Background: an optimization exercise with open tools, aiming at small area, a short achievable clock period and few clock cycles. Do not read the settings as production practice.
At most, simulation tests tie the RTL to the original design; equivalence was not proved.
Some runs may be left out. An edit can pass the tests and still lose a function that they never use.
No functional check of the RTL was part of runs 2, 3 and 5 to 9.

==> design/flow/design.v <==
`timescale 1ns / 1ps
module seq_core(
    input 		rst,    
    input		clk,
    output reg [(10)-1:0] pc,
    input  [(16)-1:0] instruction,
    output reg read,   
    output reg write,  
    output reg[(10)-1:0]	address,
    input wire[(32)-1:0]	data_in,
    output reg[(32)-1:0] data_out,
    output halted   
);
reg [(32)-1:0] reg_block [0:(8)-1];
wire [(32)-1:0] mem_buff = data_in;
assign halted = (instruction[15:9] == (7'b1111111));
always @(posedge clk) begin
    if (1'b0 == rst) begin
        pc <= 1'd0;
        reg_block[0] <= 0;
        reg_block[1] <= 0;
        reg_block[2] <= 0;
        reg_block[3] <= 0;
        reg_block[4] <= 0;
        reg_block[5] <= 0;
        reg_block[6] <= 0;
        reg_block[7] <= 0;
    end
    else begin    
        if (instruction[15:9] != (7'b1111111)) begin
            pc <= pc + 10'd1;
        end
        casex(instruction[15:9])
        (7'b0000000):       ;
        (7'b0000001):       reg_block[instruction[8:6]] <= reg_block[instruction[5:3]] + reg_block[instruction[2:0]];
        (7'b0000010):      reg_block[instruction[8:6]] <= reg_block[instruction[5:3]] + reg_block[instruction[2:0]];
        (7'b0000011):       reg_block[instruction[8:6]] <= reg_block[instruction[5:3]] - reg_block[instruction[2:0]];
        (7'b0000100):      reg_block[instruction[8:6]] <= reg_block[instruction[5:3]] - reg_block[instruction[2:0]];
        (7'b0000101):       reg_block[instruction[8:6]] <= reg_block[instruction[5:3]] & reg_block[instruction[2:0]];
        (7'b0000110):        reg_block[instruction[8:6]] <= reg_block[instruction[5:3]] | reg_block[instruction[2:0]];
        (7'b0000111):       reg_block[instruction[8:6]] <= reg_block[instruction[5:3]] ^ reg_block[instruction[2:0]];
        (7'b0001000):      reg_block[instruction[8:6]] <= ~(reg_block[instruction[5:3]] & reg_block[instruction[2:0]]);
        (7'b0001001):       reg_block[instruction[8:6]] <= ~(reg_block[instruction[5:3]] | reg_block[instruction[2:0]]);
        (7'b0001010):      reg_block[instruction[8:6]] <= ~(reg_block[instruction[5:3]] ^ reg_block[instruction[2:0]]);
        (7'b0001011):    reg_block[instruction[8:6]] <= reg_block[instruction[8:6]] >> instruction[5:0];
        (7'b0001100):   reg_block[instruction[8:6]] <= $signed(reg_block[instruction[8:6]]) >>> instruction[5:0]; 
        (7'b0001101):    reg_block[instruction[8:6]] <= reg_block[instruction[8:6]] << instruction[5:0];
        (7'b0101xxx):       pc <= reg_block[instruction[2:0]];
        (7'b0110xxx):      pc <= pc + instruction[5:0];
        (7'b0111xxx):   case (instruction[11:9])
                        (3'b000): if (1'b1 == reg_block[instruction[8:6]][(32)-1]) begin
                            pc <= reg_block[instruction[2:0]];
                            end
                        (3'b001): if (1'b0 == reg_block[instruction[8:6]][(32)-1]) begin
                            pc <= reg_block[instruction[2:0]];
                            end
                        (3'b010): if (reg_block[instruction[8:6]] == 0) begin
                            pc <= reg_block[instruction[2:0]];
                            end
                        (3'b011): if (reg_block[instruction[8:6]] != 0) begin
                             pc <= reg_block[instruction[2:0]];
                             end            
                    endcase
        (7'b1000xxx):  case (instruction[11:9])
                        (3'b000): if (1'b1 == reg_block[instruction[8:6]][(32)-1]) begin
                            pc <= pc + instruction[5:0];
                            end
                        (3'b001): if (1'b0 == reg_block[instruction[8:6]][(32)-1]) begin
                            pc <= pc + instruction[5:0];
                            end
                         (3'b010): if (reg_block[instruction[8:6]] == 0) begin
                             pc <= pc + instruction[5:0];
                             end
                         (3'b011): if (reg_block[instruction[8:6]] != 0) begin
                              pc <= pc + instruction[5:0];
                              end            
                    endcase
         (7'b00111xx):     reg_block[instruction[10:8]] <= mem_buff;
         (7'b01000xx):    begin
                    reg_block[instruction[10:8]] <= {reg_block[instruction[10:8]][(32) - 1:0], instruction[7:0]};
                    end
         (7'b1111111):     pc <= pc;
        endcase
    end
end
always @(*) begin 
    read     = (1'b0);
    write    = (1'b0);
    address  = reg_block[instruction[2:0]][(10) - 1:0];
    data_out = reg_block[instruction[2:0]];
    casex(instruction[15:9]) 
       (7'b00111xx): begin
              read    = (1'b1);
              write   = (1'b0);
              address = reg_block[instruction[2:0]][(10) - 1:0];
              end
       (7'b01001xx): begin
               read     = (1'b0);
               write    = (1'b1);
               address  = reg_block[instruction[10:8]][(10) - 1:0];
               data_out = reg_block[instruction[2:0]];
               end
    endcase
end
endmodule
==> design/flow/run.sh <==
#!/bin/bash
# synth_recipe.tcl (not shown) runs the flow's synth.tcl, then flattens the netlist and writes it again
# the make line also repeats each setting of config.mk as NAME=value (left out here)
make -C /OpenROAD-flow-scripts/flow DESIGN_CONFIG=/design/flow/config.mk WORK_HOME=/design/flow/orfs CLKGATE_MAP_FILE= SYNTH_SCRIPT=/design/flow/synth_recipe.tcl finish
==> design/flow/config.mk <==
export PLATFORM = sky130hd
export DESIGN_NAME = seq_core
export DESIGN_NICKNAME = seq_core
export VERILOG_FILES = /design/flow/design.v
export SDC_FILE = /design/flow/constraint.sdc
export NUM_CORES = 4
export LEC_CHECK = 0
export CAP_MARGIN = 20
export CORE_MARGIN = 2
export CORE_UTILIZATION = 40
export PLACE_DENSITY = 0.6
export SLEW_MARGIN = 20
==> design/flow/constraint.sdc <==
create_clock -name core_clock -period 8.5 [get_ports {clk}]
set_input_delay 1.7000 -clock core_clock [delete_from_list [all_inputs] [get_ports {clk}]]
set_output_delay 1.7000 -clock core_clock [all_outputs]
set_load 0.01 [all_outputs]
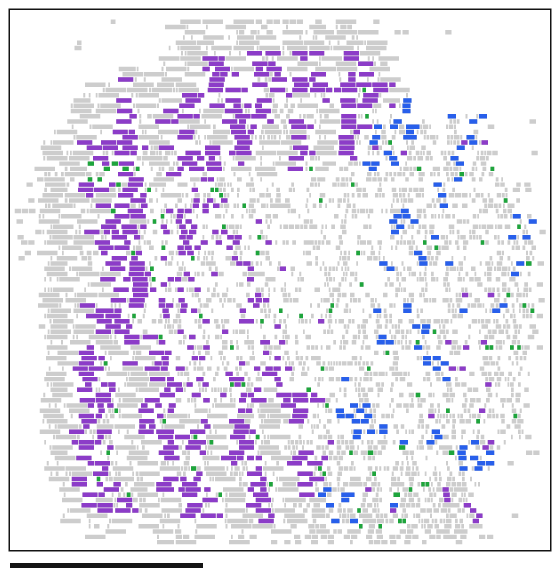
run_1/gates.png
Scale bar: 100 um.
| colour | family | cells |
|---|---|---|
| green | and/or cells | 98 |
| blue | fa/ha/maj cells | 105 |
| purple | mux cells | 497 |

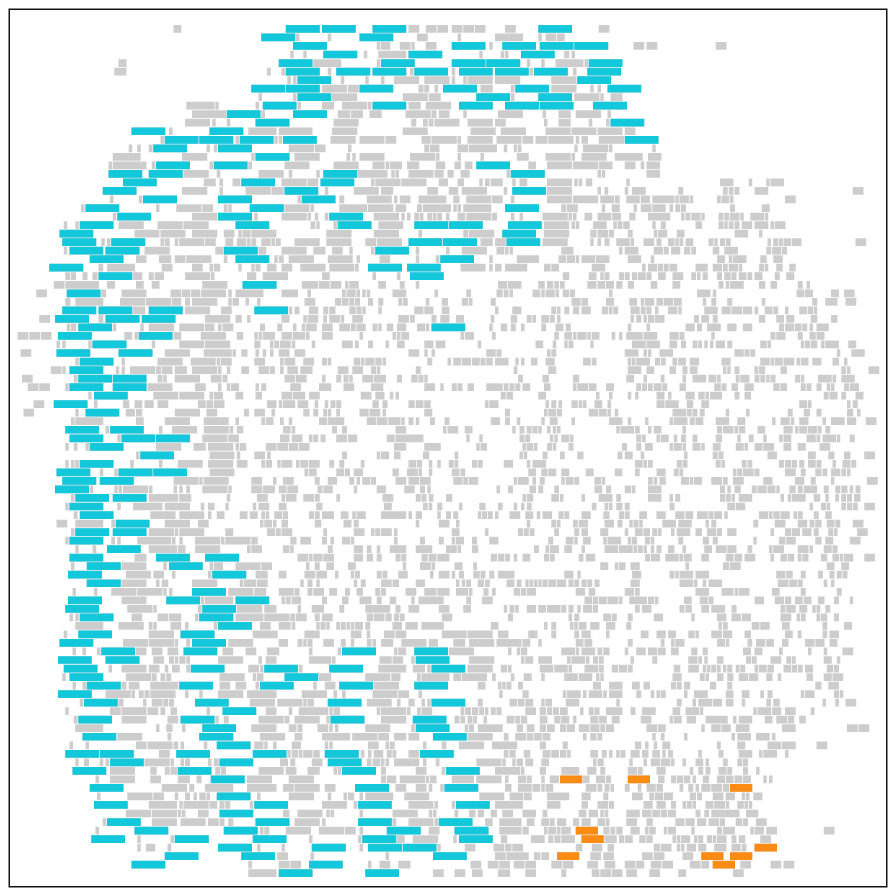
run_1/ff_map.png
Other cells in grey.
| colour | netlist name | placed flops |
|---|---|---|
| orange | `pc` | 10 |
| cyan | `reg_block` | 256 |

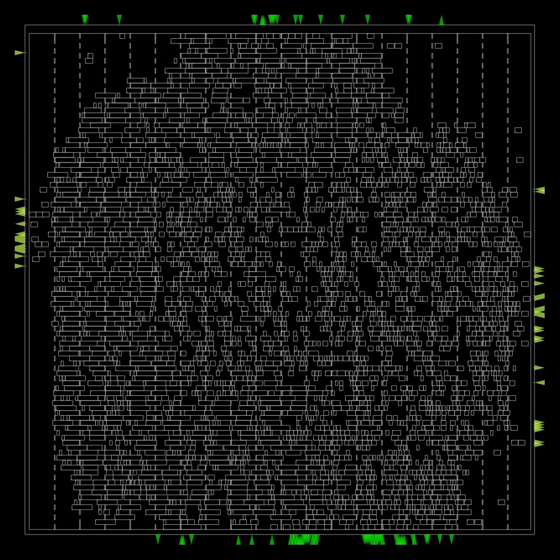
run_1/placed.png
sequential cell area share: 23.5%
Core Rows: 100
Core Util, Final: 44.8%

==> metrics.md, run 1 <==
| Metric | Value |
|---|---|
| Outcome | finished clean |
| Final hold vios | 0 |
| Setup crit end kind | register |
| Die area | 78,100 um^2 |
| Number of hold buffers added after CTS | 0 |
| WHS Endpoint | pc[4] |
| Nets | 3,474 |
| Worst slew pin tran | 1.16 ns |
| Headroom to the max-slew limit | 22.5% |
| DR iter-0 viols | 5,585 |
| Worst hold path depth | 1 |
| Starting density of the core | 40.5% |
| Crit path arrival time | 7.67 ns |
| Synth Cell Area | 30,300 um^2 |
| First-pass GRT wire length | 216,000 um |
| Final Instance Area | 33,500 um^2 |
| Tcrit/Tclk final | 87.1% |
| CTS tree | built |
| Post-route ant nets | 0 |
| Reg2reg start | reg_block[7][0] |
| End of the worst register-to-register path | reg_block[0][14] |
| Bufs on Longest Clock Path | 3 |
| Worst skew pair latency | 0.56 ns |
| CP required | 8.76 ns |
| H-tree depth | 2 |
| Worst Hold Class | register to register |
run 1: synth_stat cells (all sizes together), types with 9 or more instances:
master	number	area, um^2
clkbuf	166	623
o22ai	40	250
edfxtp	256	7690
o31ai	20	150
dfxtp	10	200
o21a	9	67.6
nor4	21	131
nand4	19	119
or3	16	100
a211o	12	105
o21ai	186	935
a31oi	43	288
and2	40	250
a211oi	47	353
nor3	84	420
nor2b	24	150
o211ai	35	268
nand2	307	1150
o2111ai	10	87.6
nand3	52	260
ha	102	1280
o21bai	15	113
o221ai	41	378
nand2b	17	106
inv	116	435
and3	17	106
a21o	22	165
a221o	9	91.3
a221oi	29	254
buf	107	566
a2111oi	15	150
xnor2	34	305
mux2	61	691
a22oi	23	173
mux4	242	5470
mux2i	194	1950
o311ai	9	78.8
a21oi	228	1150
nor2	523	1970
run 1: placed cells by master (no fill, tap or decap), types with 16 or more instances in the layout:
| cell | count |
|---|---|
| nand3_1 | 52 |
| and2_1 | 39 |
| nor3_1 | 83 |
| or3_1 | 16 |
| clkdlybuf4s50_1 | 93 |
| a22oi_1 | 23 |
| o221ai_1 | 38 |
| and3_1 | 17 |
| o211ai_1 | 34 |
| mux2i_1 | 192 |
| a221oi_1 | 29 |
| nor4_1 | 21 |
| nor2_1 | 520 |
| o21ai_0 | 180 |
| inv_1 | 111 |
| buf_4 | 111 |
| a21oi_1 | 226 |
| o31ai_1 | 20 |
| nand4_1 | 19 |
| a31oi_1 | 39 |
| nand2_2 | 17 |
| nand2b_1 | 17 |
| o22ai_1 | 40 |
| edfxtp_1 | 256 |
| a211oi_1 | 46 |
| ha_1 | 102 |
| nand2_1 | 290 |
| a21o_1 | 22 |
| mux2_2 | 60 |
| nor2b_1 | 24 |
| xnor2_1 | 33 |
| mux4_2 | 236 |
| clkbuf_16 | 35 |
run 1: area by class of cell:
cell class,instances,area (um^2)
fillers,7317,41300
clock inverters,22,263
clock buffers,39,891
multi-input cells,2684,20900
inverters,117,439
diodes,4,10.0
well taps,969,1210
flip-flops and latches,266,7890
repair buffers,216,1960
run 1: per-stage QoR:
step           hold slack (ns)  instances  utilization (%)  setup slack [ns]
4_1_cts                  0.600       4313             44.8              1.43
5_1_grt                  0.639       4314             44.8             0.958
3_3_place_gp             0.586       4252             43.2             0.973
2_1_floorplan            0.601       3344                -              1.55
3_5_place_dp             0.577       4252             43.2             0.885
6_report                 0.600       4317             44.8              1.09
run 1: worst max-delay path, stage by stage:
cell	delay [ns]
buf_6	0.33
mux4_2	0.56
mux2i_1	0.46
ha_1	0.30
inv_1	0.08
fa_1	0.44
nand2b_1	0.10
a221oi_1	0.14
o311ai_0	0.84
nand3b_1	0.33
mux2i_1	0.27
mux2i_1	0.21
a222oi_1	0.10
o21ai_0	0.59
a2111oi_0	0.35
nor2_1	0.71
nor2_1	0.08
run 1: routing by layer:
layer  track usage, %  vias up  part of all wire [%]
met5                0        -                 0.033
met4             19.4       10                   6.1
met3             12.7      451                    14
met2             55.5     2666                    42
met1             50.8    15400                    38
li1                 -    12800                     -
run 1: sequential cells by signal (all words and copies together) (netlist names):
register / flops
pc: 10
reg_block: 256
run 1: logic make-up (layout without fill, tap and decap cells):
group                    count (synthesis)  after routing  synth area share [%]
other                                    0              4                     0
AND/OR/NAND/NOR                       1160           1160                  16.8
multiplexers                           497            497                  26.7
flip-flops                             266            266                  26.0
buffers and inverters                  394            394                  5.48
AO/OA/AOI/OAI                          880            880                  19.4
XOR/XNOR                                42             42                  1.24
adder cells (fa/ha/maj)                105            105                  4.40
run 1: worst max path at each step:
stage,startpoint,end,slack [ns],cells after the start
global placement,instruction[3],reg_block[7][30],0.97,17
floorplan,instruction[0],reg_block[0][24],1.55,20
global route,instruction[3],reg_block[0][14],0.96,17
CTS,instruction[3],reg_block[0][30],1.43,17
finish,instruction[3],reg_block[0][14],1.09,17
detailed placement,instruction[3],reg_block[0][30],0.89,17
## Run 2: files that changed since run 1, shown whole
==> design/flow/design.v <==
`timescale 1ns / 1ps
module seq_core(
    input              rst,    
    input              clk,
    output reg [(10)-1:0] pc,
    input  [(16)-1:0] instruction,
    output             read,
    output             write,
    output [(10)-1:0] address,
    input  [(32)-1:0] data_in,
    output [(32)-1:0] data_out,
    output             halted
);
integer k;
reg [31:0] rf [0:7];
reg [7:0]  rvalid;
reg [1:0]  bt_v;
reg [9:0]  bt_pc [0:1];
reg [9:0]  bt_tg [0:1];
reg        bt_victim;
reg        d_valid;
reg [9:0]  d_pc;
reg [1:0]  d_hit;
reg [15:0] d_ir;
reg        e_valid;
reg [9:0]  e_pc;
reg [1:0]  e_hit;
reg [7:0]  e_ir;
reg [2:0]  e_cc;
reg [31:0] A, B;
reg [7:0]  e_wen;
reg        e_halt, e_load, e_store, e_jmp, e_jmpr, e_jc, e_jrc;
reg        e_sub, e_and, e_or, e_inv, e_shl, e_shr, e_ashr;
reg        e_arith, e_logic, e_loadc;
reg        e_ntok, e_relok;    
reg        h_r;
reg        upd_r, upd_t;       
wire [31:0] sum  = A + (B ^ {32{e_sub}}) + {31'd0, e_sub};
wire [31:0] lres = {32{e_inv}} ^ (e_and ? (A & B) : e_or ? (A | B) : (A ^ B));
wire        sh_fill = e_ashr & A[31];
wire [63:0] sh_ext  = {{32{sh_fill}}, A};
wire [31:0] sh_r    = e_ir[5] ? {32{sh_fill}} : sh_ext[e_ir[4:0] +: 32];
reg  [31:0] sh_rev;
always @(*) for (k = 0; k < 32; k = k + 1) sh_rev[k] = sh_r[31-k];
wire [31:0] result = ({32{e_load}}  & data_in)
                   | ({32{e_loadc}} & {A[23:0], e_ir[7:0]})
                   | ({32{e_shr}}   & sh_r)
                   | ({32{e_shl}}   & sh_rev)
                   | ({32{e_logic}} & lres)
                   | ({32{e_arith}} & sum);
reg cond;
always @(*) begin
    case (e_cc)
        3'b000:  cond = A[31];
        3'b001:  cond = ~A[31];
        3'b010:  cond = (A == 32'd0);
        3'b011:  cond = (A != 32'd0);
        default: cond = 1'b0;
    endcase
end
wire       e_rel    = e_jmpr | e_jrc;
wire       taken    = e_jmp | e_jmpr | ((e_jc | e_jrc) & cond);
wire [9:0] e_pc1    = e_pc + 10'd1;
wire [9:0] e_pcrel  = e_pc + {4'd0, e_ir[5:0]};
wire [9:0] e_tgt    = e_rel ? e_pcrel : B[9:0];
wire       ok_t     = e_rel ? e_relok : (d_pc == B[9:0]);
wire       redirect = e_valid & (taken ? ~ok_t : ~e_ntok);
wire [9:0] r_tgt    = taken ? e_tgt : e_pc1;
wire       stop     = h_r | (e_valid & e_halt);
assign read     = e_valid & e_load;
assign write    = e_valid & e_store;
assign address  = A[9:0];
assign data_out = B;
assign halted   = stop;
wire [6:0] op      = d_ir[15:9];
wire       i_load  = (op[6:2] == 5'b00111);
wire       i_loadc = (op[6:2] == 5'b01000);
wire       i_store = (op[6:2] == 5'b01001);
wire       i_alu   = (op >= 7'd1) && (op <= 7'd10);
wire       i_shift = (op >= 7'd11) && (op <= 7'd13);
reg [2:0] aidx;
always @(*) begin
    if (i_load)                 aidx = d_ir[2:0];
    else if (i_loadc | i_store) aidx = d_ir[10:8];
    else if (i_alu)             aidx = d_ir[5:3];
    else                        aidx = d_ir[8:6];
end
wire [2:0] didx = (i_alu | i_shift) ? d_ir[8:6] : d_ir[10:8];
wire       we   = i_alu | i_shift | i_load | i_loadc;
wire [7:0] a1h  = (8'd1 << aidx) & rvalid;
wire [7:0] b1h  = (8'd1 << d_ir[2:0]) & rvalid;
wire       abyp = |((8'd1 << aidx) & e_wen);
wire       bbyp = |((8'd1 << d_ir[2:0]) & e_wen);
reg [31:0] ra, rb;
always @(*) begin
    ra = 32'd0;
    rb = 32'd0;
    for (k = 0; k < 8; k = k + 1) begin
        ra = ra | ({32{a1h[k]}} & rf[k]);
        rb = rb | ({32{b1h[k]}} & rf[k]);
    end
end
wire        i_shl = (op == 7'd13);
wire [31:0] a_in  = abyp ? result : ra;
reg  [31:0] a_rev;
always @(*) for (k = 0; k < 32; k = k + 1) a_rev[k] = a_in[31-k];
wire        go    = d_valid & ~redirect & ~stop;
wire       hit0   = bt_v[0] & (bt_pc[0] == pc);
wire       hit1   = bt_v[1] & (bt_pc[1] == pc);
wire [9:0] pc_inc = pc + 10'd1;
always @(posedge clk) begin
    for (k = 0; k < 8; k = k + 1)
        if (e_wen[k]) rf[k] <= result;
end
always @(posedge clk) begin
    d_pc    <= pc;
    d_hit   <= {hit1 & ~hit0, hit0};
    d_ir    <= instruction;
    if (~redirect) begin
        e_pc  <= d_pc;
        e_hit <= d_hit;
    end
    e_ntok  <= (pc == d_pc + 10'd1);
    e_relok <= (pc == d_pc + {4'd0, d_ir[5:0]});
    e_ir    <= d_ir[7:0];
    e_cc    <= d_ir[11:9];
    A       <= i_shl ? a_rev : a_in;
    B       <= bbyp ? result : rb;
    e_halt  <= (op == 7'h7f);
    e_load  <= i_load;
    e_store <= i_store;
    e_jmp   <= (op[6:3] == 4'b0101);
    e_jmpr  <= (op[6:3] == 4'b0110);
    e_jc    <= (op[6:3] == 4'b0111);
    e_jrc   <= (op[6:3] == 4'b1000);
    e_sub   <= (op == 7'd3) | (op == 7'd4);
    e_and   <= (op == 7'd5) | (op == 7'd8);
    e_or    <= (op == 7'd6) | (op == 7'd9);
    e_inv   <= (op == 7'd8) | (op == 7'd9) | (op == 7'd10);
    e_shl   <= i_shl;
    e_shr   <= (op == 7'd11) | (op == 7'd12);
    e_ashr  <= (op == 7'd12);
    e_arith <= (op >= 7'd1) && (op <= 7'd4);
    e_logic <= (op >= 7'd5) && (op <= 7'd10);
    e_loadc <= i_loadc;
    if (1'b0 == rst) begin
        pc        <= 10'd0;
        rvalid    <= 8'd0;
        bt_v      <= 2'd0;
        bt_victim <= 1'b0;
        d_valid   <= 1'b0;
        e_valid   <= 1'b0;
        e_wen     <= 8'd0;
        h_r       <= 1'b0;
        upd_r     <= 1'b0;
    end else begin
        rvalid  <= rvalid | e_wen;
        h_r     <= stop;
        d_valid <= ~redirect;
        e_valid <= go;
        e_wen   <= (go & we) ? (8'd1 << didx) : 8'd0;
        if (redirect)  pc <= r_tgt;
        else if (hit0) pc <= bt_tg[0];
        else if (hit1) pc <= bt_tg[1];
        else           pc <= pc_inc;
        upd_r <= redirect;
        upd_t <= taken;
        if (upd_r) begin
            if (upd_t) begin
                if (e_hit[0] | (~e_hit[1] & ~bt_victim)) begin
                    bt_v[0] <= 1'b1; bt_pc[0] <= e_pc; bt_tg[0] <= pc;
                end else begin
                    bt_v[1] <= 1'b1; bt_pc[1] <= e_pc; bt_tg[1] <= pc;
                end
                if (e_hit == 2'b00) bt_victim <= ~bt_victim;
            end else begin
                if (e_hit[0]) bt_v[0] <= 1'b0;
                if (e_hit[1]) bt_v[1] <= 1'b0;
            end
        end
    end
end
endmodule
==> design/flow/config.mk <==
export PLATFORM = sky130hd
export DESIGN_NAME = seq_core
export DESIGN_NICKNAME = seq_core
export VERILOG_FILES = /design/flow/design.v
export SDC_FILE = /design/flow/constraint.sdc
export NUM_CORES = 4
export LEC_CHECK = 0
export CAP_MARGIN = 20
export CORE_MARGIN = 2
export CORE_UTILIZATION = 40
export PLACE_DENSITY = 0.6
export SETUP_SLACK_MARGIN = 5
export SLEW_MARGIN = 20
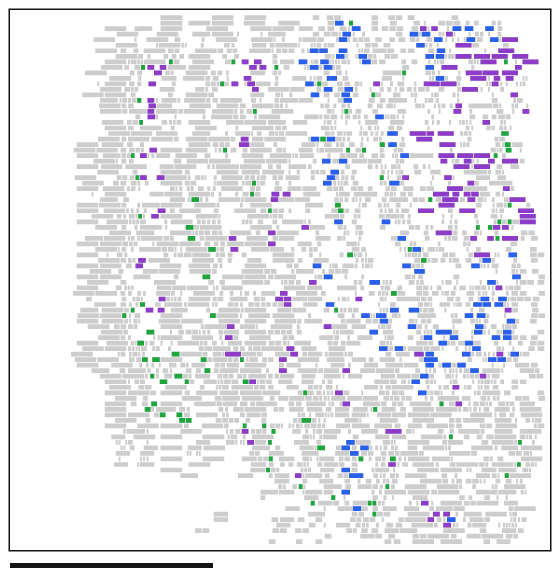
run_2/gates.png
Scale bar: 100 um.
| colour | family | cells |
|---|---|---|
| green | and/or cells | 96 |
| blue | fa/ha/maj cells | 112 |
| purple | mux cells | 141 |

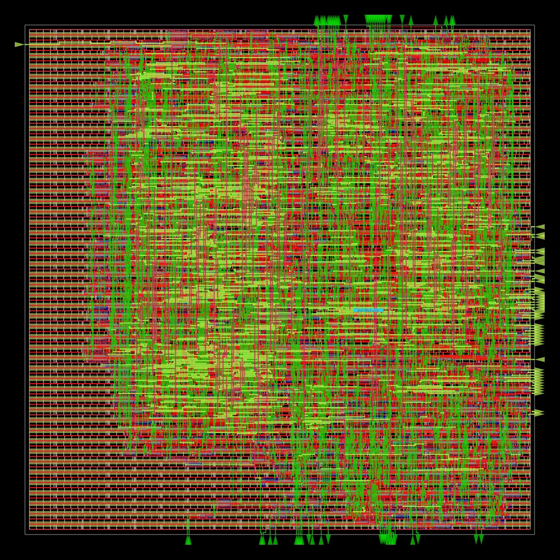
run_2/routed.png
Routed met3 length: 12,900 um
max layer used: met5
All-Layer GR Usage: 30.6%
met2 wire len: 49,600 um

==> metrics.md, run 2 <==
| Metric | Value |
|---|---|
| Outcome | finished clean (unchanged) |
| Post-route ant nets | 0 (unchanged) |
| Most frequent cells in the layout | edfxtp_1 (309), nand2_1 (163), a21oi_1 (155), nor2_1 (150), inv_1 (124) (was nor2_1 (520), nand2_1 (290), edfxtp_1 (256), mux4_2 (236), a21oi_1 (226)) |
| Hold Worst Slack | 0.400 ns (was 0.600 ns) |
| CP delay by family, top | compound AO/OA/AOI/OAI gates (unchanged) |
| Tcrit/Tclk final | 41.7% (was 87.1%) |
| Post-placement cell count | 3,489 (was 4,252) |
| H-tree depth | 2 (unchanged) |
| CP max stage delay | 0.38 ns (was 0.84 ns) |
| Crit-path most repeated cell | a21oi_1 (was mux2i_1) |
| Starting density of the core | 40.3% (was 40.5%) |
| DR iter-0 viols | 3,455 (was 5,585) |
| CP required | 8.99 ns (was 8.76 ns) |
| Headroom to the max-slew limit | 26.7% (was 22.5%) |
| Bufs on Longest Clock Path | 3 (unchanged) |
| Synth top area share | 33.7% (was 25.3%) |
| Final hold vios | 0 (unchanged) |
| TritonCTS Buffers | 49 (was 34) |
| Largest registers | rf x256, A x32, B x32 (was reg_block x256, pc x10) |
| Area contributors post-synth | edfxtp_1 (34%), dfxtp_1 (11%), ha_1 (5.0%), mux4_2 (3.3%), a22oi_1 (3.2%) (was edfxtp_1 (25%), mux4_2 (18%), nor2_1 (6.4%), mux2i_1 (6.3%), ha_1 (4.2%)) |
| Commonest cells post-synth | edfxtp_1 (309), a21oi_1 (170), nand2_1 (168) (was nor2_1 (521), nand2_1 (307), edfxtp_1 (256)) |
| Setup crit end kind | register (unchanged) |
| CP max-delay cell | dfxtp_4 (was o311ai_0) |
| Fillers | 6,102 (was 7,317) |
| Critical Path, Cell by Cell | bufbuf_16 -> xor2_1 -> ha_1 -> a21oi_1 -> o21ai_0 -> a21oi_2 -> a31oi_4 -> buf_12 -> a2111oi_4 -> nor3_1 -> a211oi_4 -> a21oi_1 -> mux2_2 (was buf_6 -> mux4_2 -> mux2i_1 -> ha_1 -> inv_1 -> fa_1 -> nand2b_1 -> a221oi_1 -> o311ai_0 -> nand3b_1 -> mux2i_1 -> mux2i_1 -> a222oi_1 -> o21ai_0 -> a2111oi_0 -> nor2_1 -> nor2_1) |
| Worst skew pair latency | 0.61 ns (was 0.56 ns) |
| RSZ-0062 raised after global routing | yes (was no) |
| HPWL Detailed | 68,400 um (was 111,000 um) |
| CTS tree | built (unchanged) |
| Yosys top cell by area | edfxtp_1 (unchanged) |
| Core Rows | 96 (was 100) |
| Synth Cell Area | 27,500 um^2 (was 30,300 um^2) |
| Post-synthesis register bit count | 464 (was 266) |
| Die area | 70,900 um^2 (was 78,100 um^2) |
| Top-count cell post-synth | edfxtp_1 (was nor2_1) |
| Worst slew pin tran | 1.10 ns (was 1.16 ns) |
| Core ar. | 68,300 um^2 (was 74,800 um^2) |
| N_diodes | 0 (was 4) |
| FF+latch area | 12,500 um^2 (was 7890 um^2) |
| Largest register FFs | 256 (unchanged) |
| Crit path arrival time | 4.04 ns (was 7.67 ns) |
| CP bufs+invs | 2 (unchanged) |
| Die height | 266 um (was 279 um) |
| Multi-input gate area | 14,500 um^2 (was 20,900 um^2) |
| Most flops, register | rf (was reg_block) |
| First-pass GRT wire length | 161,000 um (was 216,000 um) |
| Worst Hold Class | register to register (unchanged) |
| Nets | 2,911 (was 3,474) |
| Share of layout cells above drive strength 1 | 18.4% (was 16.3%) |
| Commonest non-fill, non-tap cell in the layout | edfxtp_1 (was nor2_1) |
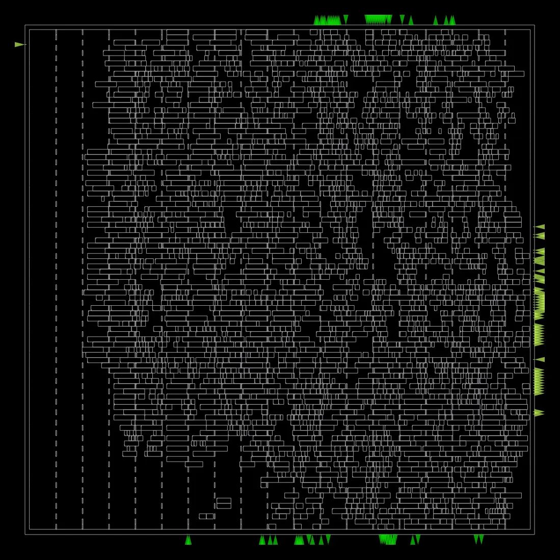
run_2/placed.png
seq_cells: 464
fin cells: 3,672

## run 2: cell count changes in the layout (fill, tap and decap cells not counted), sizes merged, moves of 49 or more
| cell | delta |
|---|---|
| o21ai | -111 |
| nand2 | -139 |
| dfxtp | +145 |
| a21oi | -58 |
| nor2 | -369 |
| edfxtp | +53 |
| mux4 | -202 |
| a22oi | +94 |
| mux2i | -146 |
| xor2 | +60 |
| xnor2 | +49 |
## run 2: cells by family after synthesis
group                    count (synthesis)  share of synthesized area (%)
flip-flops                             464                           45.0
AO/OA/AOI/OAI                          765                           20.2
adder cells (fa/ha/maj)                112                           5.18
AND/OR/NAND/NOR                        688                           12.6
buffers and inverters                  334                           5.06
multiplexers                           141                           7.19
XOR/XNOR                               151                           4.81
## run 2: path summary, 6_finish.rpt
kind                start  endpoint  depth (start not counted)
setup / recovery    e_sub     A[30]                         13
hold / removal    d_ir[3]   e_ir[3]                          0
setup reg to reg    e_sub     A[30]                         13
hold reg to reg   d_ir[3]   e_ir[3]                          0
## run 2: layout make-up
cell class	count	area share (%)
multi-input combinational	1864	44.1
sequential	464	38.0
timing repair buffer	242	7.65
clock buffer	57	4.10
tap	882	3.35
inverter	128	1.47
clock inverter	35	1.36
## run 2: per-layer routing
metal	up-vias	wire length, um	track usage [%]
met2	1777	49600	48.0
met5	-	13	0
met4	2	6570	15.8
li1	10400	-	-
met1	11900	42300	39.9
met3	423	12900	6.35
## run 2: through the flow
| stage | worst slack (ns) | utilization [%] | cell area (um^2) |
|---|---|---|---|
| 6_report | 4.95 | 48.1 | 32900 |
| 5_1_grt | 4.87 | 48.1 | 32900 |
| 4_1_cts | 4.89 | 47.4 | 32400 |
| 2_1_floorplan | 5.01 | - | 27500 |
| 3_5_place_dp | 3.17 | 42.8 | 29300 |
| 3_3_place_gp | 3.39 | 42.8 | 29200 |
## run 2: timing repair
| item | in CTS | in global routing |
|---|---|---|
| buffers inserted | 42 | 33 |
| pin swaps | 26 | 32 |
| gates cloned | 15 | 1 |
| gates resized for setup | 157 | 65 |
| hold buffers | 0 | 0 |
| endpoints found under the setup margin | 327 | 170 |
==> run 3, diff against run 2 <==
--- a/design/flow/design.v
+++ b/design/flow/design.v
@@ -28,5 +28,5 @@
 reg [7:0]  e_ir;
 reg [2:0]  e_cc;
-reg [31:0] A, B;
+reg [31:0] A, Bx;
 reg [7:0]  e_wen;
 reg        e_halt, e_load, e_store, e_jmp, e_jmpr, e_jc, e_jrc;
@@ -36,5 +36,20 @@
 reg        h_r;
 reg        upd_r, upd_t;       
-wire [31:0] sum  = A + (B ^ {32{e_sub}}) + {31'd0, e_sub};
+reg  [31:0] sum;
+reg  [31:0] pp, gg;
+integer j;
+always @(*) begin
+    pp = A ^ Bx;
+    gg = A & Bx;
+    gg[0] = gg[0] | (pp[0] & e_sub);
+    for (k = 0; k < 5; k = k + 1)
+        for (j = 0; j < 32; j = j + 1)
+            if (j & (1 << k)) begin
+                gg[j] = gg[j] | (pp[j] & gg[((j >> k) << k) - 1]);
+                pp[j] = pp[j] & pp[((j >> k) << k) - 1];
+            end
+    sum = A ^ Bx ^ {gg[30:0], e_sub};
+end
+wire [31:0] B    = Bx;    
 wire [31:0] lres = {32{e_inv}} ^ (e_and ? (A & B) : e_or ? (A | B) : (A ^ B));
 wire        sh_fill = e_ashr & A[31];
@@ -102,4 +117,5 @@
 end
 wire        i_shl = (op == 7'd13);
+wire        i_sub = (op == 7'd3) | (op == 7'd4);
 wire [31:0] a_in  = abyp ? result : ra;
 reg  [31:0] a_rev;
@@ -126,5 +142,5 @@
     e_cc    <= d_ir[11:9];
     A       <= i_shl ? a_rev : a_in;
-    B       <= bbyp ? result : rb;
+    Bx      <= (bbyp ? result : rb) ^ {32{i_sub}};
     e_halt  <= (op == 7'h7f);
     e_load  <= i_load;
@@ -134,5 +150,5 @@
     e_jc    <= (op[6:3] == 4'b0111);
     e_jrc   <= (op[6:3] == 4'b1000);
-    e_sub   <= (op == 7'd3) | (op == 7'd4);
+    e_sub   <= i_sub;
     e_and   <= (op == 7'd5) | (op == 7'd8);
     e_or    <= (op == 7'd6) | (op == 7'd9);
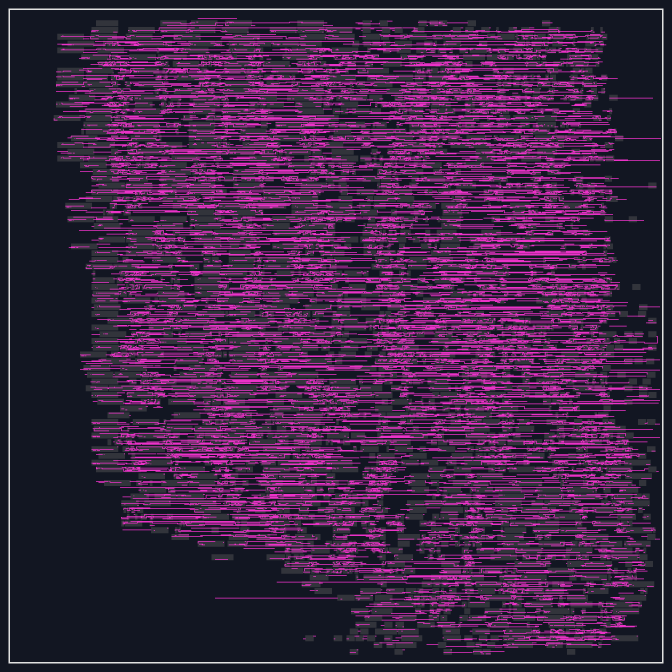
run_3/m1.png
Cells faint in the background.
main direction: horizontal
longest straight run: 89.7 um
wire length on this layer: 41.9 mm
share of all routed wire: 38%

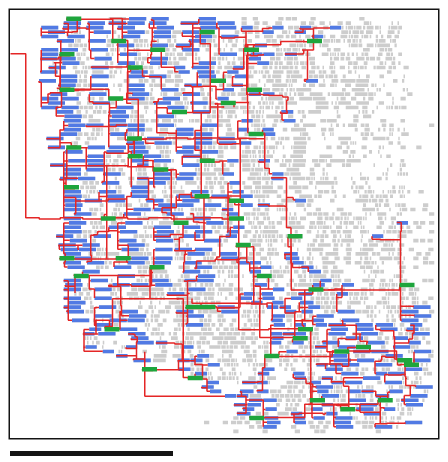
run_3/clock_wires.png
Scale bar: 100 um.
[green] clock-net drivers | count: 51
[blue] flip-flops | count: 464
[red] clock wires | length: 5,970 um
flops lie: spread over the die
routed clock nets: 52

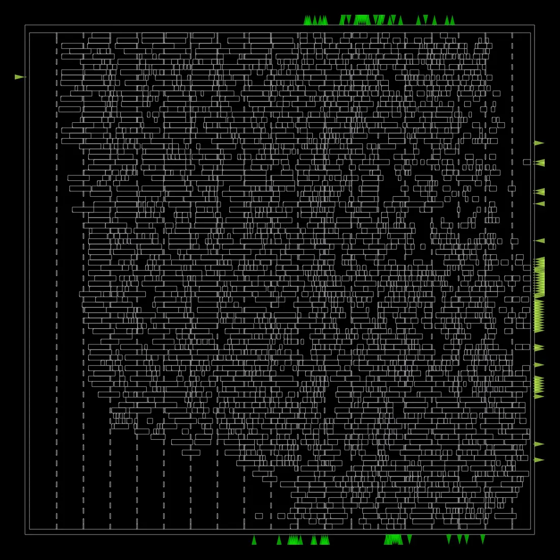
run_3/placed.png
Core Rows: 94
fin cells: 3,615
Core Util, Final: 49.6%
sequential cell area share: 38.2%

==> metrics.md, run 3 <==
| Metric | Value |
|---|---|
| CP required | 9.02 ns (was 8.99 ns) |
| Starting density of the core | 40.5% (was 40.3%) |
| Number of hold buffers added after CTS | 0 (unchanged) |
| Met2 wire len | 49,700 um (was 49,600 um) |
| Post-route ant nets | 0 (unchanged) |
| CTS tree | built (unchanged) |
| Largest registers | rf x256, A x32, Bx x32 (was rf x256, A x32, B x32) |
| Outcome | finished clean (unchanged) |
| HPWL Detailed | 71,400 um (was 68,400 um) |
| RSZ-0062 raised after global routing | yes (unchanged) |
| HP Start | d_hit[0] (was d_ir[3]) |
| Most frequent cells in the layout | edfxtp_1 (309), nor2_1 (161), nand2_1 (160), inv_1 (120), buf_4 (117) (was edfxtp_1 (309), nand2_1 (163), a21oi_1 (155), nor2_1 (150), inv_1 (124)) |
| Bufs on Longest Clock Path | 3 (unchanged) |
| Final Instance Area | 32,700 um^2 (was 32,900 um^2) |
| Critical path origin | A[0] (was e_sub) |
| Nets | 2,845 (was 2,911) |
| Die height | 262 um (was 266 um) |
| Headroom to the max-slew limit | 25.4% (was 26.7%) |
| Met1 WL | 41,900 um (was 42,300 um) |
| Die area | 68,900 um^2 (was 70,900 um^2) |
| Post-placement cell count | 3,428 (was 3,489) |
| Commonest cells post-synth | edfxtp_1 (309), nor2_1 (169), nand2_1 (163) (was edfxtp_1 (309), a21oi_1 (170), nand2_1 (168)) |
| Worst hold path depth | 0 (unchanged) |
| Largest register FFs | 256 (unchanged) |
| Synth Cell Area | 26,700 um^2 (was 27,500 um^2) |
| FF-to-FF path depth | 14 (was 13) |
| Share of layout cells above drive strength 1 | 20.2% (was 18.4%) |
| First-pass GRT wire length | 160,000 um (was 161,000 um) |
| Synth top area share | 34.7% (was 33.7%) |
| Yosys top cell by area | edfxtp_1 (unchanged) |
-- run 3: critical path, stage by stage, from the launching register on --
cell	delay (ns)
dfxtp_4	0.35
fa_2	0.20
inv_2	0.05
fa_2	0.34
nand2b_4	0.17
a21oi_4	0.14
nand2b_4	0.15
a21o_1	0.12
a21o_1	0.13
fa_2	0.44
a222oi_1	0.73
o2111ai_4	0.34
nor2_2	0.22
a41oi_2	0.07
mux2_4	0.29
-- run 3: worst max-delay path by stage --
stage / cells after the start / to
floorplan: 15 / Bx[16]
global placement: 11 / A[11]
detailed placement: 11 / A[4]
CTS: 14 / A[23]
global route: 14 / A[23]
finish: 14 / A[23]
-- run 3: final cells by class --
class	count	area [um^2]
fillers	5925	33300
multi-input cells	1788	14200
flip-flops and latches	464	12500
repair buffers	270	2700
clock buffers	73	1490
well taps	864	1080
inverters	133	514
clock inverters	23	259
-- run 3: metrics by stage --
step                      hold slack, ns  setup slack [ns]
after CTS                          0.415              4.79
after detailed placement           0.400              3.45
after floorplan                    0.326              5.03
after global routing               0.421              4.61
after global placement             0.394              3.39
final                              0.415              4.65
-- run 3: logic make-up after synthesis --
| kind of cell | synth area share, % |
|---|---|
| flip-flops | 46.4 |
| adder cells (fa/ha/maj) | 4.30 |
| AND/OR/NAND/NOR | 12.1 |
| AO/OA/AOI/OAI | 20.4 |
| multiplexers | 6.87 |
| XOR/XNOR | 4.92 |
| buffers and inverters | 5.08 |
-- run 3: metal layers --
layer | GRT usage [%] | vias to the layer above
met4 | 15.9 | 0
met5 | 0 | -
met1 | 40.2 | 11700
met3 | 7.79 | 378
li1 | - | 10100
met2 | 48.1 | 1804
-- run 3: timing repair --
action | CTS | global route
setup buffers | 34 | 50
gates resized for setup | 216 | 145
endpoints found under the setup margin | 339 | 188
pin swaps | 43 | 63
hold endpoints to repair | 0 | 0
cloned | 3 | 4
## Run 4: files that changed since run 3, shown whole
==> design/flow/design.v <==
`timescale 1ns / 1ps
module seq_core(
    input              rst,    
    input              clk,
    output reg [(10)-1:0] pc,
    input  [(16)-1:0] instruction,
    output             read,
    output             write,
    output [(10)-1:0] address,
    input  [(32)-1:0] data_in,
    output [(32)-1:0] data_out,
    output             halted
);
integer k;
reg [31:0] rf [0:7];
reg [7:0]  rvalid;
reg [1:0]  bt_v;
reg [9:0]  bt_pc [0:1];
reg [9:0]  bt_tg [0:1];
reg        bt_victim;
reg        d_valid;
reg [9:0]  d_pc;
reg [1:0]  d_hit;
reg [11:0] d_ir;
reg [7:0]  d_asel, d_bsel;    
reg        d_abyp, d_bbyp;    
reg [7:0]  d_wen;             
reg        d_halt, d_load, d_store, d_jmp, d_jmpr, d_jc, d_jrc;
reg        d_sub, d_and, d_or, d_inv, d_shl, d_shr, d_ashr;
reg        d_arith, d_logic, d_loadc;
reg        e_valid;
reg [9:0]  e_pc;
reg [1:0]  e_hit;
reg [7:0]  e_ir;
reg [2:0]  e_cc;
reg [31:0] A, B;
reg [7:0]  e_wen;
reg        e_halt, e_load, e_store, e_jmp, e_jmpr, e_jc, e_jrc;
reg        e_sub, e_and, e_or, e_inv, e_shl, e_shr, e_ashr;
reg        e_arith, e_logic, e_loadc;
reg        h_r;
reg        e_ntok, e_relok;    
reg        upd_r, upd_t;       
wire [31:0] sum  = A + (B ^ {32{e_sub}}) + {31'd0, e_sub};
wire [31:0] lres = {32{e_inv}} ^ (e_and ? (A & B) : e_or ? (A | B) : (A ^ B));
wire        sh_fill = e_ashr & A[31];
wire [63:0] sh_ext  = {{32{sh_fill}}, A};
wire [31:0] sh_r    = e_ir[5] ? {32{sh_fill}} : sh_ext[e_ir[4:0] +: 32];
reg  [31:0] sh_rev;
always @(*) for (k = 0; k < 32; k = k + 1) sh_rev[k] = sh_r[31-k];
wire [31:0] result = ({32{e_load}}  & data_in)
                   | ({32{e_loadc}} & {A[23:0], e_ir[7:0]})
                   | ({32{e_shr}}   & sh_r)
                   | ({32{e_shl}}   & sh_rev)
                   | ({32{e_logic}} & lres)
                   | ({32{e_arith}} & sum);
reg cond;
always @(*) begin
    case (e_cc)
        3'b000:  cond = A[31];
        3'b001:  cond = ~A[31];
        3'b010:  cond = (A == 32'd0);
        3'b011:  cond = (A != 32'd0);
        default: cond = 1'b0;
    endcase
end
wire       e_rel    = e_jmpr | e_jrc;
wire       taken    = e_jmp | e_jmpr | ((e_jc | e_jrc) & cond);
wire [9:0] e_pc1    = e_pc + 10'd1;
wire [9:0] e_pcrel  = e_pc + {4'd0, e_ir[5:0]};
wire [9:0] e_tgt    = e_rel ? e_pcrel : B[9:0];
wire       ok_t     = e_rel ? e_relok : (d_pc == B[9:0]);
wire       redirect = e_valid & (taken ? ~ok_t : ~e_ntok);
wire [9:0] r_tgt    = taken ? e_tgt : e_pc1;
wire       stop     = h_r | (e_valid & e_halt);
assign read     = e_valid & e_load;
assign write    = e_valid & e_store;
assign address  = A[9:0];
assign data_out = B;
assign halted   = stop;
reg [31:0] ra, rb;
always @(*) begin
    ra = 32'd0;
    rb = 32'd0;
    for (k = 0; k < 8; k = k + 1) begin
        ra = ra | ({32{d_asel[k]}} & rf[k]);
        rb = rb | ({32{d_bsel[k]}} & rf[k]);
    end
end
wire [31:0] a_in = d_abyp ? result : ra;
reg  [31:0] a_rev;
always @(*) for (k = 0; k < 32; k = k + 1) a_rev[k] = a_in[31-k];
wire [6:0] f_op    = instruction[15:9];
wire       f_load  = (f_op[6:2] == 5'b00111);
wire       f_loadc = (f_op[6:2] == 5'b01000);
wire       f_store = (f_op[6:2] == 5'b01001);
wire       f_alu   = (f_op >= 7'd1) && (f_op <= 7'd10);
wire       f_shift = (f_op >= 7'd11) && (f_op <= 7'd13);
reg [2:0] f_aidx;
always @(*) begin
    if (f_load)                 f_aidx = instruction[2:0];
    else if (f_loadc | f_store) f_aidx = instruction[10:8];
    else if (f_alu)             f_aidx = instruction[5:3];
    else                        f_aidx = instruction[8:6];
end
wire [2:0] f_didx = (f_alu | f_shift) ? instruction[8:6] : instruction[10:8];
wire       f_we   = f_alu | f_shift | f_load | f_loadc;
wire [7:0] f_a1h  = 8'd1 << f_aidx;
wire [7:0] f_b1h  = 8'd1 << instruction[2:0];
wire [7:0] f_d1h  = f_we ? (8'd1 << f_didx) : 8'd0;
wire [7:0] rv_d   = rvalid | e_wen;
wire       hit0   = bt_v[0] & (bt_pc[0] == pc);
wire       hit1   = bt_v[1] & (bt_pc[1] == pc);
wire [9:0] pc_inc = pc + 10'd1;
always @(posedge clk) begin
    for (k = 0; k < 8; k = k + 1)
        if (e_wen[k]) rf[k] <= result;
end
always @(posedge clk) begin
    d_pc    <= pc;
    d_hit   <= {hit1 & ~hit0, hit0};
    d_ir    <= instruction[11:0];
    d_asel  <= f_a1h & rv_d;
    d_bsel  <= f_b1h & rv_d;
    d_abyp  <= d_valid & |(f_a1h & d_wen);
    d_bbyp  <= d_valid & |(f_b1h & d_wen);
    d_wen   <= f_d1h;
    d_halt  <= (f_op == 7'h7f);
    d_load  <= f_load;
    d_store <= f_store;
    d_jmp   <= (f_op[6:3] == 4'b0101);
    d_jmpr  <= (f_op[6:3] == 4'b0110);
    d_jc    <= (f_op[6:3] == 4'b0111);
    d_jrc   <= (f_op[6:3] == 4'b1000);
    d_sub   <= (f_op == 7'd3) | (f_op == 7'd4);
    d_and   <= (f_op == 7'd5) | (f_op == 7'd8);
    d_or    <= (f_op == 7'd6) | (f_op == 7'd9);
    d_inv   <= (f_op == 7'd8) | (f_op == 7'd9) | (f_op == 7'd10);
    d_shl   <= (f_op == 7'd13);
    d_shr   <= (f_op == 7'd11) | (f_op == 7'd12);
    d_ashr  <= (f_op == 7'd12);
    d_arith <= (f_op >= 7'd1) && (f_op <= 7'd4);
    d_logic <= (f_op >= 7'd5) && (f_op <= 7'd10);
    d_loadc <= f_loadc;
    if (~redirect) begin
        e_pc  <= d_pc;
        e_hit <= d_hit;
    end
    e_ntok  <= (pc == d_pc + 10'd1);
    e_relok <= (pc == d_pc + {4'd0, d_ir[5:0]});
    e_ir    <= d_ir[7:0];
    e_cc    <= d_ir[11:9];
    A       <= d_shl ? a_rev : a_in;
    B       <= d_bbyp ? result : rb;
    e_halt  <= d_halt;
    e_load  <= d_load;
    e_store <= d_store;
    e_jmp   <= d_jmp;
    e_jmpr  <= d_jmpr;
    e_jc    <= d_jc;
    e_jrc   <= d_jrc;
    e_sub   <= d_sub;
    e_and   <= d_and;
    e_or    <= d_or;
    e_inv   <= d_inv;
    e_shl   <= d_shl;
    e_shr   <= d_shr;
    e_ashr  <= d_ashr;
    e_arith <= d_arith;
    e_logic <= d_logic;
    e_loadc <= d_loadc;
    if (1'b0 == rst) begin
        pc        <= 10'd0;
        rvalid    <= 8'd0;
        bt_v      <= 2'd0;
        bt_victim <= 1'b0;
        d_valid   <= 1'b0;
        e_valid   <= 1'b0;
        e_wen     <= 8'd0;
        h_r       <= 1'b0;
        upd_r     <= 1'b0;
    end else begin
        rvalid  <= rv_d;
        h_r     <= stop;
        d_valid <= ~redirect;
        e_valid <= d_valid & ~redirect & ~stop;
        e_wen   <= (d_valid & ~redirect & ~stop) ? d_wen : 8'd0;
        if (redirect)  pc <= r_tgt;
        else if (hit0) pc <= bt_tg[0];
        else if (hit1) pc <= bt_tg[1];
        else           pc <= pc_inc;
        upd_r <= redirect;
        upd_t <= taken;
        if (upd_r) begin
            if (upd_t) begin
                if (e_hit[0] | (~e_hit[1] & ~bt_victim)) begin
                    bt_v[0] <= 1'b1; bt_pc[0] <= e_pc; bt_tg[0] <= pc;
                end else begin
                    bt_v[1] <= 1'b1; bt_pc[1] <= e_pc; bt_tg[1] <= pc;
                end
                if (e_hit == 2'b00) bt_victim <= ~bt_victim;
            end else begin
                if (e_hit[0]) bt_v[0] <= 1'b0;
                if (e_hit[1]) bt_v[1] <= 1'b0;
            end
        end
    end
end
endmodule
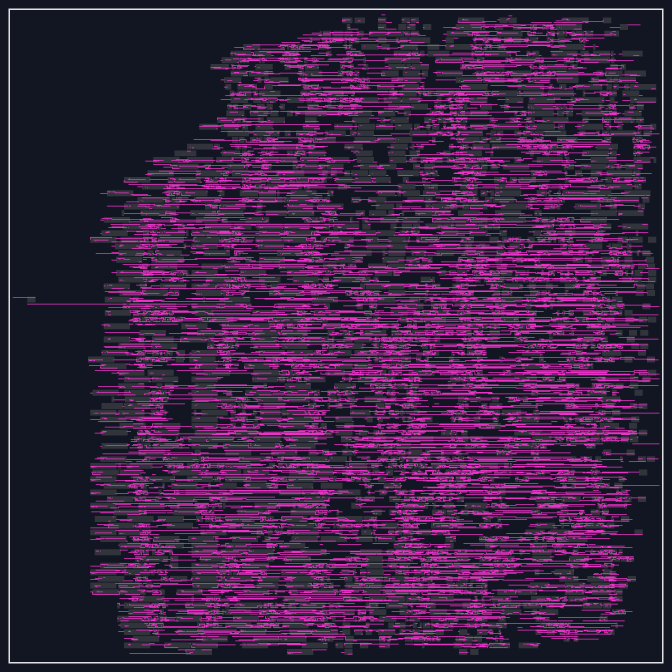
run_4/m1.png
Cells faint in the background.
nets with wire on the layer: 2,596
wire length on this layer: 40.2 mm
share of all routed wire: 39%
longest straight run: 70.8 um
main direction: horizontal

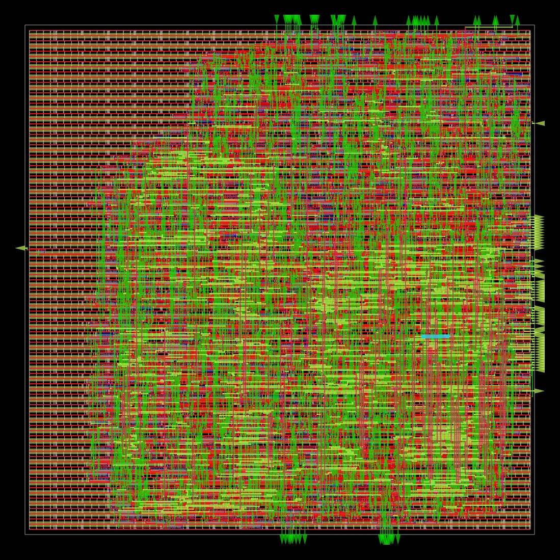
run_4/routed.png
drt total wl: 104,000 um
Avg WL per Cell: 29.2 um
vias: 23,200
All-Layer GR Usage: 28.5%

==> metrics.md, run 4 <==
| Metric | Value |
|---|---|
| Outcome | finished clean (unchanged) |
| Headroom to the max-slew limit | 33.2% (was 25.4%) |
| Setup crit end kind | register (unchanged) |
| Yosys top cell by area | edfxtp_1 (unchanged) |
| Core Util, Final | 46.8% (was 49.6%) |
| HPWL Detailed | 67,700 um (was 71,400 um) |
| Tcrit/Tclk final | 41.4% (was 45.3%) |
| Final hold vios | 0 (unchanged) |
| DRC Markers | 0 (unchanged) |
| WS Path Type | primary input to register (was register to register) |
| CP max-delay cell | a222oi_1 (unchanged) |
| Share of layout cells above drive strength 1 | 14.5% (was 20.2%) |
| Bufs on Longest Clock Path | 3 (unchanged) |
| Commonest non-fill, non-tap cell in the layout | edfxtp_1 (unchanged) |
| N_diodes | 0 (unchanged) |
| DR iter-0 viols | 2,725 (was 3,650) |
| Top-count cell post-synth | edfxtp_1 (unchanged) |
| Synth top area share | 33.6% (was 34.7%) |
| Post-synthesis register bit count | 502 (was 464) |
| Critical Path, Cell by Cell | clkdlybuf4s50_1 -> a222oi_1 -> nand2_1 -> a221oi_2 -> inv_1 (was fa_2 -> inv_2 -> fa_2 -> nand2b_4 -> a21oi_4 -> nand2b_4 -> a21o_1 -> a21o_1 -> fa_2 -> a222oi_1 -> o2111ai_4 -> nor2_2 -> a41oi_2 -> mux2_4) |
| Largest registers | rf x256, A x32, B x32 (was rf x256, A x32, Bx x32) |
| Port Buffer Count | 104 (unchanged) |
| Die height | 267 um (was 262 um) |
| Die area | 71,100 um^2 (was 68,900 um^2) |
| Core ar. | 68,500 um^2 (was 66,000 um^2) |
| Worst slew pin tran | 1.00 ns (was 1.11 ns) |
| RSZ-0062 raised after global routing | yes (unchanged) |
| Max Freq | 284 MHz (was 260 MHz) |
| Largest register FFs | 256 (unchanged) |
| Nets | 2,795 (was 2,845) |
| Post-route ant nets | 0 (unchanged) |
| Number of hold buffers added after CTS | 0 (unchanged) |
| Area contributors post-synth | edfxtp_1 (34%), dfxtp_1 (14%), ha_1 (4.9%), a22oi_1 (4.4%), mux4_2 (3.3%) (was edfxtp_1 (35%), dfxtp_1 (12%), ha_1 (3.7%), xnor2_1 (3.6%), a22oi_1 (3.2%)) |
| Worst skew pair latency | 0.61 ns (was 0.64 ns) |
| H-tree depth | 2 (unchanged) |
| Worst hold path depth | 0 (unchanged) |
| Most frequent cells in the layout | edfxtp_1 (309), a22oi_1 (163), nor2_1 (145), dfxtp_1 (138), nand2_1 (133) (was edfxtp_1 (309), nor2_1 (161), nand2_1 (160), inv_1 (120), buf_4 (117)) |
| Post-placement cell count | 3,428 (unchanged) |
| First-pass GRT wire length | 151,000 um (was 160,000 um) |
| CP required | 8.79 ns (was 9.02 ns) |
| Crit path arrival time | 3.81 ns (was 4.37 ns) |
| Most flops, register | rf (unchanged) |
| FF-to-FF path depth | 11 (was 14) |
| TritonCTS Buffers | 51 (unchanged) |
| Total I/O pin count | 105 (unchanged) |
| Fin cells | 3,557 (was 3,615) |
| Worst Hold Class | register to register (unchanged) |
| Synth Cell Area | 27,600 um^2 (was 26,700 um^2) |
| Core Rows | 96 (was 94) |
| Commonest cells post-synth | edfxtp_1 (309), dfxtp_1 (193), a22oi_1 (163) (was edfxtp_1 (309), nor2_1 (169), nand2_1 (163)) |
| CTS tree | built (unchanged) |
| CP max stage delay | 0.72 ns (was 0.73 ns) |
Testbench counts for the RTL of run 4, summed over its fixed seeds: cycles 20,787.
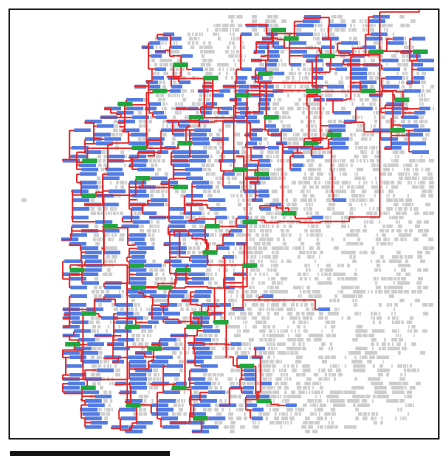
run_4/clock_wires.png
Scale bar: 100 um.
[red] clock wires | length: 5,910 um
[green] clock-net drivers | count: 51
[blue] flip-flops | count: 502
routed clock nets: 52

==> run 4: cell count changes in the layout (fill, tap and decap cells not counted), moves of 22 or more <==
cell	previous run	this run
a22oi_1	113	163
dfxtp_1	102	138
buf_4	117	82
a21oi_1	101	132
nand3_1	95	64
ha_1	77	105
nand2_1	160	133
mux2i_1	53	78
xor2_1	41	65
buf_6	27	5
==> run 4: cells by family after synthesis <==
family                     share of synthesized area (%)
AOI/OAI and AO/OA                                   19.9
xor gates and xnor gates                            4.89
adders and majority gates                           5.16
buffers and inverters                               4.63
DFF                                                 47.6
muxes                                               7.37
and+or+nand+nor                                     10.4
==> run 4: per-stage QoR <==
| stage | area, um^2 | hold WS [ns] | setup slack, ns |
|---|---|---|---|
| 2_1_floorplan | 27600 | 0.310 | 4.99 |
| 4_1_cts | 31800 | 0.318 | 5.00 |
| 3_5_place_dp | 29400 | 0.312 | 3.97 |
| 5_1_grt | 32000 | 0.321 | 4.91 |
| 6_report | 32000 | 0.318 | 4.98 |
| 3_3_place_gp | 29400 | 0.314 | 4.01 |
==> run 4: final cells by class <==
class	count	area, um^2
multi-input combinational	1752	13700
clock inverter	23	240
timing repair buffer	194	1800
fill	6229	36400
clock buffer	72	1500
inverter	132	499
tap	882	1100
sequential	502	13300
==> run 4: worst paths after layout <==
| path | from | endpoint | slack, ns |
|---|---|---|---|
| max | data_in[7] | rf[1][7] | 4.98 |
| min | d_ir[11] | e_cc[2] | 0.32 |
| max reg2reg | e_sub | rf[2][29] | 4.98 |
| min reg2reg | d_ir[11] | e_cc[2] | 0.32 |
==> run 4: layer usage <==
| layer | wire, um | track usage, % |
|---|---|---|
| met5 | 12 | 0 |
| met1 | 40200 | 37.2 |
| met2 | 47400 | 45.3 |
| met3 | 10900 | 5.63 |
| met4 | 5230 | 14.1 |
==> run 4: critical path: cells and delay by family <==
kind | cells | cell delay [ns]
compound gates | 2 | 1.25
buf+inv | 2 | 0.68
simple gates | 1 | 0.18
==> run 4: what timing repair did <==
item	CTS	global route
setup endpoints to repair	377	198
pin swaps	18	19
buffers inserted	22	11
hold endpoints to repair	0	0
cloned	1	0
resized for setup	112	57
run_4/ff_map.png
Other sequential cells in the stronger grey, the rest of the logic in the fainter grey.
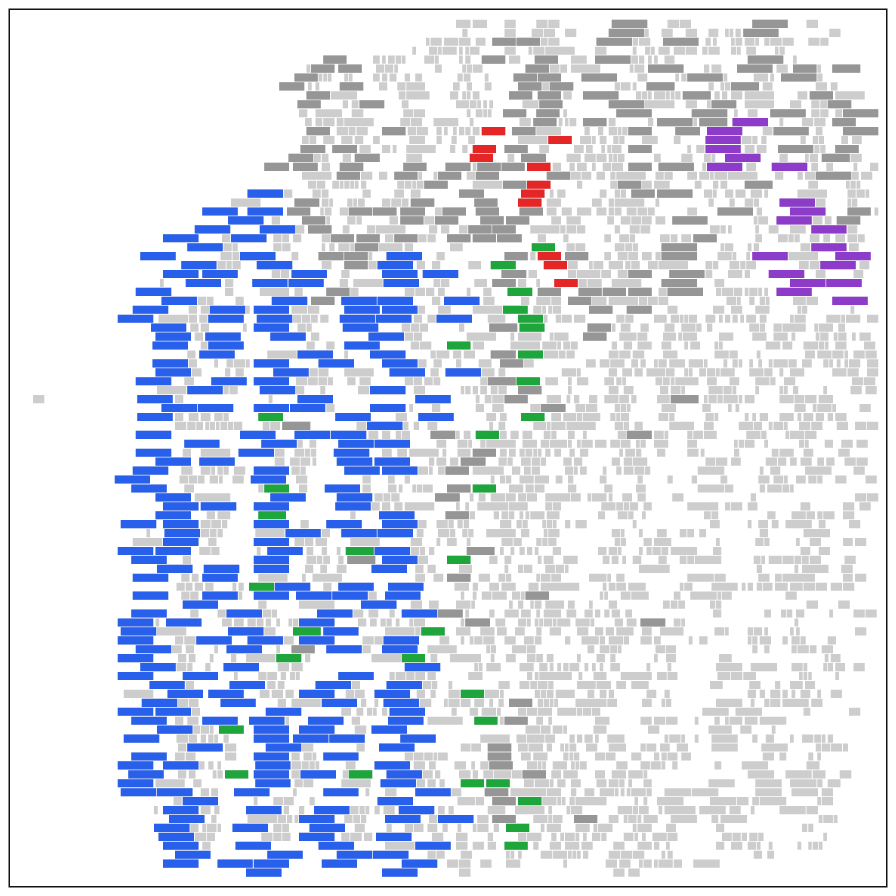

## Run 5: files that changed since run 4, shown whole
==> design/flow/design.v <==
`timescale 1ns / 1ps
module seq_core(
    input              rst,    
    input              clk,
    output reg [(10)-1:0] pc,
    input  [(16)-1:0] instruction,
    output             read,
    output             write,
    output [(10)-1:0] address,
    input  [(32)-1:0] data_in,
    output [(32)-1:0] data_out,
    output             halted
);
reg [31:0] rf [0:7];
reg [7:0]  rvalid;
reg [15:0] ir;
reg [9:0]  ir_pc;
reg        e_valid;
reg        e_pred;
reg [7:0]  a_sel, b_sel;    
reg [7:0]  wen;             
reg        e_store, e_load, e_halt;
wire [6:0] f_op = instruction[15:9];
wire f_load  = (f_op[6:2] == 5'b00111);
wire f_loadc = (f_op[6:2] == 5'b01000);
wire f_store = (f_op[6:2] == 5'b01001);
wire f_alu   = (f_op >= 7'd1) && (f_op <= 7'd10);
wire f_shift = (f_op >= 7'd11) && (f_op <= 7'd13);
wire f_jmp   = (f_op[6:3] == 4'b0101);
wire f_jc    = (f_op[6:3] == 4'b0111);
wire f_halt  = (f_op == 7'h7f);
reg [2:0] f_aidx;
always @(*) begin
    if (f_load)                f_aidx = instruction[2:0];
    else if (f_loadc | f_store) f_aidx = instruction[10:8];
    else if (f_alu)            f_aidx = instruction[5:3];
    else                       f_aidx = instruction[8:6];
end
wire [2:0] f_didx = (f_alu | f_shift) ? instruction[8:6] : instruction[10:8];
wire       f_we   = f_alu | f_shift | f_load | f_loadc;
wire [7:0] f_a1h = 8'd1 << f_aidx;
wire [7:0] f_b1h = 8'd1 << instruction[2:0];
wire [7:0] f_d1h = 8'd1 << f_didx;
wire [7:0] rvalid_next = rvalid | wen;
reg [9:0] f_tgt;
integer k;
always @(*) begin
    f_tgt = 10'd0;
    for (k = 0; k < 8; k = k + 1)
        f_tgt = f_tgt | ({10{f_b1h[k] & rvalid[k]}} & rf[k][9:0]);
end
wire f_hazard = |(f_b1h & wen);
wire f_pred   = (f_jmp | (f_jc & instruction[9] & ~instruction[11])) & ~f_hazard;
reg [31:0] A, B;
always @(*) begin
    A = 32'd0;
    B = 32'd0;
    for (k = 0; k < 8; k = k + 1) begin
        A = A | ({32{a_sel[k]}} & rf[k]);
        B = B | ({32{b_sel[k]}} & rf[k]);
    end
end
wire [6:0] e_op = ir[15:9];
wire e_arith = (e_op >= 7'd1) && (e_op <= 7'd4);
wire e_logic = (e_op >= 7'd5) && (e_op <= 7'd10);
wire e_shift = (e_op >= 7'd11) && (e_op <= 7'd13);
wire e_loadc = (e_op[6:2] == 5'b01000);
wire e_jmp   = (e_op[6:3] == 4'b0101);
wire e_jmpr  = (e_op[6:3] == 4'b0110);
wire e_jc    = (e_op[6:3] == 4'b0111);
wire e_jrc   = (e_op[6:3] == 4'b1000);
wire        sub = (e_op == 7'd3) || (e_op == 7'd4);
wire [31:0] sum = A + (B ^ {32{sub}}) + {31'd0, sub};
reg [31:0] lres;
always @(*) begin
    case (e_op)
        7'd5, 7'd8:  lres = A & B;
        7'd6, 7'd9:  lres = A | B;
        default:     lres = A ^ B;
    endcase
    if (e_op == 7'd8 || e_op == 7'd9 || e_op == 7'd10) lres = ~lres;
end
wire        sh_left  = (e_op == 7'd13);
wire        sh_fill  = (e_op == 7'd12) & A[31];
reg  [31:0] sh_in;
always @(*) for (k = 0; k < 32; k = k + 1) sh_in[k] = sh_left ? A[31-k] : A[k];
wire [63:0] sh_ext = {{32{sh_fill}}, sh_in};
wire [31:0] sh_r   = ir[5] ? {32{sh_fill}} : sh_ext[ir[4:0] +: 32];
reg  [31:0] sres;
always @(*) for (k = 0; k < 32; k = k + 1) sres[k] = sh_left ? sh_r[31-k] : sh_r[k];
reg [31:0] result;
always @(*) begin
    if (e_load)       result = data_in;
    else if (e_loadc) result = {A[23:0], ir[7:0]};
    else if (e_shift) result = sres;
    else if (e_logic) result = lres;
    else              result = sum;
end
reg cond;
always @(*) begin
    case (ir[11:9])
        3'b000:  cond = A[31];
        3'b001:  cond = ~A[31];
        3'b010:  cond = (A == 32'd0);
        3'b011:  cond = (A != 32'd0);
        default: cond = 1'b0;
    endcase
end
wire       taken    = e_jmp | e_jmpr | ((e_jc | e_jrc) & cond);
wire       redirect = e_valid & (taken ^ e_pred);
wire       e_rel    = e_jmpr | e_jrc;
wire [9:0] e_inc    = ir_pc + ((taken & e_rel) ? {4'd0, ir[5:0]} : 10'd1);
wire [9:0] r_tgt    = (taken & ~e_rel) ? B[9:0] : e_inc;
assign read     = e_load;
assign write    = e_store;
assign address  = A[9:0];
assign data_out = B;
assign halted   = e_halt;
always @(posedge clk) begin
    for (k = 0; k < 8; k = k + 1)
        if (wen[k]) rf[k] <= result;
end
always @(posedge clk) begin
    ir    <= instruction;
    ir_pc <= pc;
    a_sel <= f_a1h & rvalid_next;
    b_sel <= f_b1h & rvalid_next;
    if (1'b0 == rst) begin
        pc      <= 10'd0;
        rvalid  <= 8'd0;
        e_valid <= 1'b0;
        e_pred  <= 1'b0;
        wen     <= 8'd0;
        e_store <= 1'b0;
        e_load  <= 1'b0;
        e_halt  <= 1'b0;
    end else begin
        rvalid  <= rvalid_next;
        e_valid <= ~redirect;
        e_pred  <= f_pred;
        wen     <= (f_we & ~redirect) ? f_d1h : 8'd0;
        e_store <= f_store & ~redirect;
        e_load  <= f_load & ~redirect;
        e_halt  <= f_halt & ~redirect;
        if (redirect)    pc <= r_tgt;
        else if (f_halt) pc <= pc;
        else if (f_pred) pc <= f_tgt;
        else             pc <= pc + 10'd1;
    end
end
endmodule
==> design/flow/config.mk <==
export PLATFORM = sky130hd
export DESIGN_NAME = seq_core
export DESIGN_NICKNAME = seq_core
export VERILOG_FILES = /design/flow/design.v
export SDC_FILE = /design/flow/constraint.sdc
export NUM_CORES = 4
export LEC_CHECK = 0
export CAP_MARGIN = 20
export CORE_MARGIN = 2
export CORE_UTILIZATION = 40
export PLACE_DENSITY = 0.6
export SLEW_MARGIN = 20
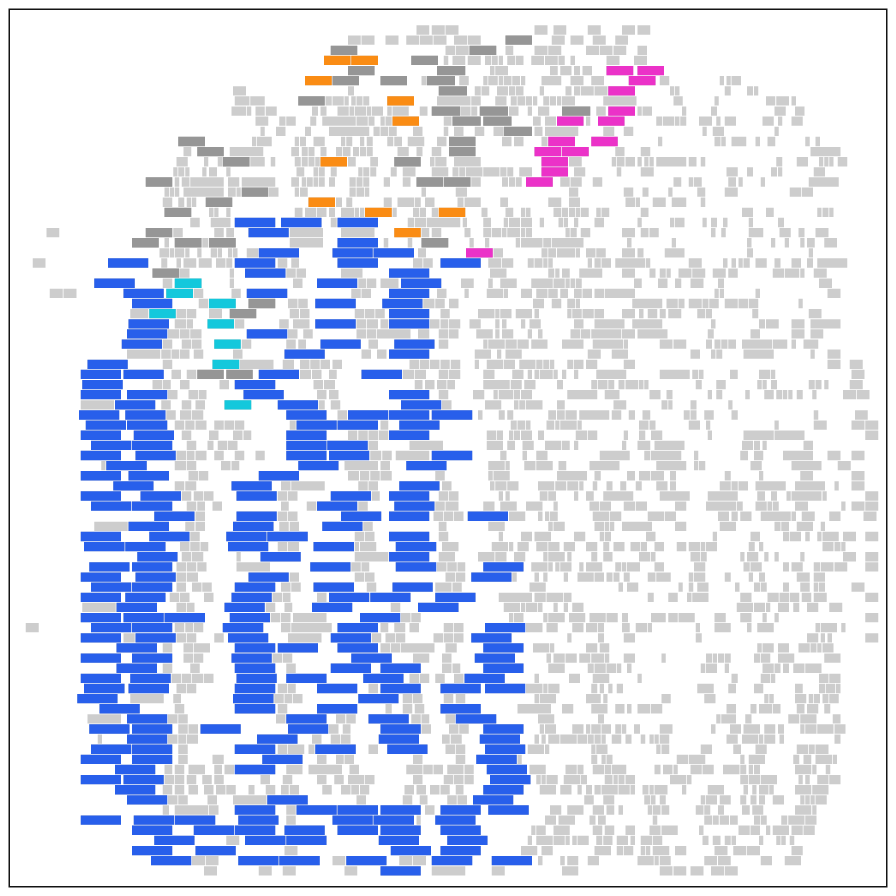
run_5/ff_map.png
Other sequential cells in the stronger grey, the rest of the logic in the fainter grey.
| colour | netlist name | placed flops |
|---|---|---|
| cyan | `a_sel` | 8 |
| orange | `pc` | 10 |
| blue | `rf` | 256 |
| magenta | `ir` | 15 |

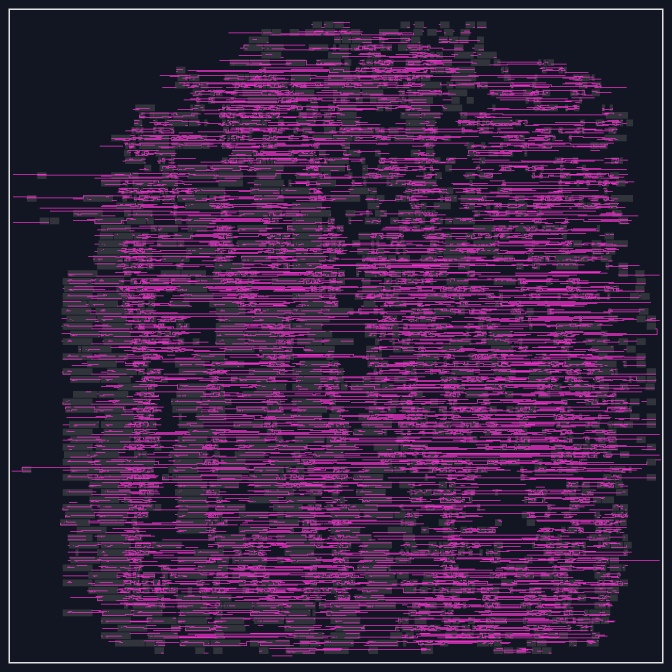
run_5/m1.png
Cells faint in the background.
longest straight run: 78.7 um
nets with wire on the layer: 2,136

==> metrics.md, run 5 <==
| Metric | Value |
|---|---|
| All-Layer GR Usage | 31.8% (was 28.5%) |
| Drt total wl | 91,800 um (was 104,000 um) |
| Commonest cells post-synth | a22oi_1 (287), edfxtp_1 (256), nor2_1 (163) (was edfxtp_1 (309), dfxtp_1 (193), a22oi_1 (163)) |
| Share of layout cells above drive strength 1 | 10.3% (was 14.5%) |
| M2 GR Usage | 49.1% (was 45.3%) |
| Setup WS post-layout | 2.23 ns (was 4.98 ns) |
| Die height | 235 um (was 267 um) |
| Number of hold buffers added after CTS | 0 (unchanged) |
| Post-synthesis register bit count | 328 (was 502) |
| Outcome | finished clean (unchanged) |
| Vias | 19,900 (was 23,200) |
| Tcrit/Tclk final | 73.8% (was 41.4%) |
| Commonest non-fill, non-tap cell in the layout | a22oi_1 (was edfxtp_1) |
| H-tree depth | 1 (was 2) |
| Synth Cell Area | 21,400 um^2 (was 27,600 um^2) |
| Nets | 2,295 (was 2,795) |
| Post-synthesis mux area share | 6.42% (was 7.37%) |
| N_diodes | 0 (unchanged) |
| Post-route ant nets | 0 (unchanged) |
| Worst skew pair latency | 0.59 ns (was 0.61 ns) |
| TritonCTS Buffers | 30 (was 51) |
| Grt peak-use layer | met2 (unchanged) |
| Die area | 55,300 um^2 (was 71,100 um^2) |
| Headroom to the max-slew limit | 16.8% (was 33.2%) |
| Met3 Use GR | 7.73% (was 5.63%) |
| Post-CTS resize count | 0 (was 112) |
| Most frequent cells in the layout | a22oi_1 (287), edfxtp_1 (256), nor2_1 (162), nand2_1 (114), clkdlybuf4s50_1 (104) (was edfxtp_1 (309), a22oi_1 (163), nor2_1 (145), dfxtp_1 (138), nand2_1 (133)) |
| XOR/XNOR share of the synthesized area | 3.93% (was 4.89%) |
| WS Path Type | register to register (was primary input to register) |
| Core Util, Final | 46.0% (was 46.8%) |
| Worst Hold Class | register to register (unchanged) |
| Total I/O pin count | 105 (unchanged) |
| Worst slew pin tran | 1.24 ns (was 1.00 ns) |
| Met1 usage | 41.9% (was 37.2%) |
| Port Buffer Count | 104 (unchanged) |
| Area contributors post-synth | edfxtp_1 (36%), a22oi_1 (10%), dfxtp_1 (6.7%), ha_1 (5.9%), mux4_2 (4.0%) (was edfxtp_1 (34%), dfxtp_1 (14%), ha_1 (4.9%), a22oi_1 (4.4%), mux4_2 (3.3%)) |
| Yosys top cell by area | edfxtp_1 (unchanged) |
| First-pass GRT wire length | 131,000 um (was 151,000 um) |
| Largest family of logic cells by synthesized area | compound AO/OA/AOI/OAI gates (unchanged) |
| Max Freq | 159 MHz (was 284 MHz) |
| DRC Markers | 0 (unchanged) |
| RSZ-0062 raised after global routing | no (was yes) |
| Top-count cell post-synth | a22oi_1 (was edfxtp_1) |
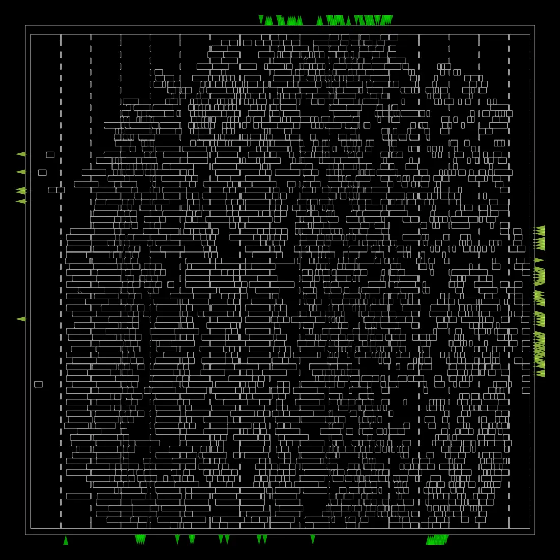
run_5/placed.png
fillers: 4,827
Core Rows: 84

[run 5: cell count changes in the layout (fill, tap and decap cells not counted), moves of 42 or more]
cell | previous run | this run
a22oi_1 | 163 | 287
mux2i_1 | 78 | 36
dfxtp_1 | 138 | 63
inv_1 | 121 | 76
edfxtp_1 | 309 | 256
[run 5: per-layer routing]
layer  share of wire [%]  vias to the layer above
met5                   0                        -
met4                 6.0                        0
met3                  12                      331
met2                  43                     1586
met1                  38                     9666
li1                    -                     8341
[run 5: cells by family after synthesis]
logic type      Yosys count
compound gates          715
simple gates            520
flops                   328
buf+inv                 236
fa+ha+maj               103
xor+xnor                 96
mux                      88
[run 5: worst max-delay path: stages (launching register included)]
cell,delay [ns]
dfxtp_1,0.56
buf_4,0.38
a22oi_1,0.25
nand4_1,0.62
xnor2_1,0.49
ha_1,0.37
a21oi_1,0.26
nand3b_1,0.15
o2111a_1,0.34
a31oi_1,0.40
o211ai_1,0.29
a311oi_1,0.56
o311ai_1,0.25
nor2_1,0.15
a2111oi_1,0.06
a221oi_1,0.81
[run 5: final timing paths]
path | from | endpoint | slack (ns) | cells after the start
worst min register to register | pc[7] | ir_pc[7] | 0.42 | 0
worst max register to register | b_sel[3] | rf[1][30] | 2.23 | 15
worst max-delay path | b_sel[3] | rf[1][30] | 2.23 | 15
worst min-delay path | pc[7] | ir_pc[7] | 0.42 | 0
[run 5: cell type report]
cell class | count | area (um^2) | share of cell area (%)
timing repair buffer | 168 | 1520 | 6.27
clock buffer | 38 | 843 | 3.48
multi-input combinational | 1522 | 11400 | 46.8
tap | 688 | 861 | 3.55
sequential | 328 | 9140 | 37.7
clock inverter | 17 | 184 | 0.758
inverter | 92 | 345 | 1.42
[run 5: stage by stage]
stage | cell area (um^2) | cells
after detailed placement | 23200 | 2798
after floorplan | 21400 | 2086
after global placement | 23200 | 2798
final | 24300 | 2853
after global routing | 24300 | 2853
after CTS | 24200 | 2853
run_5/clock_wires.png
Scale bar: 50 um.
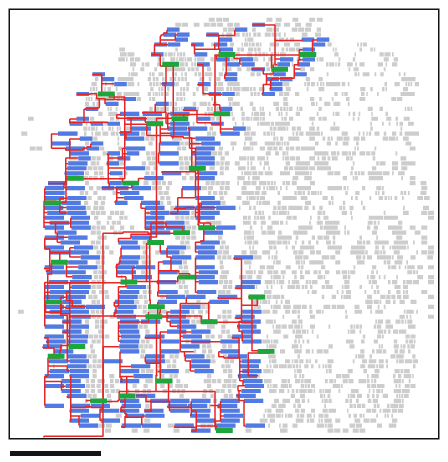

==> run 6, diff against run 5 <==
--- a/design/flow/config.mk
+++ b/design/flow/config.mk
@@ -6,7 +6,9 @@
 export NUM_CORES = 4
 export LEC_CHECK = 0
+export ABC_CLOCK_PERIOD_IN_PS = 3000
 export CAP_MARGIN = 20
 export CORE_MARGIN = 2
 export CORE_UTILIZATION = 40
 export PLACE_DENSITY = 0.6
+export SETUP_SLACK_MARGIN = 5
 export SLEW_MARGIN = 20
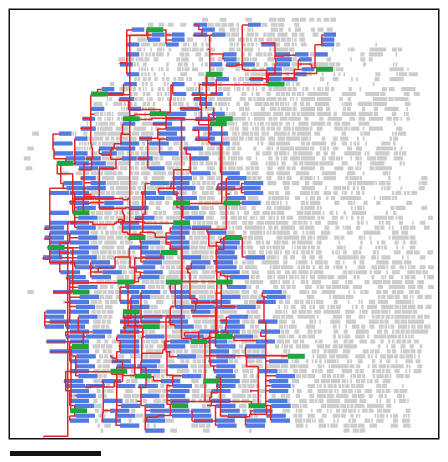
run_6/clock_wires.png
Scale bar: 50 um.
[red] clock wires | length: 4,100 um
[blue] flip-flops | count: 328
[green] clock-net drivers | count: 34
routed clock nets: 35

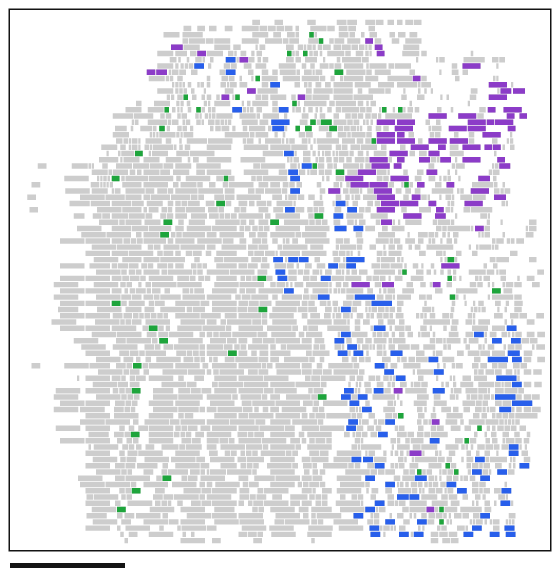
run_6/gates.png
Scale bar: 50 um.
| colour | family | cells |
|---|---|---|
| blue | fa/ha/maj cells | 103 |
| purple | mux cells | 88 |
| green | and/or cells | 57 |

==> metrics.md, run 6 <==
| Metric | Value |
|---|---|
| Most frequent cells in the layout | buf_4 (266), edfxtp_1 (256), nor2_1 (152), a22oi_1 (148), a22oi_2 (142) (was a22oi_1 (287), edfxtp_1 (256), nor2_1 (162), nand2_1 (114), clkdlybuf4s50_1 (104)) |
| Worst skew pair latency | 0.55 ns (was 0.59 ns) |
| Post-synthesis register bit count | 328 (unchanged) |
| Critical path origin | a_sel[4] (was b_sel[3]) |
| TritonCTS Buffers | 34 (was 30) |
| Nets | 2,656 (was 2,295) |
| Area contributors post-synth | edfxtp_1 (36%), a22oi_1 (10%), dfxtp_1 (6.7%), ha_1 (5.9%), mux4_2 (4.0%) (unchanged) |
| Post-route ant nets | 0 (unchanged) |
| Worst hold path depth | 0 (unchanged) |
| Yosys top cell by area | edfxtp_1 (unchanged) |
| Critical path depth | 20 (was 15) |
| FF-to-FF path depth | 20 (was 15) |
| Bufs on Longest Clock Path | 3 (unchanged) |
| Hold Worst Slack | 0.415 ns (was 0.421 ns) |
| Synth top area share | 35.9% (unchanged) |
| End of the worst register-to-register path | pc[6] (was rf[1][30]) |
| CP max-delay cell | dfxtp_4 (was a221oi_1) |
| Worst Hold Class | register to register (unchanged) |
| WHS Endpoint | ir_pc[9] (was ir_pc[7]) |
| Commonest cells post-synth | a22oi_1 (287), edfxtp_1 (256), nor2_1 (163) (unchanged) |
| Avg WL per Cell | 34.4 um (was 32.2 um) |
| Setup crit end kind | register (unchanged) |
| First-pass GRT wire length | 153,000 um (was 131,000 um) |
| Worst slew pin tran | 1.27 ns (was 1.24 ns) |
| Reg2reg start | a_sel[4] (was b_sel[3]) |
| Starting density of the core | 40.5% (unchanged) |
| Largest register FFs | 256 (unchanged) |
| Critical Path, Cell by Cell | buf_12 -> a22oi_2 -> and4_4 -> clkinvlp_4 -> nor4_4 -> nand4_1 -> or3_4 -> nand3_4 -> a32oi_4 -> or3_1 -> ha_2 -> fa_2 -> a21oi_2 -> o21bai_1 -> a21o_1 -> a21oi_2 -> xor2_1 -> nor2_1 -> a21oi_1 -> a21oi_1 (was buf_4 -> a22oi_1 -> nand4_1 -> xnor2_1 -> ha_1 -> a21oi_1 -> nand3b_1 -> o2111a_1 -> a31oi_1 -> o211ai_1 -> a311oi_1 -> o311ai_1 -> nor2_1 -> a2111oi_1 -> a221oi_1) |
| WS Path Type | register to register (unchanged) |
| HPWL Detailed | 61,600 um (was 63,000 um) |
| Total I/O pin count | 105 (unchanged) |
| Die area | 55,300 um^2 (unchanged) |
| Synth Cell Area | 21,400 um^2 (unchanged) |
| Outcome | finished clean (unchanged) |
| Core Rows | 84 (unchanged) |
| CP delay by family, top | simple AND/OR/NAND/NOR gates (was compound AO/OA/AOI/OAI gates) |
| Largest registers | rf x256, ir x15 (unchanged) |
| Headroom to the max-slew limit | 15.3% (was 16.8%) |
| Final hold vios | 0 (unchanged) |
| Max Freq | 219 MHz (was 159 MHz) |
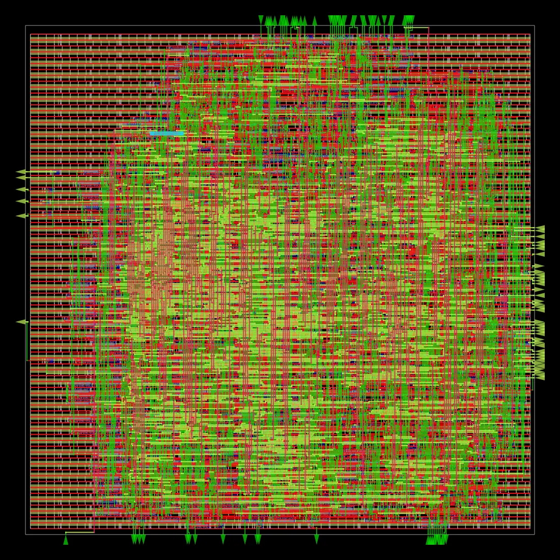
run_6/routed.png
drt total wl: 111,000 um
met2 wire len: 47,000 um
Routed met3 length: 16,200 um
met1 WL: 37,600 um
All-Layer GR Usage: 37.6%

## run 6: cell families after synthesis
logic type,after synthesis,synth area share (%)
and+or+nand+nor,520,12.6
DFF,328,42.7
muxes,88,6.42
buffers and inverters,236,4.55
adders and majority gates,103,6.10
AOI/OAI and AO/OA,715,23.7
xor gates and xnor gates,96,3.93
## run 6: metrics by stage
| stage | utilization (%) | instance area [um^2] | instances | setup slack (ns) |
|---|---|---|---|---|
| 3_5_place_dp | 44.2 | 23300 | 2786 | 3.23 |
| 2_1_floorplan | - | 21900 | 2086 | 4.59 |
| 3_3_place_gp | 44.2 | 23300 | 2786 | 3.30 |
| 4_1_cts | 55.8 | 29400 | 3137 | 4.15 |
| 5_1_grt | 58.8 | 31000 | 3217 | 3.81 |
| 6_report | 58.8 | 31000 | 3219 | 3.92 |
## run 6: per-layer routing
metal	routed length, um	track usage (%)
met3	16200	12.2
met1	37600	45.8
met4	9880	25.5
met2	47000	56.8
met5	13	0
## run 6: area by class of cell
cell class / instances / area [um^2]
Clock buffer: 42 / 933
Sequential cell: 328 / 9230
Clock inverter: 20 / 215
Tap cell: 688 / 861
Multi-Input combinational cell: 1523 / 13700
Timing Repair Buffer: 524 / 5660
Fill cell: 4157 / 21800
Inverter: 92 / 410
Antenna cell: 2 / 5.00
## run 6: worst max path at each step
stage | endpoint
after floorplan | pc[8]
after global placement | rf[6][31]
after detailed placement | rf[4][31]
after CTS | pc[8]
after global routing | pc[6]
final | pc[6]
## run 6: repair_timing
action | 4_1_cts | 5_1_grt
endpoints found under the setup margin | 329 | 328
gates resized for setup | 675 | 191
hold buffers | 0 | 0
setup buffers | 271 | 77
pin swaps | 130 | 116
cloned | 18 | 3
run_6/ff_map.png
Other sequential cells in the stronger grey, the rest of the logic in the fainter grey.
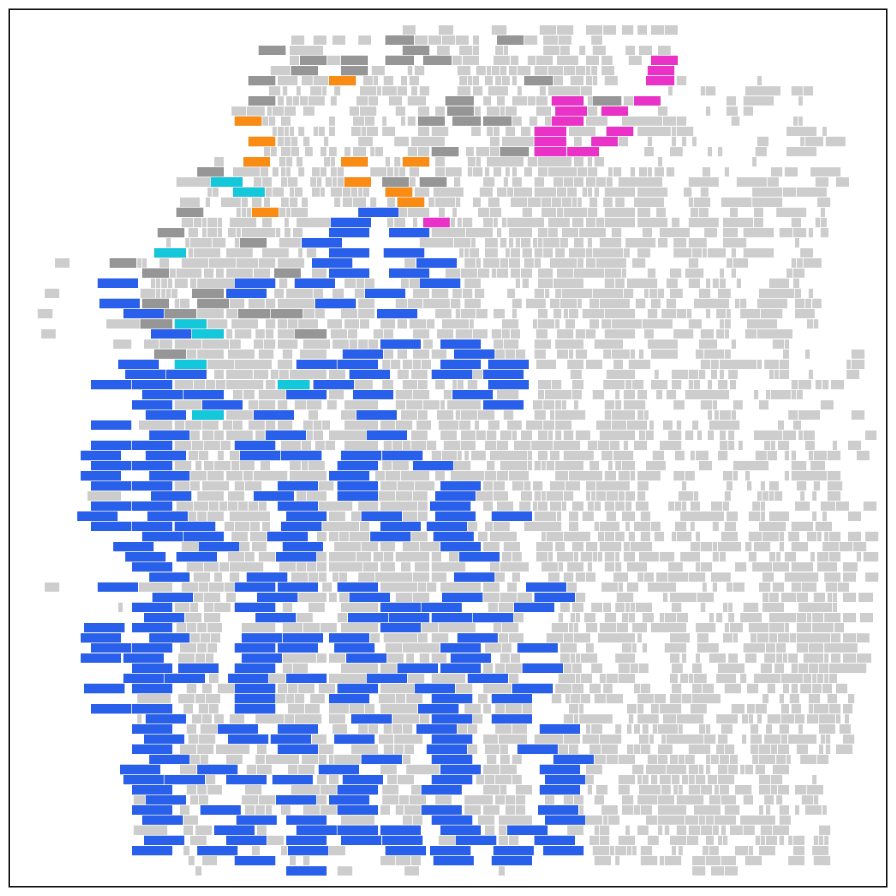

--- run 7 (changed files replaced; the others as in run 6) ---
==> design/flow/design.v <==
`timescale 1ns / 1ps
module seq_core(
    input              rst,    
    input              clk,
    output reg [(10)-1:0] pc,
    input  [(16)-1:0] instruction,
    output             read,
    output             write,
    output [(10)-1:0] address,
    input  [(32)-1:0] data_in,
    output [(32)-1:0] data_out,
    output             halted
);
reg [31:0] rf [0:7];
reg [7:0]  rvalid;
reg [15:0] ir;
reg [9:0]  ir_pc1;           
reg [9:0]  ir_rel;           
reg        e_valid;
reg        e_pred;
reg [7:0]  a_sel, b_sel;    
reg [7:0]  wen;             
reg        e_store, e_load, e_halt;
wire [6:0] f_op = instruction[15:9];
wire f_load  = (f_op[6:2] == 5'b00111);
wire f_loadc = (f_op[6:2] == 5'b01000);
wire f_store = (f_op[6:2] == 5'b01001);
wire f_alu   = (f_op >= 7'd1) && (f_op <= 7'd10);
wire f_shift = (f_op >= 7'd11) && (f_op <= 7'd13);
wire f_jmp   = (f_op[6:3] == 4'b0101);
wire f_jc    = (f_op[6:3] == 4'b0111);
wire f_halt  = (f_op == 7'h7f);
reg [2:0] f_aidx;
always @(*) begin
    if (f_load)                f_aidx = instruction[2:0];
    else if (f_loadc | f_store) f_aidx = instruction[10:8];
    else if (f_alu)            f_aidx = instruction[5:3];
    else                       f_aidx = instruction[8:6];
end
wire [2:0] f_didx = (f_alu | f_shift) ? instruction[8:6] : instruction[10:8];
wire       f_we   = f_alu | f_shift | f_load | f_loadc;
wire [7:0] f_a1h = 8'd1 << f_aidx;
wire [7:0] f_b1h = 8'd1 << instruction[2:0];
wire [7:0] f_d1h = 8'd1 << f_didx;
wire [7:0] rvalid_next = rvalid | wen;
reg [9:0] f_tgt;
integer k;
always @(*) begin
    f_tgt = 10'd0;
    for (k = 0; k < 8; k = k + 1)
        f_tgt = f_tgt | ({10{f_b1h[k] & rvalid[k]}} & rf[k][9:0]);
end
wire f_hazard = |(f_b1h & wen);
wire f_pred   = (f_jmp | (f_jc & instruction[9] & ~instruction[11])) & ~f_hazard;
reg [31:0] A, B;
always @(*) begin
    A = 32'd0;
    B = 32'd0;
    for (k = 0; k < 8; k = k + 1) begin
        A = A | ({32{a_sel[k]}} & rf[k]);
        B = B | ({32{b_sel[k]}} & rf[k]);
    end
end
reg c_sub, c_and, c_or, c_inv, c_left, c_ashr;
reg r_arith, r_logic, r_shift, r_loadc;
reg e_jmp, e_jmpr, e_jc, e_jrc;
wire [31:0] sum = A + (B ^ {32{c_sub}}) + {31'd0, c_sub};
wire [31:0] lres = {32{c_inv}} ^ (c_and ? (A & B) : c_or ? (A | B) : (A ^ B));
wire        sh_fill  = c_ashr & A[31];
reg  [31:0] sh_in;
always @(*) for (k = 0; k < 32; k = k + 1) sh_in[k] = c_left ? A[31-k] : A[k];
wire [63:0] sh_ext = {{32{sh_fill}}, sh_in};
wire [31:0] sh_r   = ir[5] ? {32{sh_fill}} : sh_ext[ir[4:0] +: 32];
reg  [31:0] sres;
always @(*) for (k = 0; k < 32; k = k + 1) sres[k] = c_left ? sh_r[31-k] : sh_r[k];
wire [31:0] result = ({32{e_load}}  & data_in)
                   | ({32{r_loadc}} & {A[23:0], ir[7:0]})
                   | ({32{r_shift}} & sres)
                   | ({32{r_logic}} & lres)
                   | ({32{r_arith}} & sum);
reg cond;
always @(*) begin
    case (ir[11:9])
        3'b000:  cond = A[31];
        3'b001:  cond = ~A[31];
        3'b010:  cond = (A == 32'd0);
        3'b011:  cond = (A != 32'd0);
        default: cond = 1'b0;
    endcase
end
wire       taken    = e_jmp | e_jmpr | ((e_jc | e_jrc) & cond);
wire       redirect = e_valid & (taken ^ e_pred);
wire       e_rel    = e_jmpr | e_jrc;
wire [9:0] r_tgt    = ~taken ? ir_pc1 : e_rel ? ir_rel : B[9:0];
assign read     = e_load;
assign write    = e_store;
assign address  = A[9:0];
assign data_out = B;
assign halted   = e_halt;
wire [9:0] pc_inc = pc + 10'd1;
always @(posedge clk) begin
    for (k = 0; k < 8; k = k + 1)
        if (wen[k]) rf[k] <= result;
end
always @(posedge clk) begin
    ir    <= instruction;
    ir_pc1 <= pc_inc;
    c_sub   <= (f_op == 7'd3) | (f_op == 7'd4);
    c_and   <= (f_op == 7'd5) | (f_op == 7'd8);
    c_or    <= (f_op == 7'd6) | (f_op == 7'd9);
    c_inv   <= (f_op == 7'd8) | (f_op == 7'd9) | (f_op == 7'd10);
    c_left  <= (f_op == 7'd13);
    c_ashr  <= (f_op == 7'd12);
    r_arith <= (f_op >= 7'd1) && (f_op <= 7'd4);
    r_logic <= (f_op >= 7'd5) && (f_op <= 7'd10);
    r_shift <= f_shift;
    r_loadc <= f_loadc;
    e_jmp   <= f_jmp;
    e_jmpr  <= (f_op[6:3] == 4'b0110);
    e_jc    <= f_jc;
    e_jrc   <= (f_op[6:3] == 4'b1000);
    ir_rel <= pc + {4'd0, instruction[5:0]};
    a_sel <= f_a1h & rvalid_next;
    b_sel <= f_b1h & rvalid_next;
    if (1'b0 == rst) begin
        pc      <= 10'd0;
        rvalid  <= 8'd0;
        e_valid <= 1'b0;
        e_pred  <= 1'b0;
        wen     <= 8'd0;
        e_store <= 1'b0;
        e_load  <= 1'b0;
        e_halt  <= 1'b0;
    end else begin
        rvalid  <= rvalid_next;
        e_valid <= ~redirect;
        e_pred  <= f_pred;
        wen     <= (f_we & ~redirect) ? f_d1h : 8'd0;
        e_store <= f_store & ~redirect;
        e_load  <= f_load & ~redirect;
        e_halt  <= f_halt & ~redirect;
        if (redirect)    pc <= r_tgt;
        else if (f_halt) pc <= pc;
        else if (f_pred) pc <= f_tgt;
        else             pc <= pc_inc;
    end
end
endmodule
==> design/flow/config.mk <==
export PLATFORM = sky130hd
export DESIGN_NAME = seq_core
export DESIGN_NICKNAME = seq_core
export VERILOG_FILES = /design/flow/design.v
export SDC_FILE = /design/flow/constraint.sdc
export NUM_CORES = 4
export LEC_CHECK = 0
export CAP_MARGIN = 20
export CORE_MARGIN = 2
export CORE_UTILIZATION = 40
export PLACE_DENSITY = 0.6
export SETUP_SLACK_MARGIN = 4.5
export SLEW_MARGIN = 20
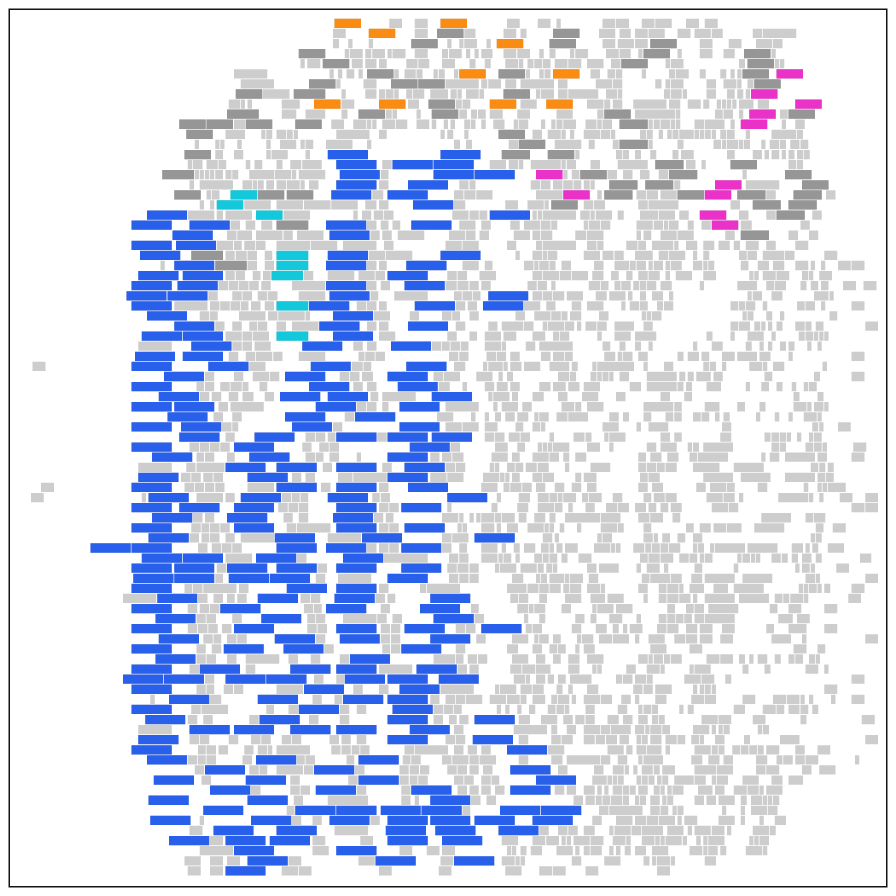
run_7/ff_map.png
Other sequential cells in the stronger grey, the rest of the logic in the fainter grey.
| colour | netlist name | placed flops |
|---|---|---|
| magenta | `ir` | 11 |
| orange | `pc` | 10 |
| cyan | `a_sel` | 8 |
| blue | `rf` | 256 |
not coloured: 63

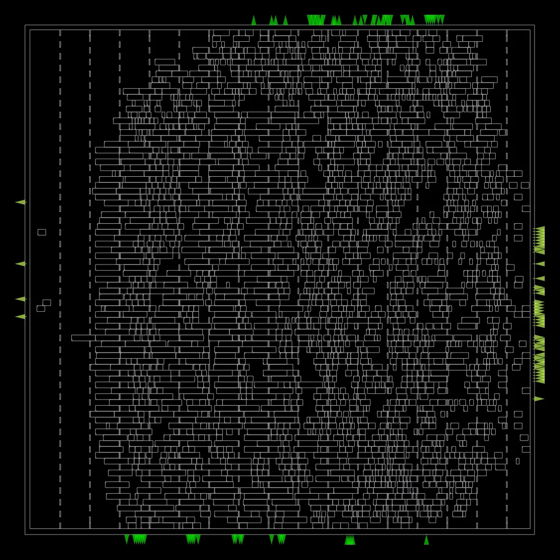
run_7/placed.png
Tapcell Cnt: 696
sequential cell area share: 35.7%
fillers: 4,855

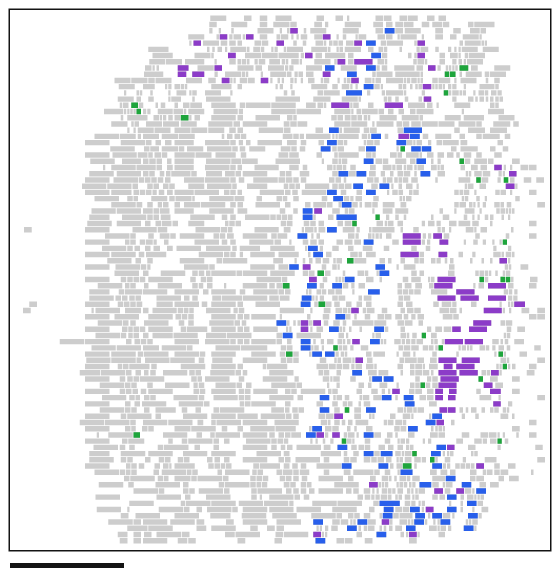
run_7/gates.png
Scale bar: 50 um.
| colour | family | cells |
|---|---|---|
| purple | mux cells | 92 |
| green | and/or cells | 36 |
| blue | fa/ha/maj cells | 103 |

==> metrics.md, run 7 <==
| Metric | Value |
|---|---|
| Outcome | finished clean (unchanged) |
| Synth Cell Area | 21,600 um^2 (was 21,400 um^2) |
| Avg WL per Cell | 30.8 um (was 34.4 um) |
| HP Start | pc[0] (was pc[9]) |
| Worst skew pair latency | 0.58 ns (was 0.55 ns) |
| Core ar. | 53,600 um^2 (was 52,800 um^2) |
| Worst hold path depth | 1 (was 0) |
| Synth top area share | 35.7% (was 35.9%) |
| Most frequent cells in the layout | a22oi_1 (271), edfxtp_1 (256), buf_4 (201), nor2_1 (137), nand2_1 (113) (was buf_4 (266), edfxtp_1 (256), nor2_1 (152), a22oi_1 (148), a22oi_2 (142)) |
| Total I/O pin count | 105 (unchanged) |
| Commonest cells post-synth | a22oi_1 (288), edfxtp_1 (256), nor2_1 (139) (was a22oi_1 (287), edfxtp_1 (256), nor2_1 (163)) |
| Area contributors post-synth | edfxtp_1 (36%), a22oi_1 (10%), dfxtp_1 (8.5%), ha_1 (5.9%), mux2i_1 (2.6%) (was edfxtp_1 (36%), a22oi_1 (10%), dfxtp_1 (6.7%), ha_1 (5.9%), mux4_2 (4.0%)) |
| Critical path origin | b_sel[4] (was a_sel[4]) |
| HPWL Detailed | 60,700 um (was 61,600 um) |
| TritonCTS Buffers | 36 (was 34) |
| Vias | 20,800 (was 23,000) |
| First-pass GRT wire length | 133,000 um (was 153,000 um) |
| FF-to-FF path depth | 18 (was 20) |
| N_diodes | 0 (was 2) |
| Die area | 55,800 um^2 (was 55,300 um^2) |
| CP max-delay cell | clkdlybuf4s50_1 (was dfxtp_4) |
| Core Rows | 85 (was 84) |
| Worst Hold Class | register to register (unchanged) |
| Crit path arrival time | 2.38 ns (was 4.99 ns) |
| Critical Path, Cell by Cell | buf_12 -> a22oi_2 -> nand4_1 -> buf_4 -> clkdlybuf4s50_1 (was buf_12 -> a22oi_2 -> and4_4 -> clkinvlp_4 -> nor4_4 -> nand4_1 -> or3_4 -> nand3_4 -> a32oi_4 -> or3_1 -> ha_2 -> fa_2 -> a21oi_2 -> o21bai_1 -> a21o_1 -> a21oi_2 -> xor2_1 -> nor2_1 -> a21oi_1 -> a21oi_1) |
| WHS Endpoint | ir_pc1[0] (was ir_pc[9]) |
| CTS tree | built (unchanged) |
| RSZ-0062 raised after global routing | yes (unchanged) |
| Die height | 236 um (was 235 um) |
| Most flops, register | rf (unchanged) |
| DP Worst Slack | 3.11 ns (was 3.23 ns) |
| CP max stage delay | 0.56 ns (was 0.42 ns) |
| WS Path Type | register to primary output (was register to register) |
| Post-synthesis register bit count | 348 (was 328) |
| All-Layer GR Usage | 32.1% (was 37.6%) |
| End of the worst register-to-register path | rf[7][22] (was pc[6]) |
| Largest register FFs | 256 (unchanged) |
| Nets | 2,493 (was 2,656) |
| DRC Markers | 0 (unchanged) |
| Final hold vios | 0 (unchanged) |
[run 7: worst register-to-register path, stage by stage, from the launching register on]
cell,delay [ns]
dfxtp_4,0.37
buf_12,0.14
buf_4,0.15
a22oi_2,0.17
nand4_1,0.27
buf_4,0.23
buf_4,0.13
ha_4,0.23
a21o_4,0.24
o21ai_0,0.23
nor4b_2,0.30
buf_4,0.21
o211ai_1,0.11
buf_4,0.17
buf_4,0.12
nand2_1,0.06
xor2_1,0.14
o21ai_0,0.09
a221o_2,0.41
[run 7: per-stage QoR]
step	utilization, %	hold slack [ns]	instance area, um^2	cells
global placement	43.5	0.469	23300	2811
CTS	48.4	0.492	25900	3005
finish	50.1	0.497	26800	3062
floorplan	-	0.447	21600	2108
global route	50.1	0.511	26800	3062
detailed placement	43.5	0.477	23300	2812
[run 7: how the worst max path moves through the flow]
stage                             end  slack, ns  cells after the start
after floorplan             rf[0][14]       4.59                     15
after detailed placement    rf[4][28]       3.11                     15
final                     data_out[4]       4.42                      5
after global placement      rf[2][28]       3.29                     15
after global routing        rf[0][16]       4.41                     16
after CTS                   rf[3][28]       4.43                     16
[run 7: routing by layer]
layer,wire (um),GRT usage [%],share of wire [%],vias to the layer above
met1,35300,42.6,37,10100
met4,5760,14.7,6.1,4
met3,12000,8.02,13,357
met2,41200,49.5,44,1594
li1,-,-,-,8722
met5,29,0,0.031,-
[run 7: kinds of logic after synthesis]
| family | Yosys count | synth area share (%) |
|---|---|---|
| XOR/XNOR | 104 | 4.22 |
| AO/OA/AOI/OAI | 711 | 23.8 |
| AND/OR/NAND/NOR | 492 | 11.3 |
| adder cells (fa/ha/maj) | 103 | 6.05 |
| buffers and inverters | 258 | 4.64 |
| multiplexers | 92 | 5.74 |
| flip-flops | 348 | 44.2 |
[run 7: layout make-up]
class / instances / area, um^2 / area share [%]
Clock buffer: 42 / 933 / 3.48
Clock inverter: 22 / 199 / 0.741
Inverter: 110 / 415 / 1.55
Multi-Input combinational cell: 1502 / 11500 / 43.0
Sequential cell: 348 / 9590 / 35.7
Tap cell: 696 / 871 / 3.25
Timing Repair Buffer: 342 / 3300 / 12.3
[run 7: what timing repair did]
action	CTS	global route
resized for setup	112	100
pin swaps	53	41
gates cloned	1	3
setup buffers	128	54
hold buffers	0	0
endpoints found under the setup margin	329	253
run_7/routed.png
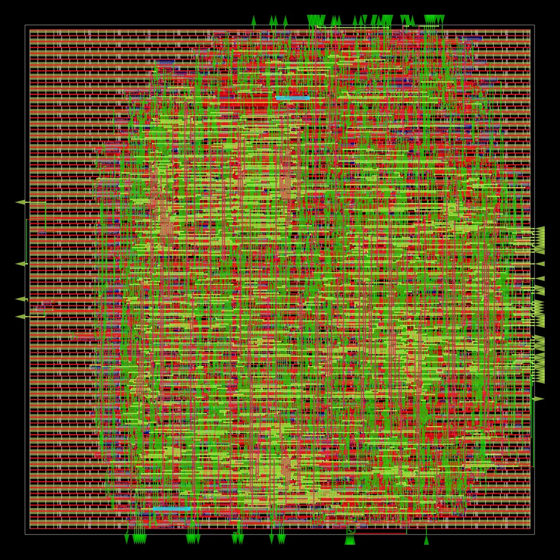

==> run 8, diff against run 7 <==
--- a/design/flow/design.v
+++ b/design/flow/design.v
@@ -16,5 +16,4 @@
 reg [15:0] ir;
 reg [9:0]  ir_pc1;           
-reg [9:0]  ir_rel;           
 reg        e_valid;
 reg        e_pred;
@@ -62,9 +61,11 @@
     end
 end
-reg c_sub, c_and, c_or, c_inv, c_left, c_ashr;
-reg r_arith, r_logic, r_shift, r_loadc;
+reg c_sub, c_left, c_ashr;
+reg r_arith, r_shift, r_loadc;
 reg e_jmp, e_jmpr, e_jc, e_jrc;
 wire [31:0] sum = A + (B ^ {32{c_sub}}) + {31'd0, c_sub};
-wire [31:0] lres = {32{c_inv}} ^ (c_and ? (A & B) : c_or ? (A | B) : (A ^ B));
+reg [3:0]  lut;
+reg [31:0] lres;
+always @(*) for (k = 0; k < 32; k = k + 1) lres[k] = lut[{A[k], B[k]}];
 wire        sh_fill  = c_ashr & A[31];
 reg  [31:0] sh_in;
@@ -77,5 +78,5 @@
                    | ({32{r_loadc}} & {A[23:0], ir[7:0]})
                    | ({32{r_shift}} & sres)
-                   | ({32{r_logic}} & lres)
+                   | lres
                    | ({32{r_arith}} & sum);
 reg cond;
@@ -92,4 +93,5 @@
 wire       redirect = e_valid & (taken ^ e_pred);
 wire       e_rel    = e_jmpr | e_jrc;
+wire [9:0] ir_rel   = ir_pc1 + {4'd0, ir[5:0]} - 10'd1;
 wire [9:0] r_tgt    = ~taken ? ir_pc1 : e_rel ? ir_rel : B[9:0];
 assign read     = e_load;
@@ -107,11 +109,16 @@
     ir_pc1 <= pc_inc;
     c_sub   <= (f_op == 7'd3) | (f_op == 7'd4);
-    c_and   <= (f_op == 7'd5) | (f_op == 7'd8);
-    c_or    <= (f_op == 7'd6) | (f_op == 7'd9);
-    c_inv   <= (f_op == 7'd8) | (f_op == 7'd9) | (f_op == 7'd10);
+    case (f_op)
+        7'd5:    lut <= 4'b1000;    
+        7'd6:    lut <= 4'b1110;    
+        7'd7:    lut <= 4'b0110;    
+        7'd8:    lut <= 4'b0111;    
+        7'd9:    lut <= 4'b0001;    
+        7'd10:   lut <= 4'b1001;    
+        default: lut <= 4'b0000;
+    endcase
     c_left  <= (f_op == 7'd13);
     c_ashr  <= (f_op == 7'd12);
     r_arith <= (f_op >= 7'd1) && (f_op <= 7'd4);
-    r_logic <= (f_op >= 7'd5) && (f_op <= 7'd10);
     r_shift <= f_shift;
     r_loadc <= f_loadc;
@@ -120,5 +127,4 @@
     e_jc    <= f_jc;
     e_jrc   <= (f_op[6:3] == 4'b1000);
-    ir_rel <= pc + {4'd0, instruction[5:0]};
     a_sel <= f_a1h & rvalid_next;
     b_sel <= f_b1h & rvalid_next;
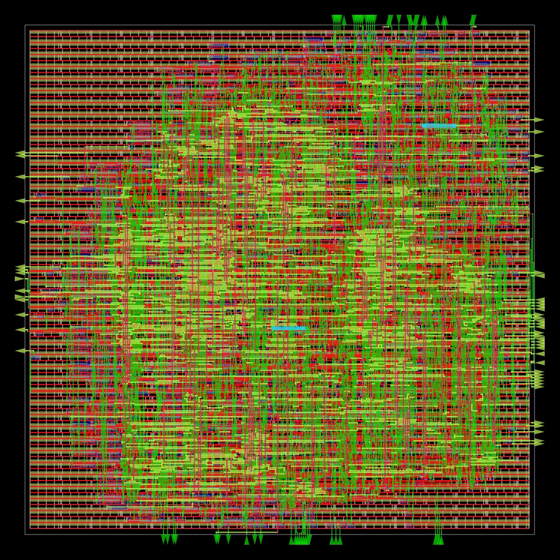
run_8/routed.png
Avg WL per Cell: 31.2 um
Routed met3 length: 11,500 um
met2 wire len: 39,300 um
vias: 20,100
drt total wl: 89,200 um

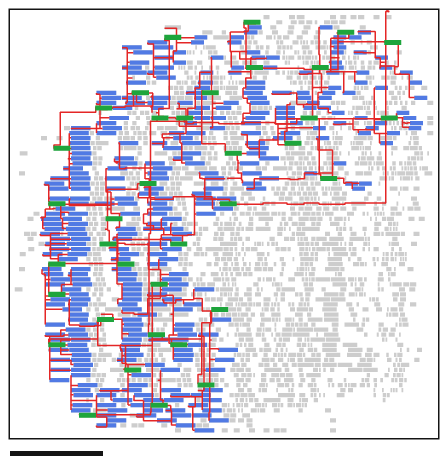
run_8/clock_wires.png
Scale bar: 50 um.
[red] clock wires | length: 4,000 um
[blue] flip-flops | count: 337
[green] clock-net drivers | count: 36
flops lie: spread over the die

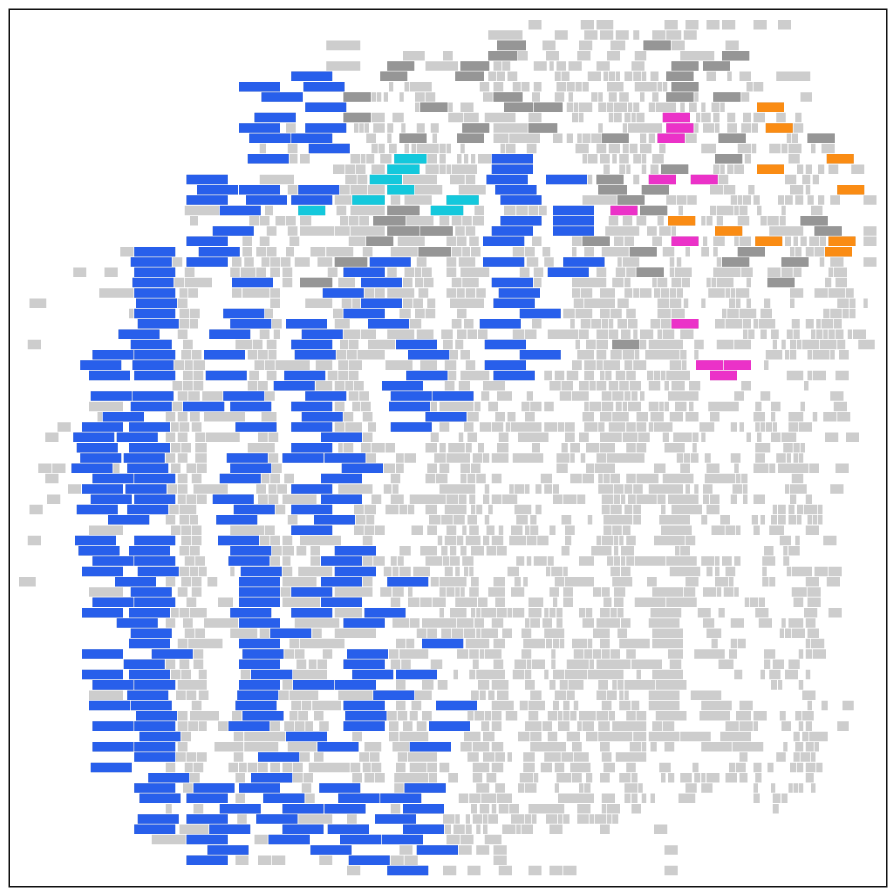
run_8/ff_map.png
Other sequential cells in the stronger grey, the rest of the logic in the fainter grey.
| colour | netlist name | placed flops |
|---|---|---|
| orange | `pc` | 10 |
| magenta | `ir` | 11 |
| blue | `rf` | 256 |
| cyan | `a_sel` | 8 |

==> metrics.md, run 8 <==
| Metric | Value |
|---|---|
| Outcome | finished clean (unchanged) |
| N_diodes | 0 (unchanged) |
| End of the worst register-to-register path | rf[5][29] (was rf[7][22]) |
| Commonest cells post-synth | a22oi_1 (308), edfxtp_1 (256), nor2_1 (122) (was a22oi_1 (288), edfxtp_1 (256), nor2_1 (139)) |
| Crit path arrival time | 4.50 ns (was 2.38 ns) |
| Core ar. | 51,100 um^2 (was 53,600 um^2) |
| Critical path endpoint | rf[5][29] (was data_out[4]) |
| Fillers | 4,517 (was 4,855) |
| Setup crit end kind | register (was primary output) |
| Top-count cell post-synth | a22oi_1 (unchanged) |
| Largest register FFs | 256 (unchanged) |
| Core Rows | 83 (was 85) |
| Die area | 53,400 um^2 (was 55,800 um^2) |
| Core Util, Final | 50.9% (was 50.1%) |
| Most frequent cells in the layout | a22oi_1 (291), edfxtp_1 (256), buf_4 (160), nor2_1 (118), nand2_1 (92) (was a22oi_1 (271), edfxtp_1 (256), buf_4 (201), nor2_1 (137), nand2_1 (113)) |
| Worst skew pair latency | 0.56 ns (was 0.58 ns) |
| Number of hold buffers added after CTS | 0 (unchanged) |
| FF-to-FF path depth | 16 (was 18) |
| Synth Cell Area | 20,600 um^2 (was 21,600 um^2) |
| Post-route ant nets | 0 (unchanged) |
| Max layer used | met5 (unchanged) |
| CP max-delay cell | dfxtp_4 (was clkdlybuf4s50_1) |
| Post-synthesis register bit count | 337 (was 348) |
| HPWL Detailed | 57,700 um (was 60,700 um) |
| RSZ-0062 raised after global routing | yes (unchanged) |
| CTS tree | built (unchanged) |
| Starting density of the core | 40.3% (was 40.2%) |
| Bufs on Longest Clock Path | 3 (unchanged) |
| Headroom to the max-slew limit | 29.4% (was 31.0%) |
| All-Layer GR Usage | 31.9% (was 32.1%) |
| CP max stage delay | 0.37 ns (was 0.56 ns) |
| Total I/O pin count | 105 (unchanged) |
| Die height | 231 um (was 236 um) |
| Worst Hold Class | register to register (unchanged) |
| Reg2reg start | b_sel[4] (was a_sel[2]) |
| Max Freq | 237 MHz (was 245 MHz) |
run 8: area by class of cell:
type / count / area, um^2 / share of cell area, %
Multi-Input combinational cell: 1404 / 11300 / 43.3
Sequential cell: 337 / 9370 / 36.0
Timing Repair Buffer: 306 / 3010 / 11.6
Clock buffer: 46 / 1020 / 3.93
Tap cell: 680 / 851 / 3.27
Inverter: 63 / 265 / 1.02
Clock inverter: 20 / 246 / 0.947
run 8: per-layer routing:
layer | up-vias | global-route usage [%]
met2 | 1753 | 50.0
met1 | 9728 | 43.4
li1 | 8199 | -
met5 | - | 0
met3 | 367 | 6.30
met4 | 4 | 12.8
run 8: what timing repair did:
action | CTS | global route
endpoints found under the setup margin | 321 | 254
pin swaps | 62 | 49
gates cloned | 4 | 3
resized for setup | 169 | 92
buffers inserted | 111 | 37
endpoints found under the hold margin | 0 | 0
run 8: per-stage QoR:
stage / instance area [um^2] / hold WS, ns / cells / worst slack (ns)
finish: 26000 / 0.487 / 2856 / 4.28
global route: 26000 / 0.515 / 2856 / 4.19
CTS: 25200 / 0.489 / 2816 / 4.44
detailed placement: 22400 / 0.473 / 2635 / 2.92
global placement: 22300 / 0.467 / 2634 / 2.51
floorplan: 20600 / 0.448 / 1939 / 4.54
run 8: worst min path at each step:
stage                         start         to  slack, ns  cells after the start
after detailed placement  rvalid[4]  rvalid[4]       0.47                      2
after global placement    rvalid[4]  rvalid[4]       0.47                      2
after global routing      ir_pc1[2]      pc[2]       0.51                      2
after CTS                 rvalid[4]  rvalid[4]       0.49                      2
final                     ir_pc1[1]      pc[1]       0.49                      2
after floorplan           rvalid[2]  rvalid[2]       0.45                      2
run 8: cell families after synthesis:
family,Yosys count,share of synthesized area [%]
AO/OA/AOI/OAI,662,23.1
buffers and inverters,198,4.06
XOR/XNOR,102,4.33
multiplexers,111,8.11
flip-flops,337,45.2
adder cells (fa/ha/maj),47,2.93
AND/OR/NAND/NOR,482,12.3
run 8: critical path: cells and delay by family (launching register included):
| family | cells | cell delay, ns |
|---|---|---|
| XOR/XNOR | 1 | 0.29 |
| flip-flops | 1 | 0.37 |
| AO/OA/AOI/OAI | 9 | 2.05 |
| AND/OR/NAND/NOR | 1 | 0.28 |
| buffers and inverters | 4 | 0.60 |
| adder cells (fa/ha/maj) | 1 | 0.34 |
==> run 9, diff against run 8 <==
==> design/flow/flow/run.sh (new file) <==
#!/bin/bash
# The standard ORFS layout; the port buffers are plain buffers instead of
# the default delay-cell buffers, so I/O paths are not slowed by them.
set -euo pipefail
bash standard.sh 'BUFFER_PORTS_ARGS=-buffer_cell sky130_fd_sc_hd__buf_2' finish > standard.log 2>&1
==> design/flow/standard.sh (new file) <==
#!/bin/bash
# synth_recipe.tcl (not shown) runs the flow's synth.tcl, then flattens the netlist and writes it again
# the make line also repeats each setting of config.mk as NAME=value (left out here)
make -C /OpenROAD-flow-scripts/flow DESIGN_CONFIG=/design/flow/config.mk WORK_HOME=/design/flow/orfs CLKGATE_MAP_FILE= SYNTH_SCRIPT=/design/flow/synth_recipe.tcl "${@:-finish}"
removed: design/flow/run.sh
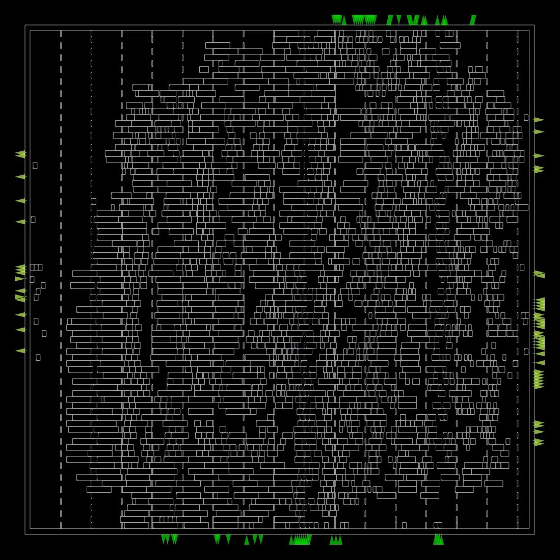
run_9/placed.png
Core Rows: 83
Core Util, Final: 48.6%
sequential cell area share: 37.7%
Tapcell Cnt: 680

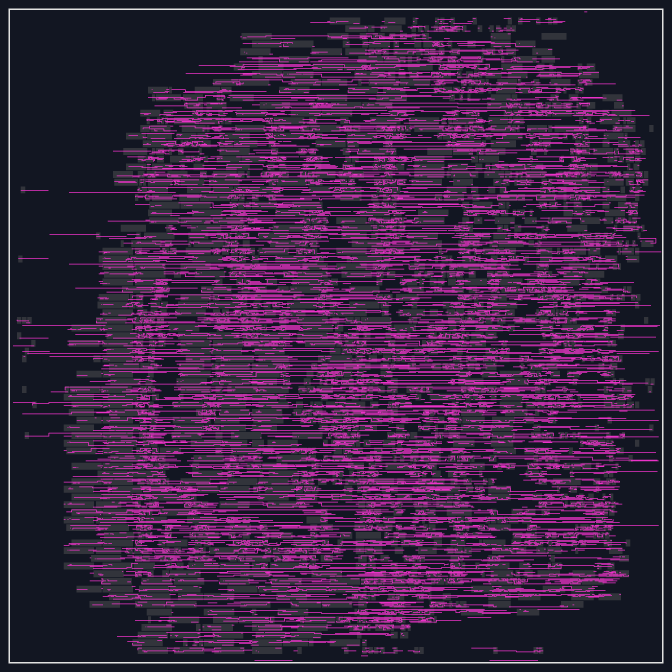
run_9/m1.png
Cells faint in the background.
nets with wire on the layer: 2,054
main direction: horizontal
share of all routed wire: 37%
wire length on this layer: 33.3 mm

==> metrics.md, run 9 <==
| Metric | Value |
|---|---|
| Outcome | finished clean (unchanged) |
| Worst slew pin tran | 1.15 ns (was 1.05 ns) |
| CP bufs+invs | 6 (was 4) |
| HPWL Detailed | 58,400 um (was 57,700 um) |
| Layout Skew | 0.0271 ns (was 0.0281 ns) |
| Vias in the first global route | 18,300 (was 18,400) |
| Hold Worst Slack | 0.493 ns (was 0.487 ns) |
| Area contributors post-synth | edfxtp_1 (37%), a22oi_1 (11%), dfxtp_1 (7.9%), mux4_2 (4.7%), ha_1 (2.7%) (unchanged) |
| Post-synthesis register bit count | 337 (unchanged) |
| All-Layer GR Usage | 31.6% (was 31.9%) |
| Die area | 53,400 um^2 (unchanged) |
| TritonCTS Buffers | 38 (was 36) |
| Starting density of the core | 40.3% (unchanged) |
| Bufs on Longest Clock Path | 3 (unchanged) |
| Vias | 19,800 (was 20,100) |
| CP max stage delay | 0.37 ns (about the same) |
| Worst Hold Class | register to register (unchanged) |
| CP max-delay cell | ha_1 (was dfxtp_4) |
| Number of hold buffers added after CTS | 0 (unchanged) |
| HP Start | ir_pc1[0] (was ir_pc1[1]) |
| DRC Markers | 0 (unchanged) |
| RSZ-0062 raised after global routing | yes (unchanged) |
| DR vias/cell | 7.07 (was 7.02) |
| First-pass GRT wire length | 124,000 um (was 126,000 um) |
| Largest registers | rf x256, ir x11 (unchanged) |
| DP Area | 21,800 um^2 (was 22,400 um^2) |
| CP required | 8.91 ns (was 8.78 ns) |
| N_diodes | 0 (unchanged) |
| WS Path Type | register to register (unchanged) |
| Top-count cell post-synth | a22oi_1 (unchanged) |
| Post-route ant nets | 0 (unchanged) |
| DR iter-0 viols | 3,720 (was 3,625) |
| Drt total wl | 89,400 um (was 89,200 um) |
| Most frequent cells in the layout | a22oi_1 (299), edfxtp_1 (256), nor2_1 (118), buf_4 (115), buf_2 (104) (was a22oi_1 (291), edfxtp_1 (256), buf_4 (160), nor2_1 (118), nand2_1 (92)) |
| Crit path arrival time | 4.60 ns (was 4.50 ns) |
| Total I/O pin count | 105 (unchanged) |
| Die height | 231 um (unchanged) |
| Core ar. | 51,100 um^2 (unchanged) |
| CTS tree | built (unchanged) |
| Largest register FFs | 256 (unchanged) |
| Nets | 2,192 (was 2,245) |
| Setup crit end kind | register (unchanged) |
| Critical path origin | b_sel[3] (was b_sel[4]) |
| Synth Cell Area | 20,600 um^2 (unchanged) |
| Final Instance Area | 24,900 um^2 (was 26,000 um^2) |
| Final hold vios | 0 (unchanged) |
| Headroom to the max-slew limit | 23.0% (was 29.4%) |
| Port Buffer Count | 104 (unchanged) |
| Commonest cells post-synth | a22oi_1 (308), edfxtp_1 (256), nor2_1 (122) (unchanged) |
| Reg2reg start | b_sel[3] (was b_sel[4]) |
| Commonest non-fill, non-tap cell in the layout | a22oi_1 (unchanged) |
| Avg WL per Cell | 31.9 um (was 31.2 um) |
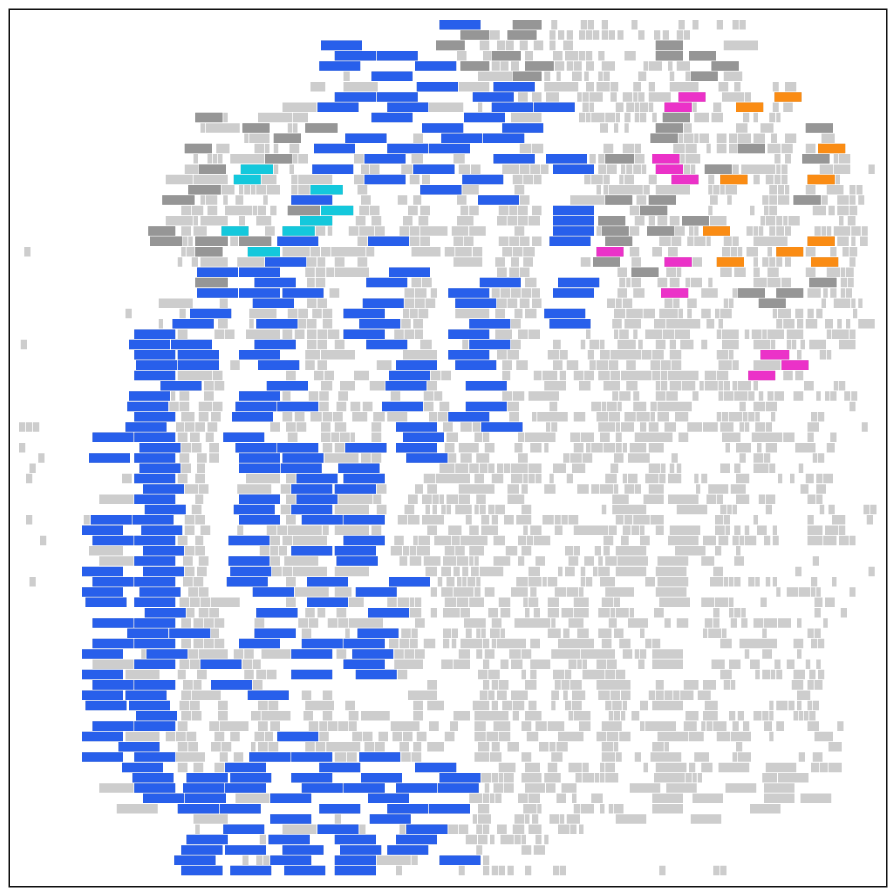
run_9/ff_map.png
Other sequential cells in the stronger grey, the rest of the logic in the fainter grey.
| colour | netlist name | placed flops |
|---|---|---|
| magenta | `ir` | 11 |
| blue | `rf` | 256 |
| cyan | `a_sel` | 8 |
| orange | `pc` | 10 |

==> run 9: cell types whose count changed in the layout (fill, tap and decap cells not counted), moves of 8 or more <==
cell / change
buf_2: +104
clkdlybuf4s50_1: -83
buf_4: -45
buf_12: -10
dlygate4sd2_1: -10
a22oi_1: +8
a22oi_2: -8
dlymetal6s2s_1: -8
==> run 9: layout make-up <==
| cell class | count | area [um^2] |
|---|---|---|
| clock inverters | 18 | 148 |
| repair buffers | 251 | 1950 |
| fillers | 4619 | 26200 |
| flip-flops and latches | 337 | 9370 |
| clock buffers | 50 | 1040 |
| well taps | 680 | 851 |
| inverters | 63 | 258 |
| multi-input cells | 1404 | 11200 |
==> run 9: routing by layer <==
layer  GRT usage (%)  vias to the layer above  share of wire [%]
met5               0                        -                  0
met4            13.3                        0                5.9
met3            7.33                      364                 13
met2            48.7                     1663                 44
met1            42.8                     9694                 37
li1                -                     8086                  -
==> run 9: cell families after synthesis <==
kind of cell	Yosys count	synth area share (%)
XOR/XNOR	102	4.33
buffers and inverters	198	4.06
AND/OR/NAND/NOR	482	12.3
AO/OA/AOI/OAI	662	23.1
flip-flops	337	45.2
adder cells (fa/ha/maj)	47	2.93
multiplexers	111	8.11
==> run 9: what timing repair did <==
item                                    in CTS  in global routing
gates cloned                                 0                  9
endpoints found under the setup margin     312                256
pin swaps                                   35                 51
resized for setup                          115                 90
setup buffers                               45                 52
==> run 9: worst paths after layout <==
check | endpoint | slack [ns] | depth (start not counted)
min reg2reg | pc[0] | 0.49 | 2
max | rf[2][28] | 4.31 | 19
max reg2reg | rf[2][28] | 4.31 | 19
min | pc[0] | 0.49 | 2
==> run 9: through the flow <==
step	worst slack, ns	utilization (%)
2_1_floorplan	4.54	-
3_3_place_gp	3.20	42.6
3_5_place_dp	3.08	42.6
4_1_cts	4.31	46.6
5_1_grt	4.23	48.6
6_report	4.31	48.6
==> run 9: worst register-to-register path: cells and delay by family (launching register included) <==
kind            cells  cell delay [ns]
xor+xnor            1             0.21
fa+ha+maj           1             0.37
compound gates      8             1.60
flops               1             0.35
simple gates        3             0.58
buf+inv             6             0.94

static timing again, ports no longer ideal:
Ports are ideal in the flow. The routed layouts listed here were re-timed in OpenROAD.
Step 1 assumes that a clkbuf_16 drives the clock port and a buf_2 every other input.
Step 2 adds t to the input delays and takes it off the output delays; t is the mean of the earliest and latest rising clock arrival at the registers after step 1. Input paths then give back, and output paths get back, about the clock's delay inside the block.
Three values: ideal ports, drivers, drivers and shift; two values: the first two.
run | shift t [ns] | slack for setup (ns) | hold WS [ns]
run 1 | 0.609 | 1.092 / 1.118 / 0.509 | 0.600 / 0.600 / 0.600
run 2 | 0.670 | 4.953 / 4.953 / 4.439 | 0.400 / 0.400 / 0.400
run 3 | 0.680 | 4.650 / 4.650 / 4.378 | 0.415 / 0.415 / 0.415
run 4 | 0.667 | 4.978 / 4.952 / 4.350 | 0.318 / 0.318 / 0.318
run 5 | 0.635 | 2.226 / 2.226 / 2.226 | 0.421 / 0.421 / 0.421
run 6 | 0.591 | 3.925 / 3.925 / 3.915 | 0.415 / 0.415 / 0.415
run 7 | 0.625 | 4.424 / 4.366 / 3.892 | 0.497 / 0.497 / 0.497
run 8 | 0.607 | 4.281 / 4.281 / 4.068 | 0.487 / 0.487 / 0.487
run 9 | 0.619 | 4.305 / 4.305 / 4.043 | 0.493 / 0.493 / 0.493
After both steps setup and hold are still met in every run listed. For run 4, which loses most, drivers alone change the setup slack by -0.026 ns; drivers and shift together by -0.628 ns.
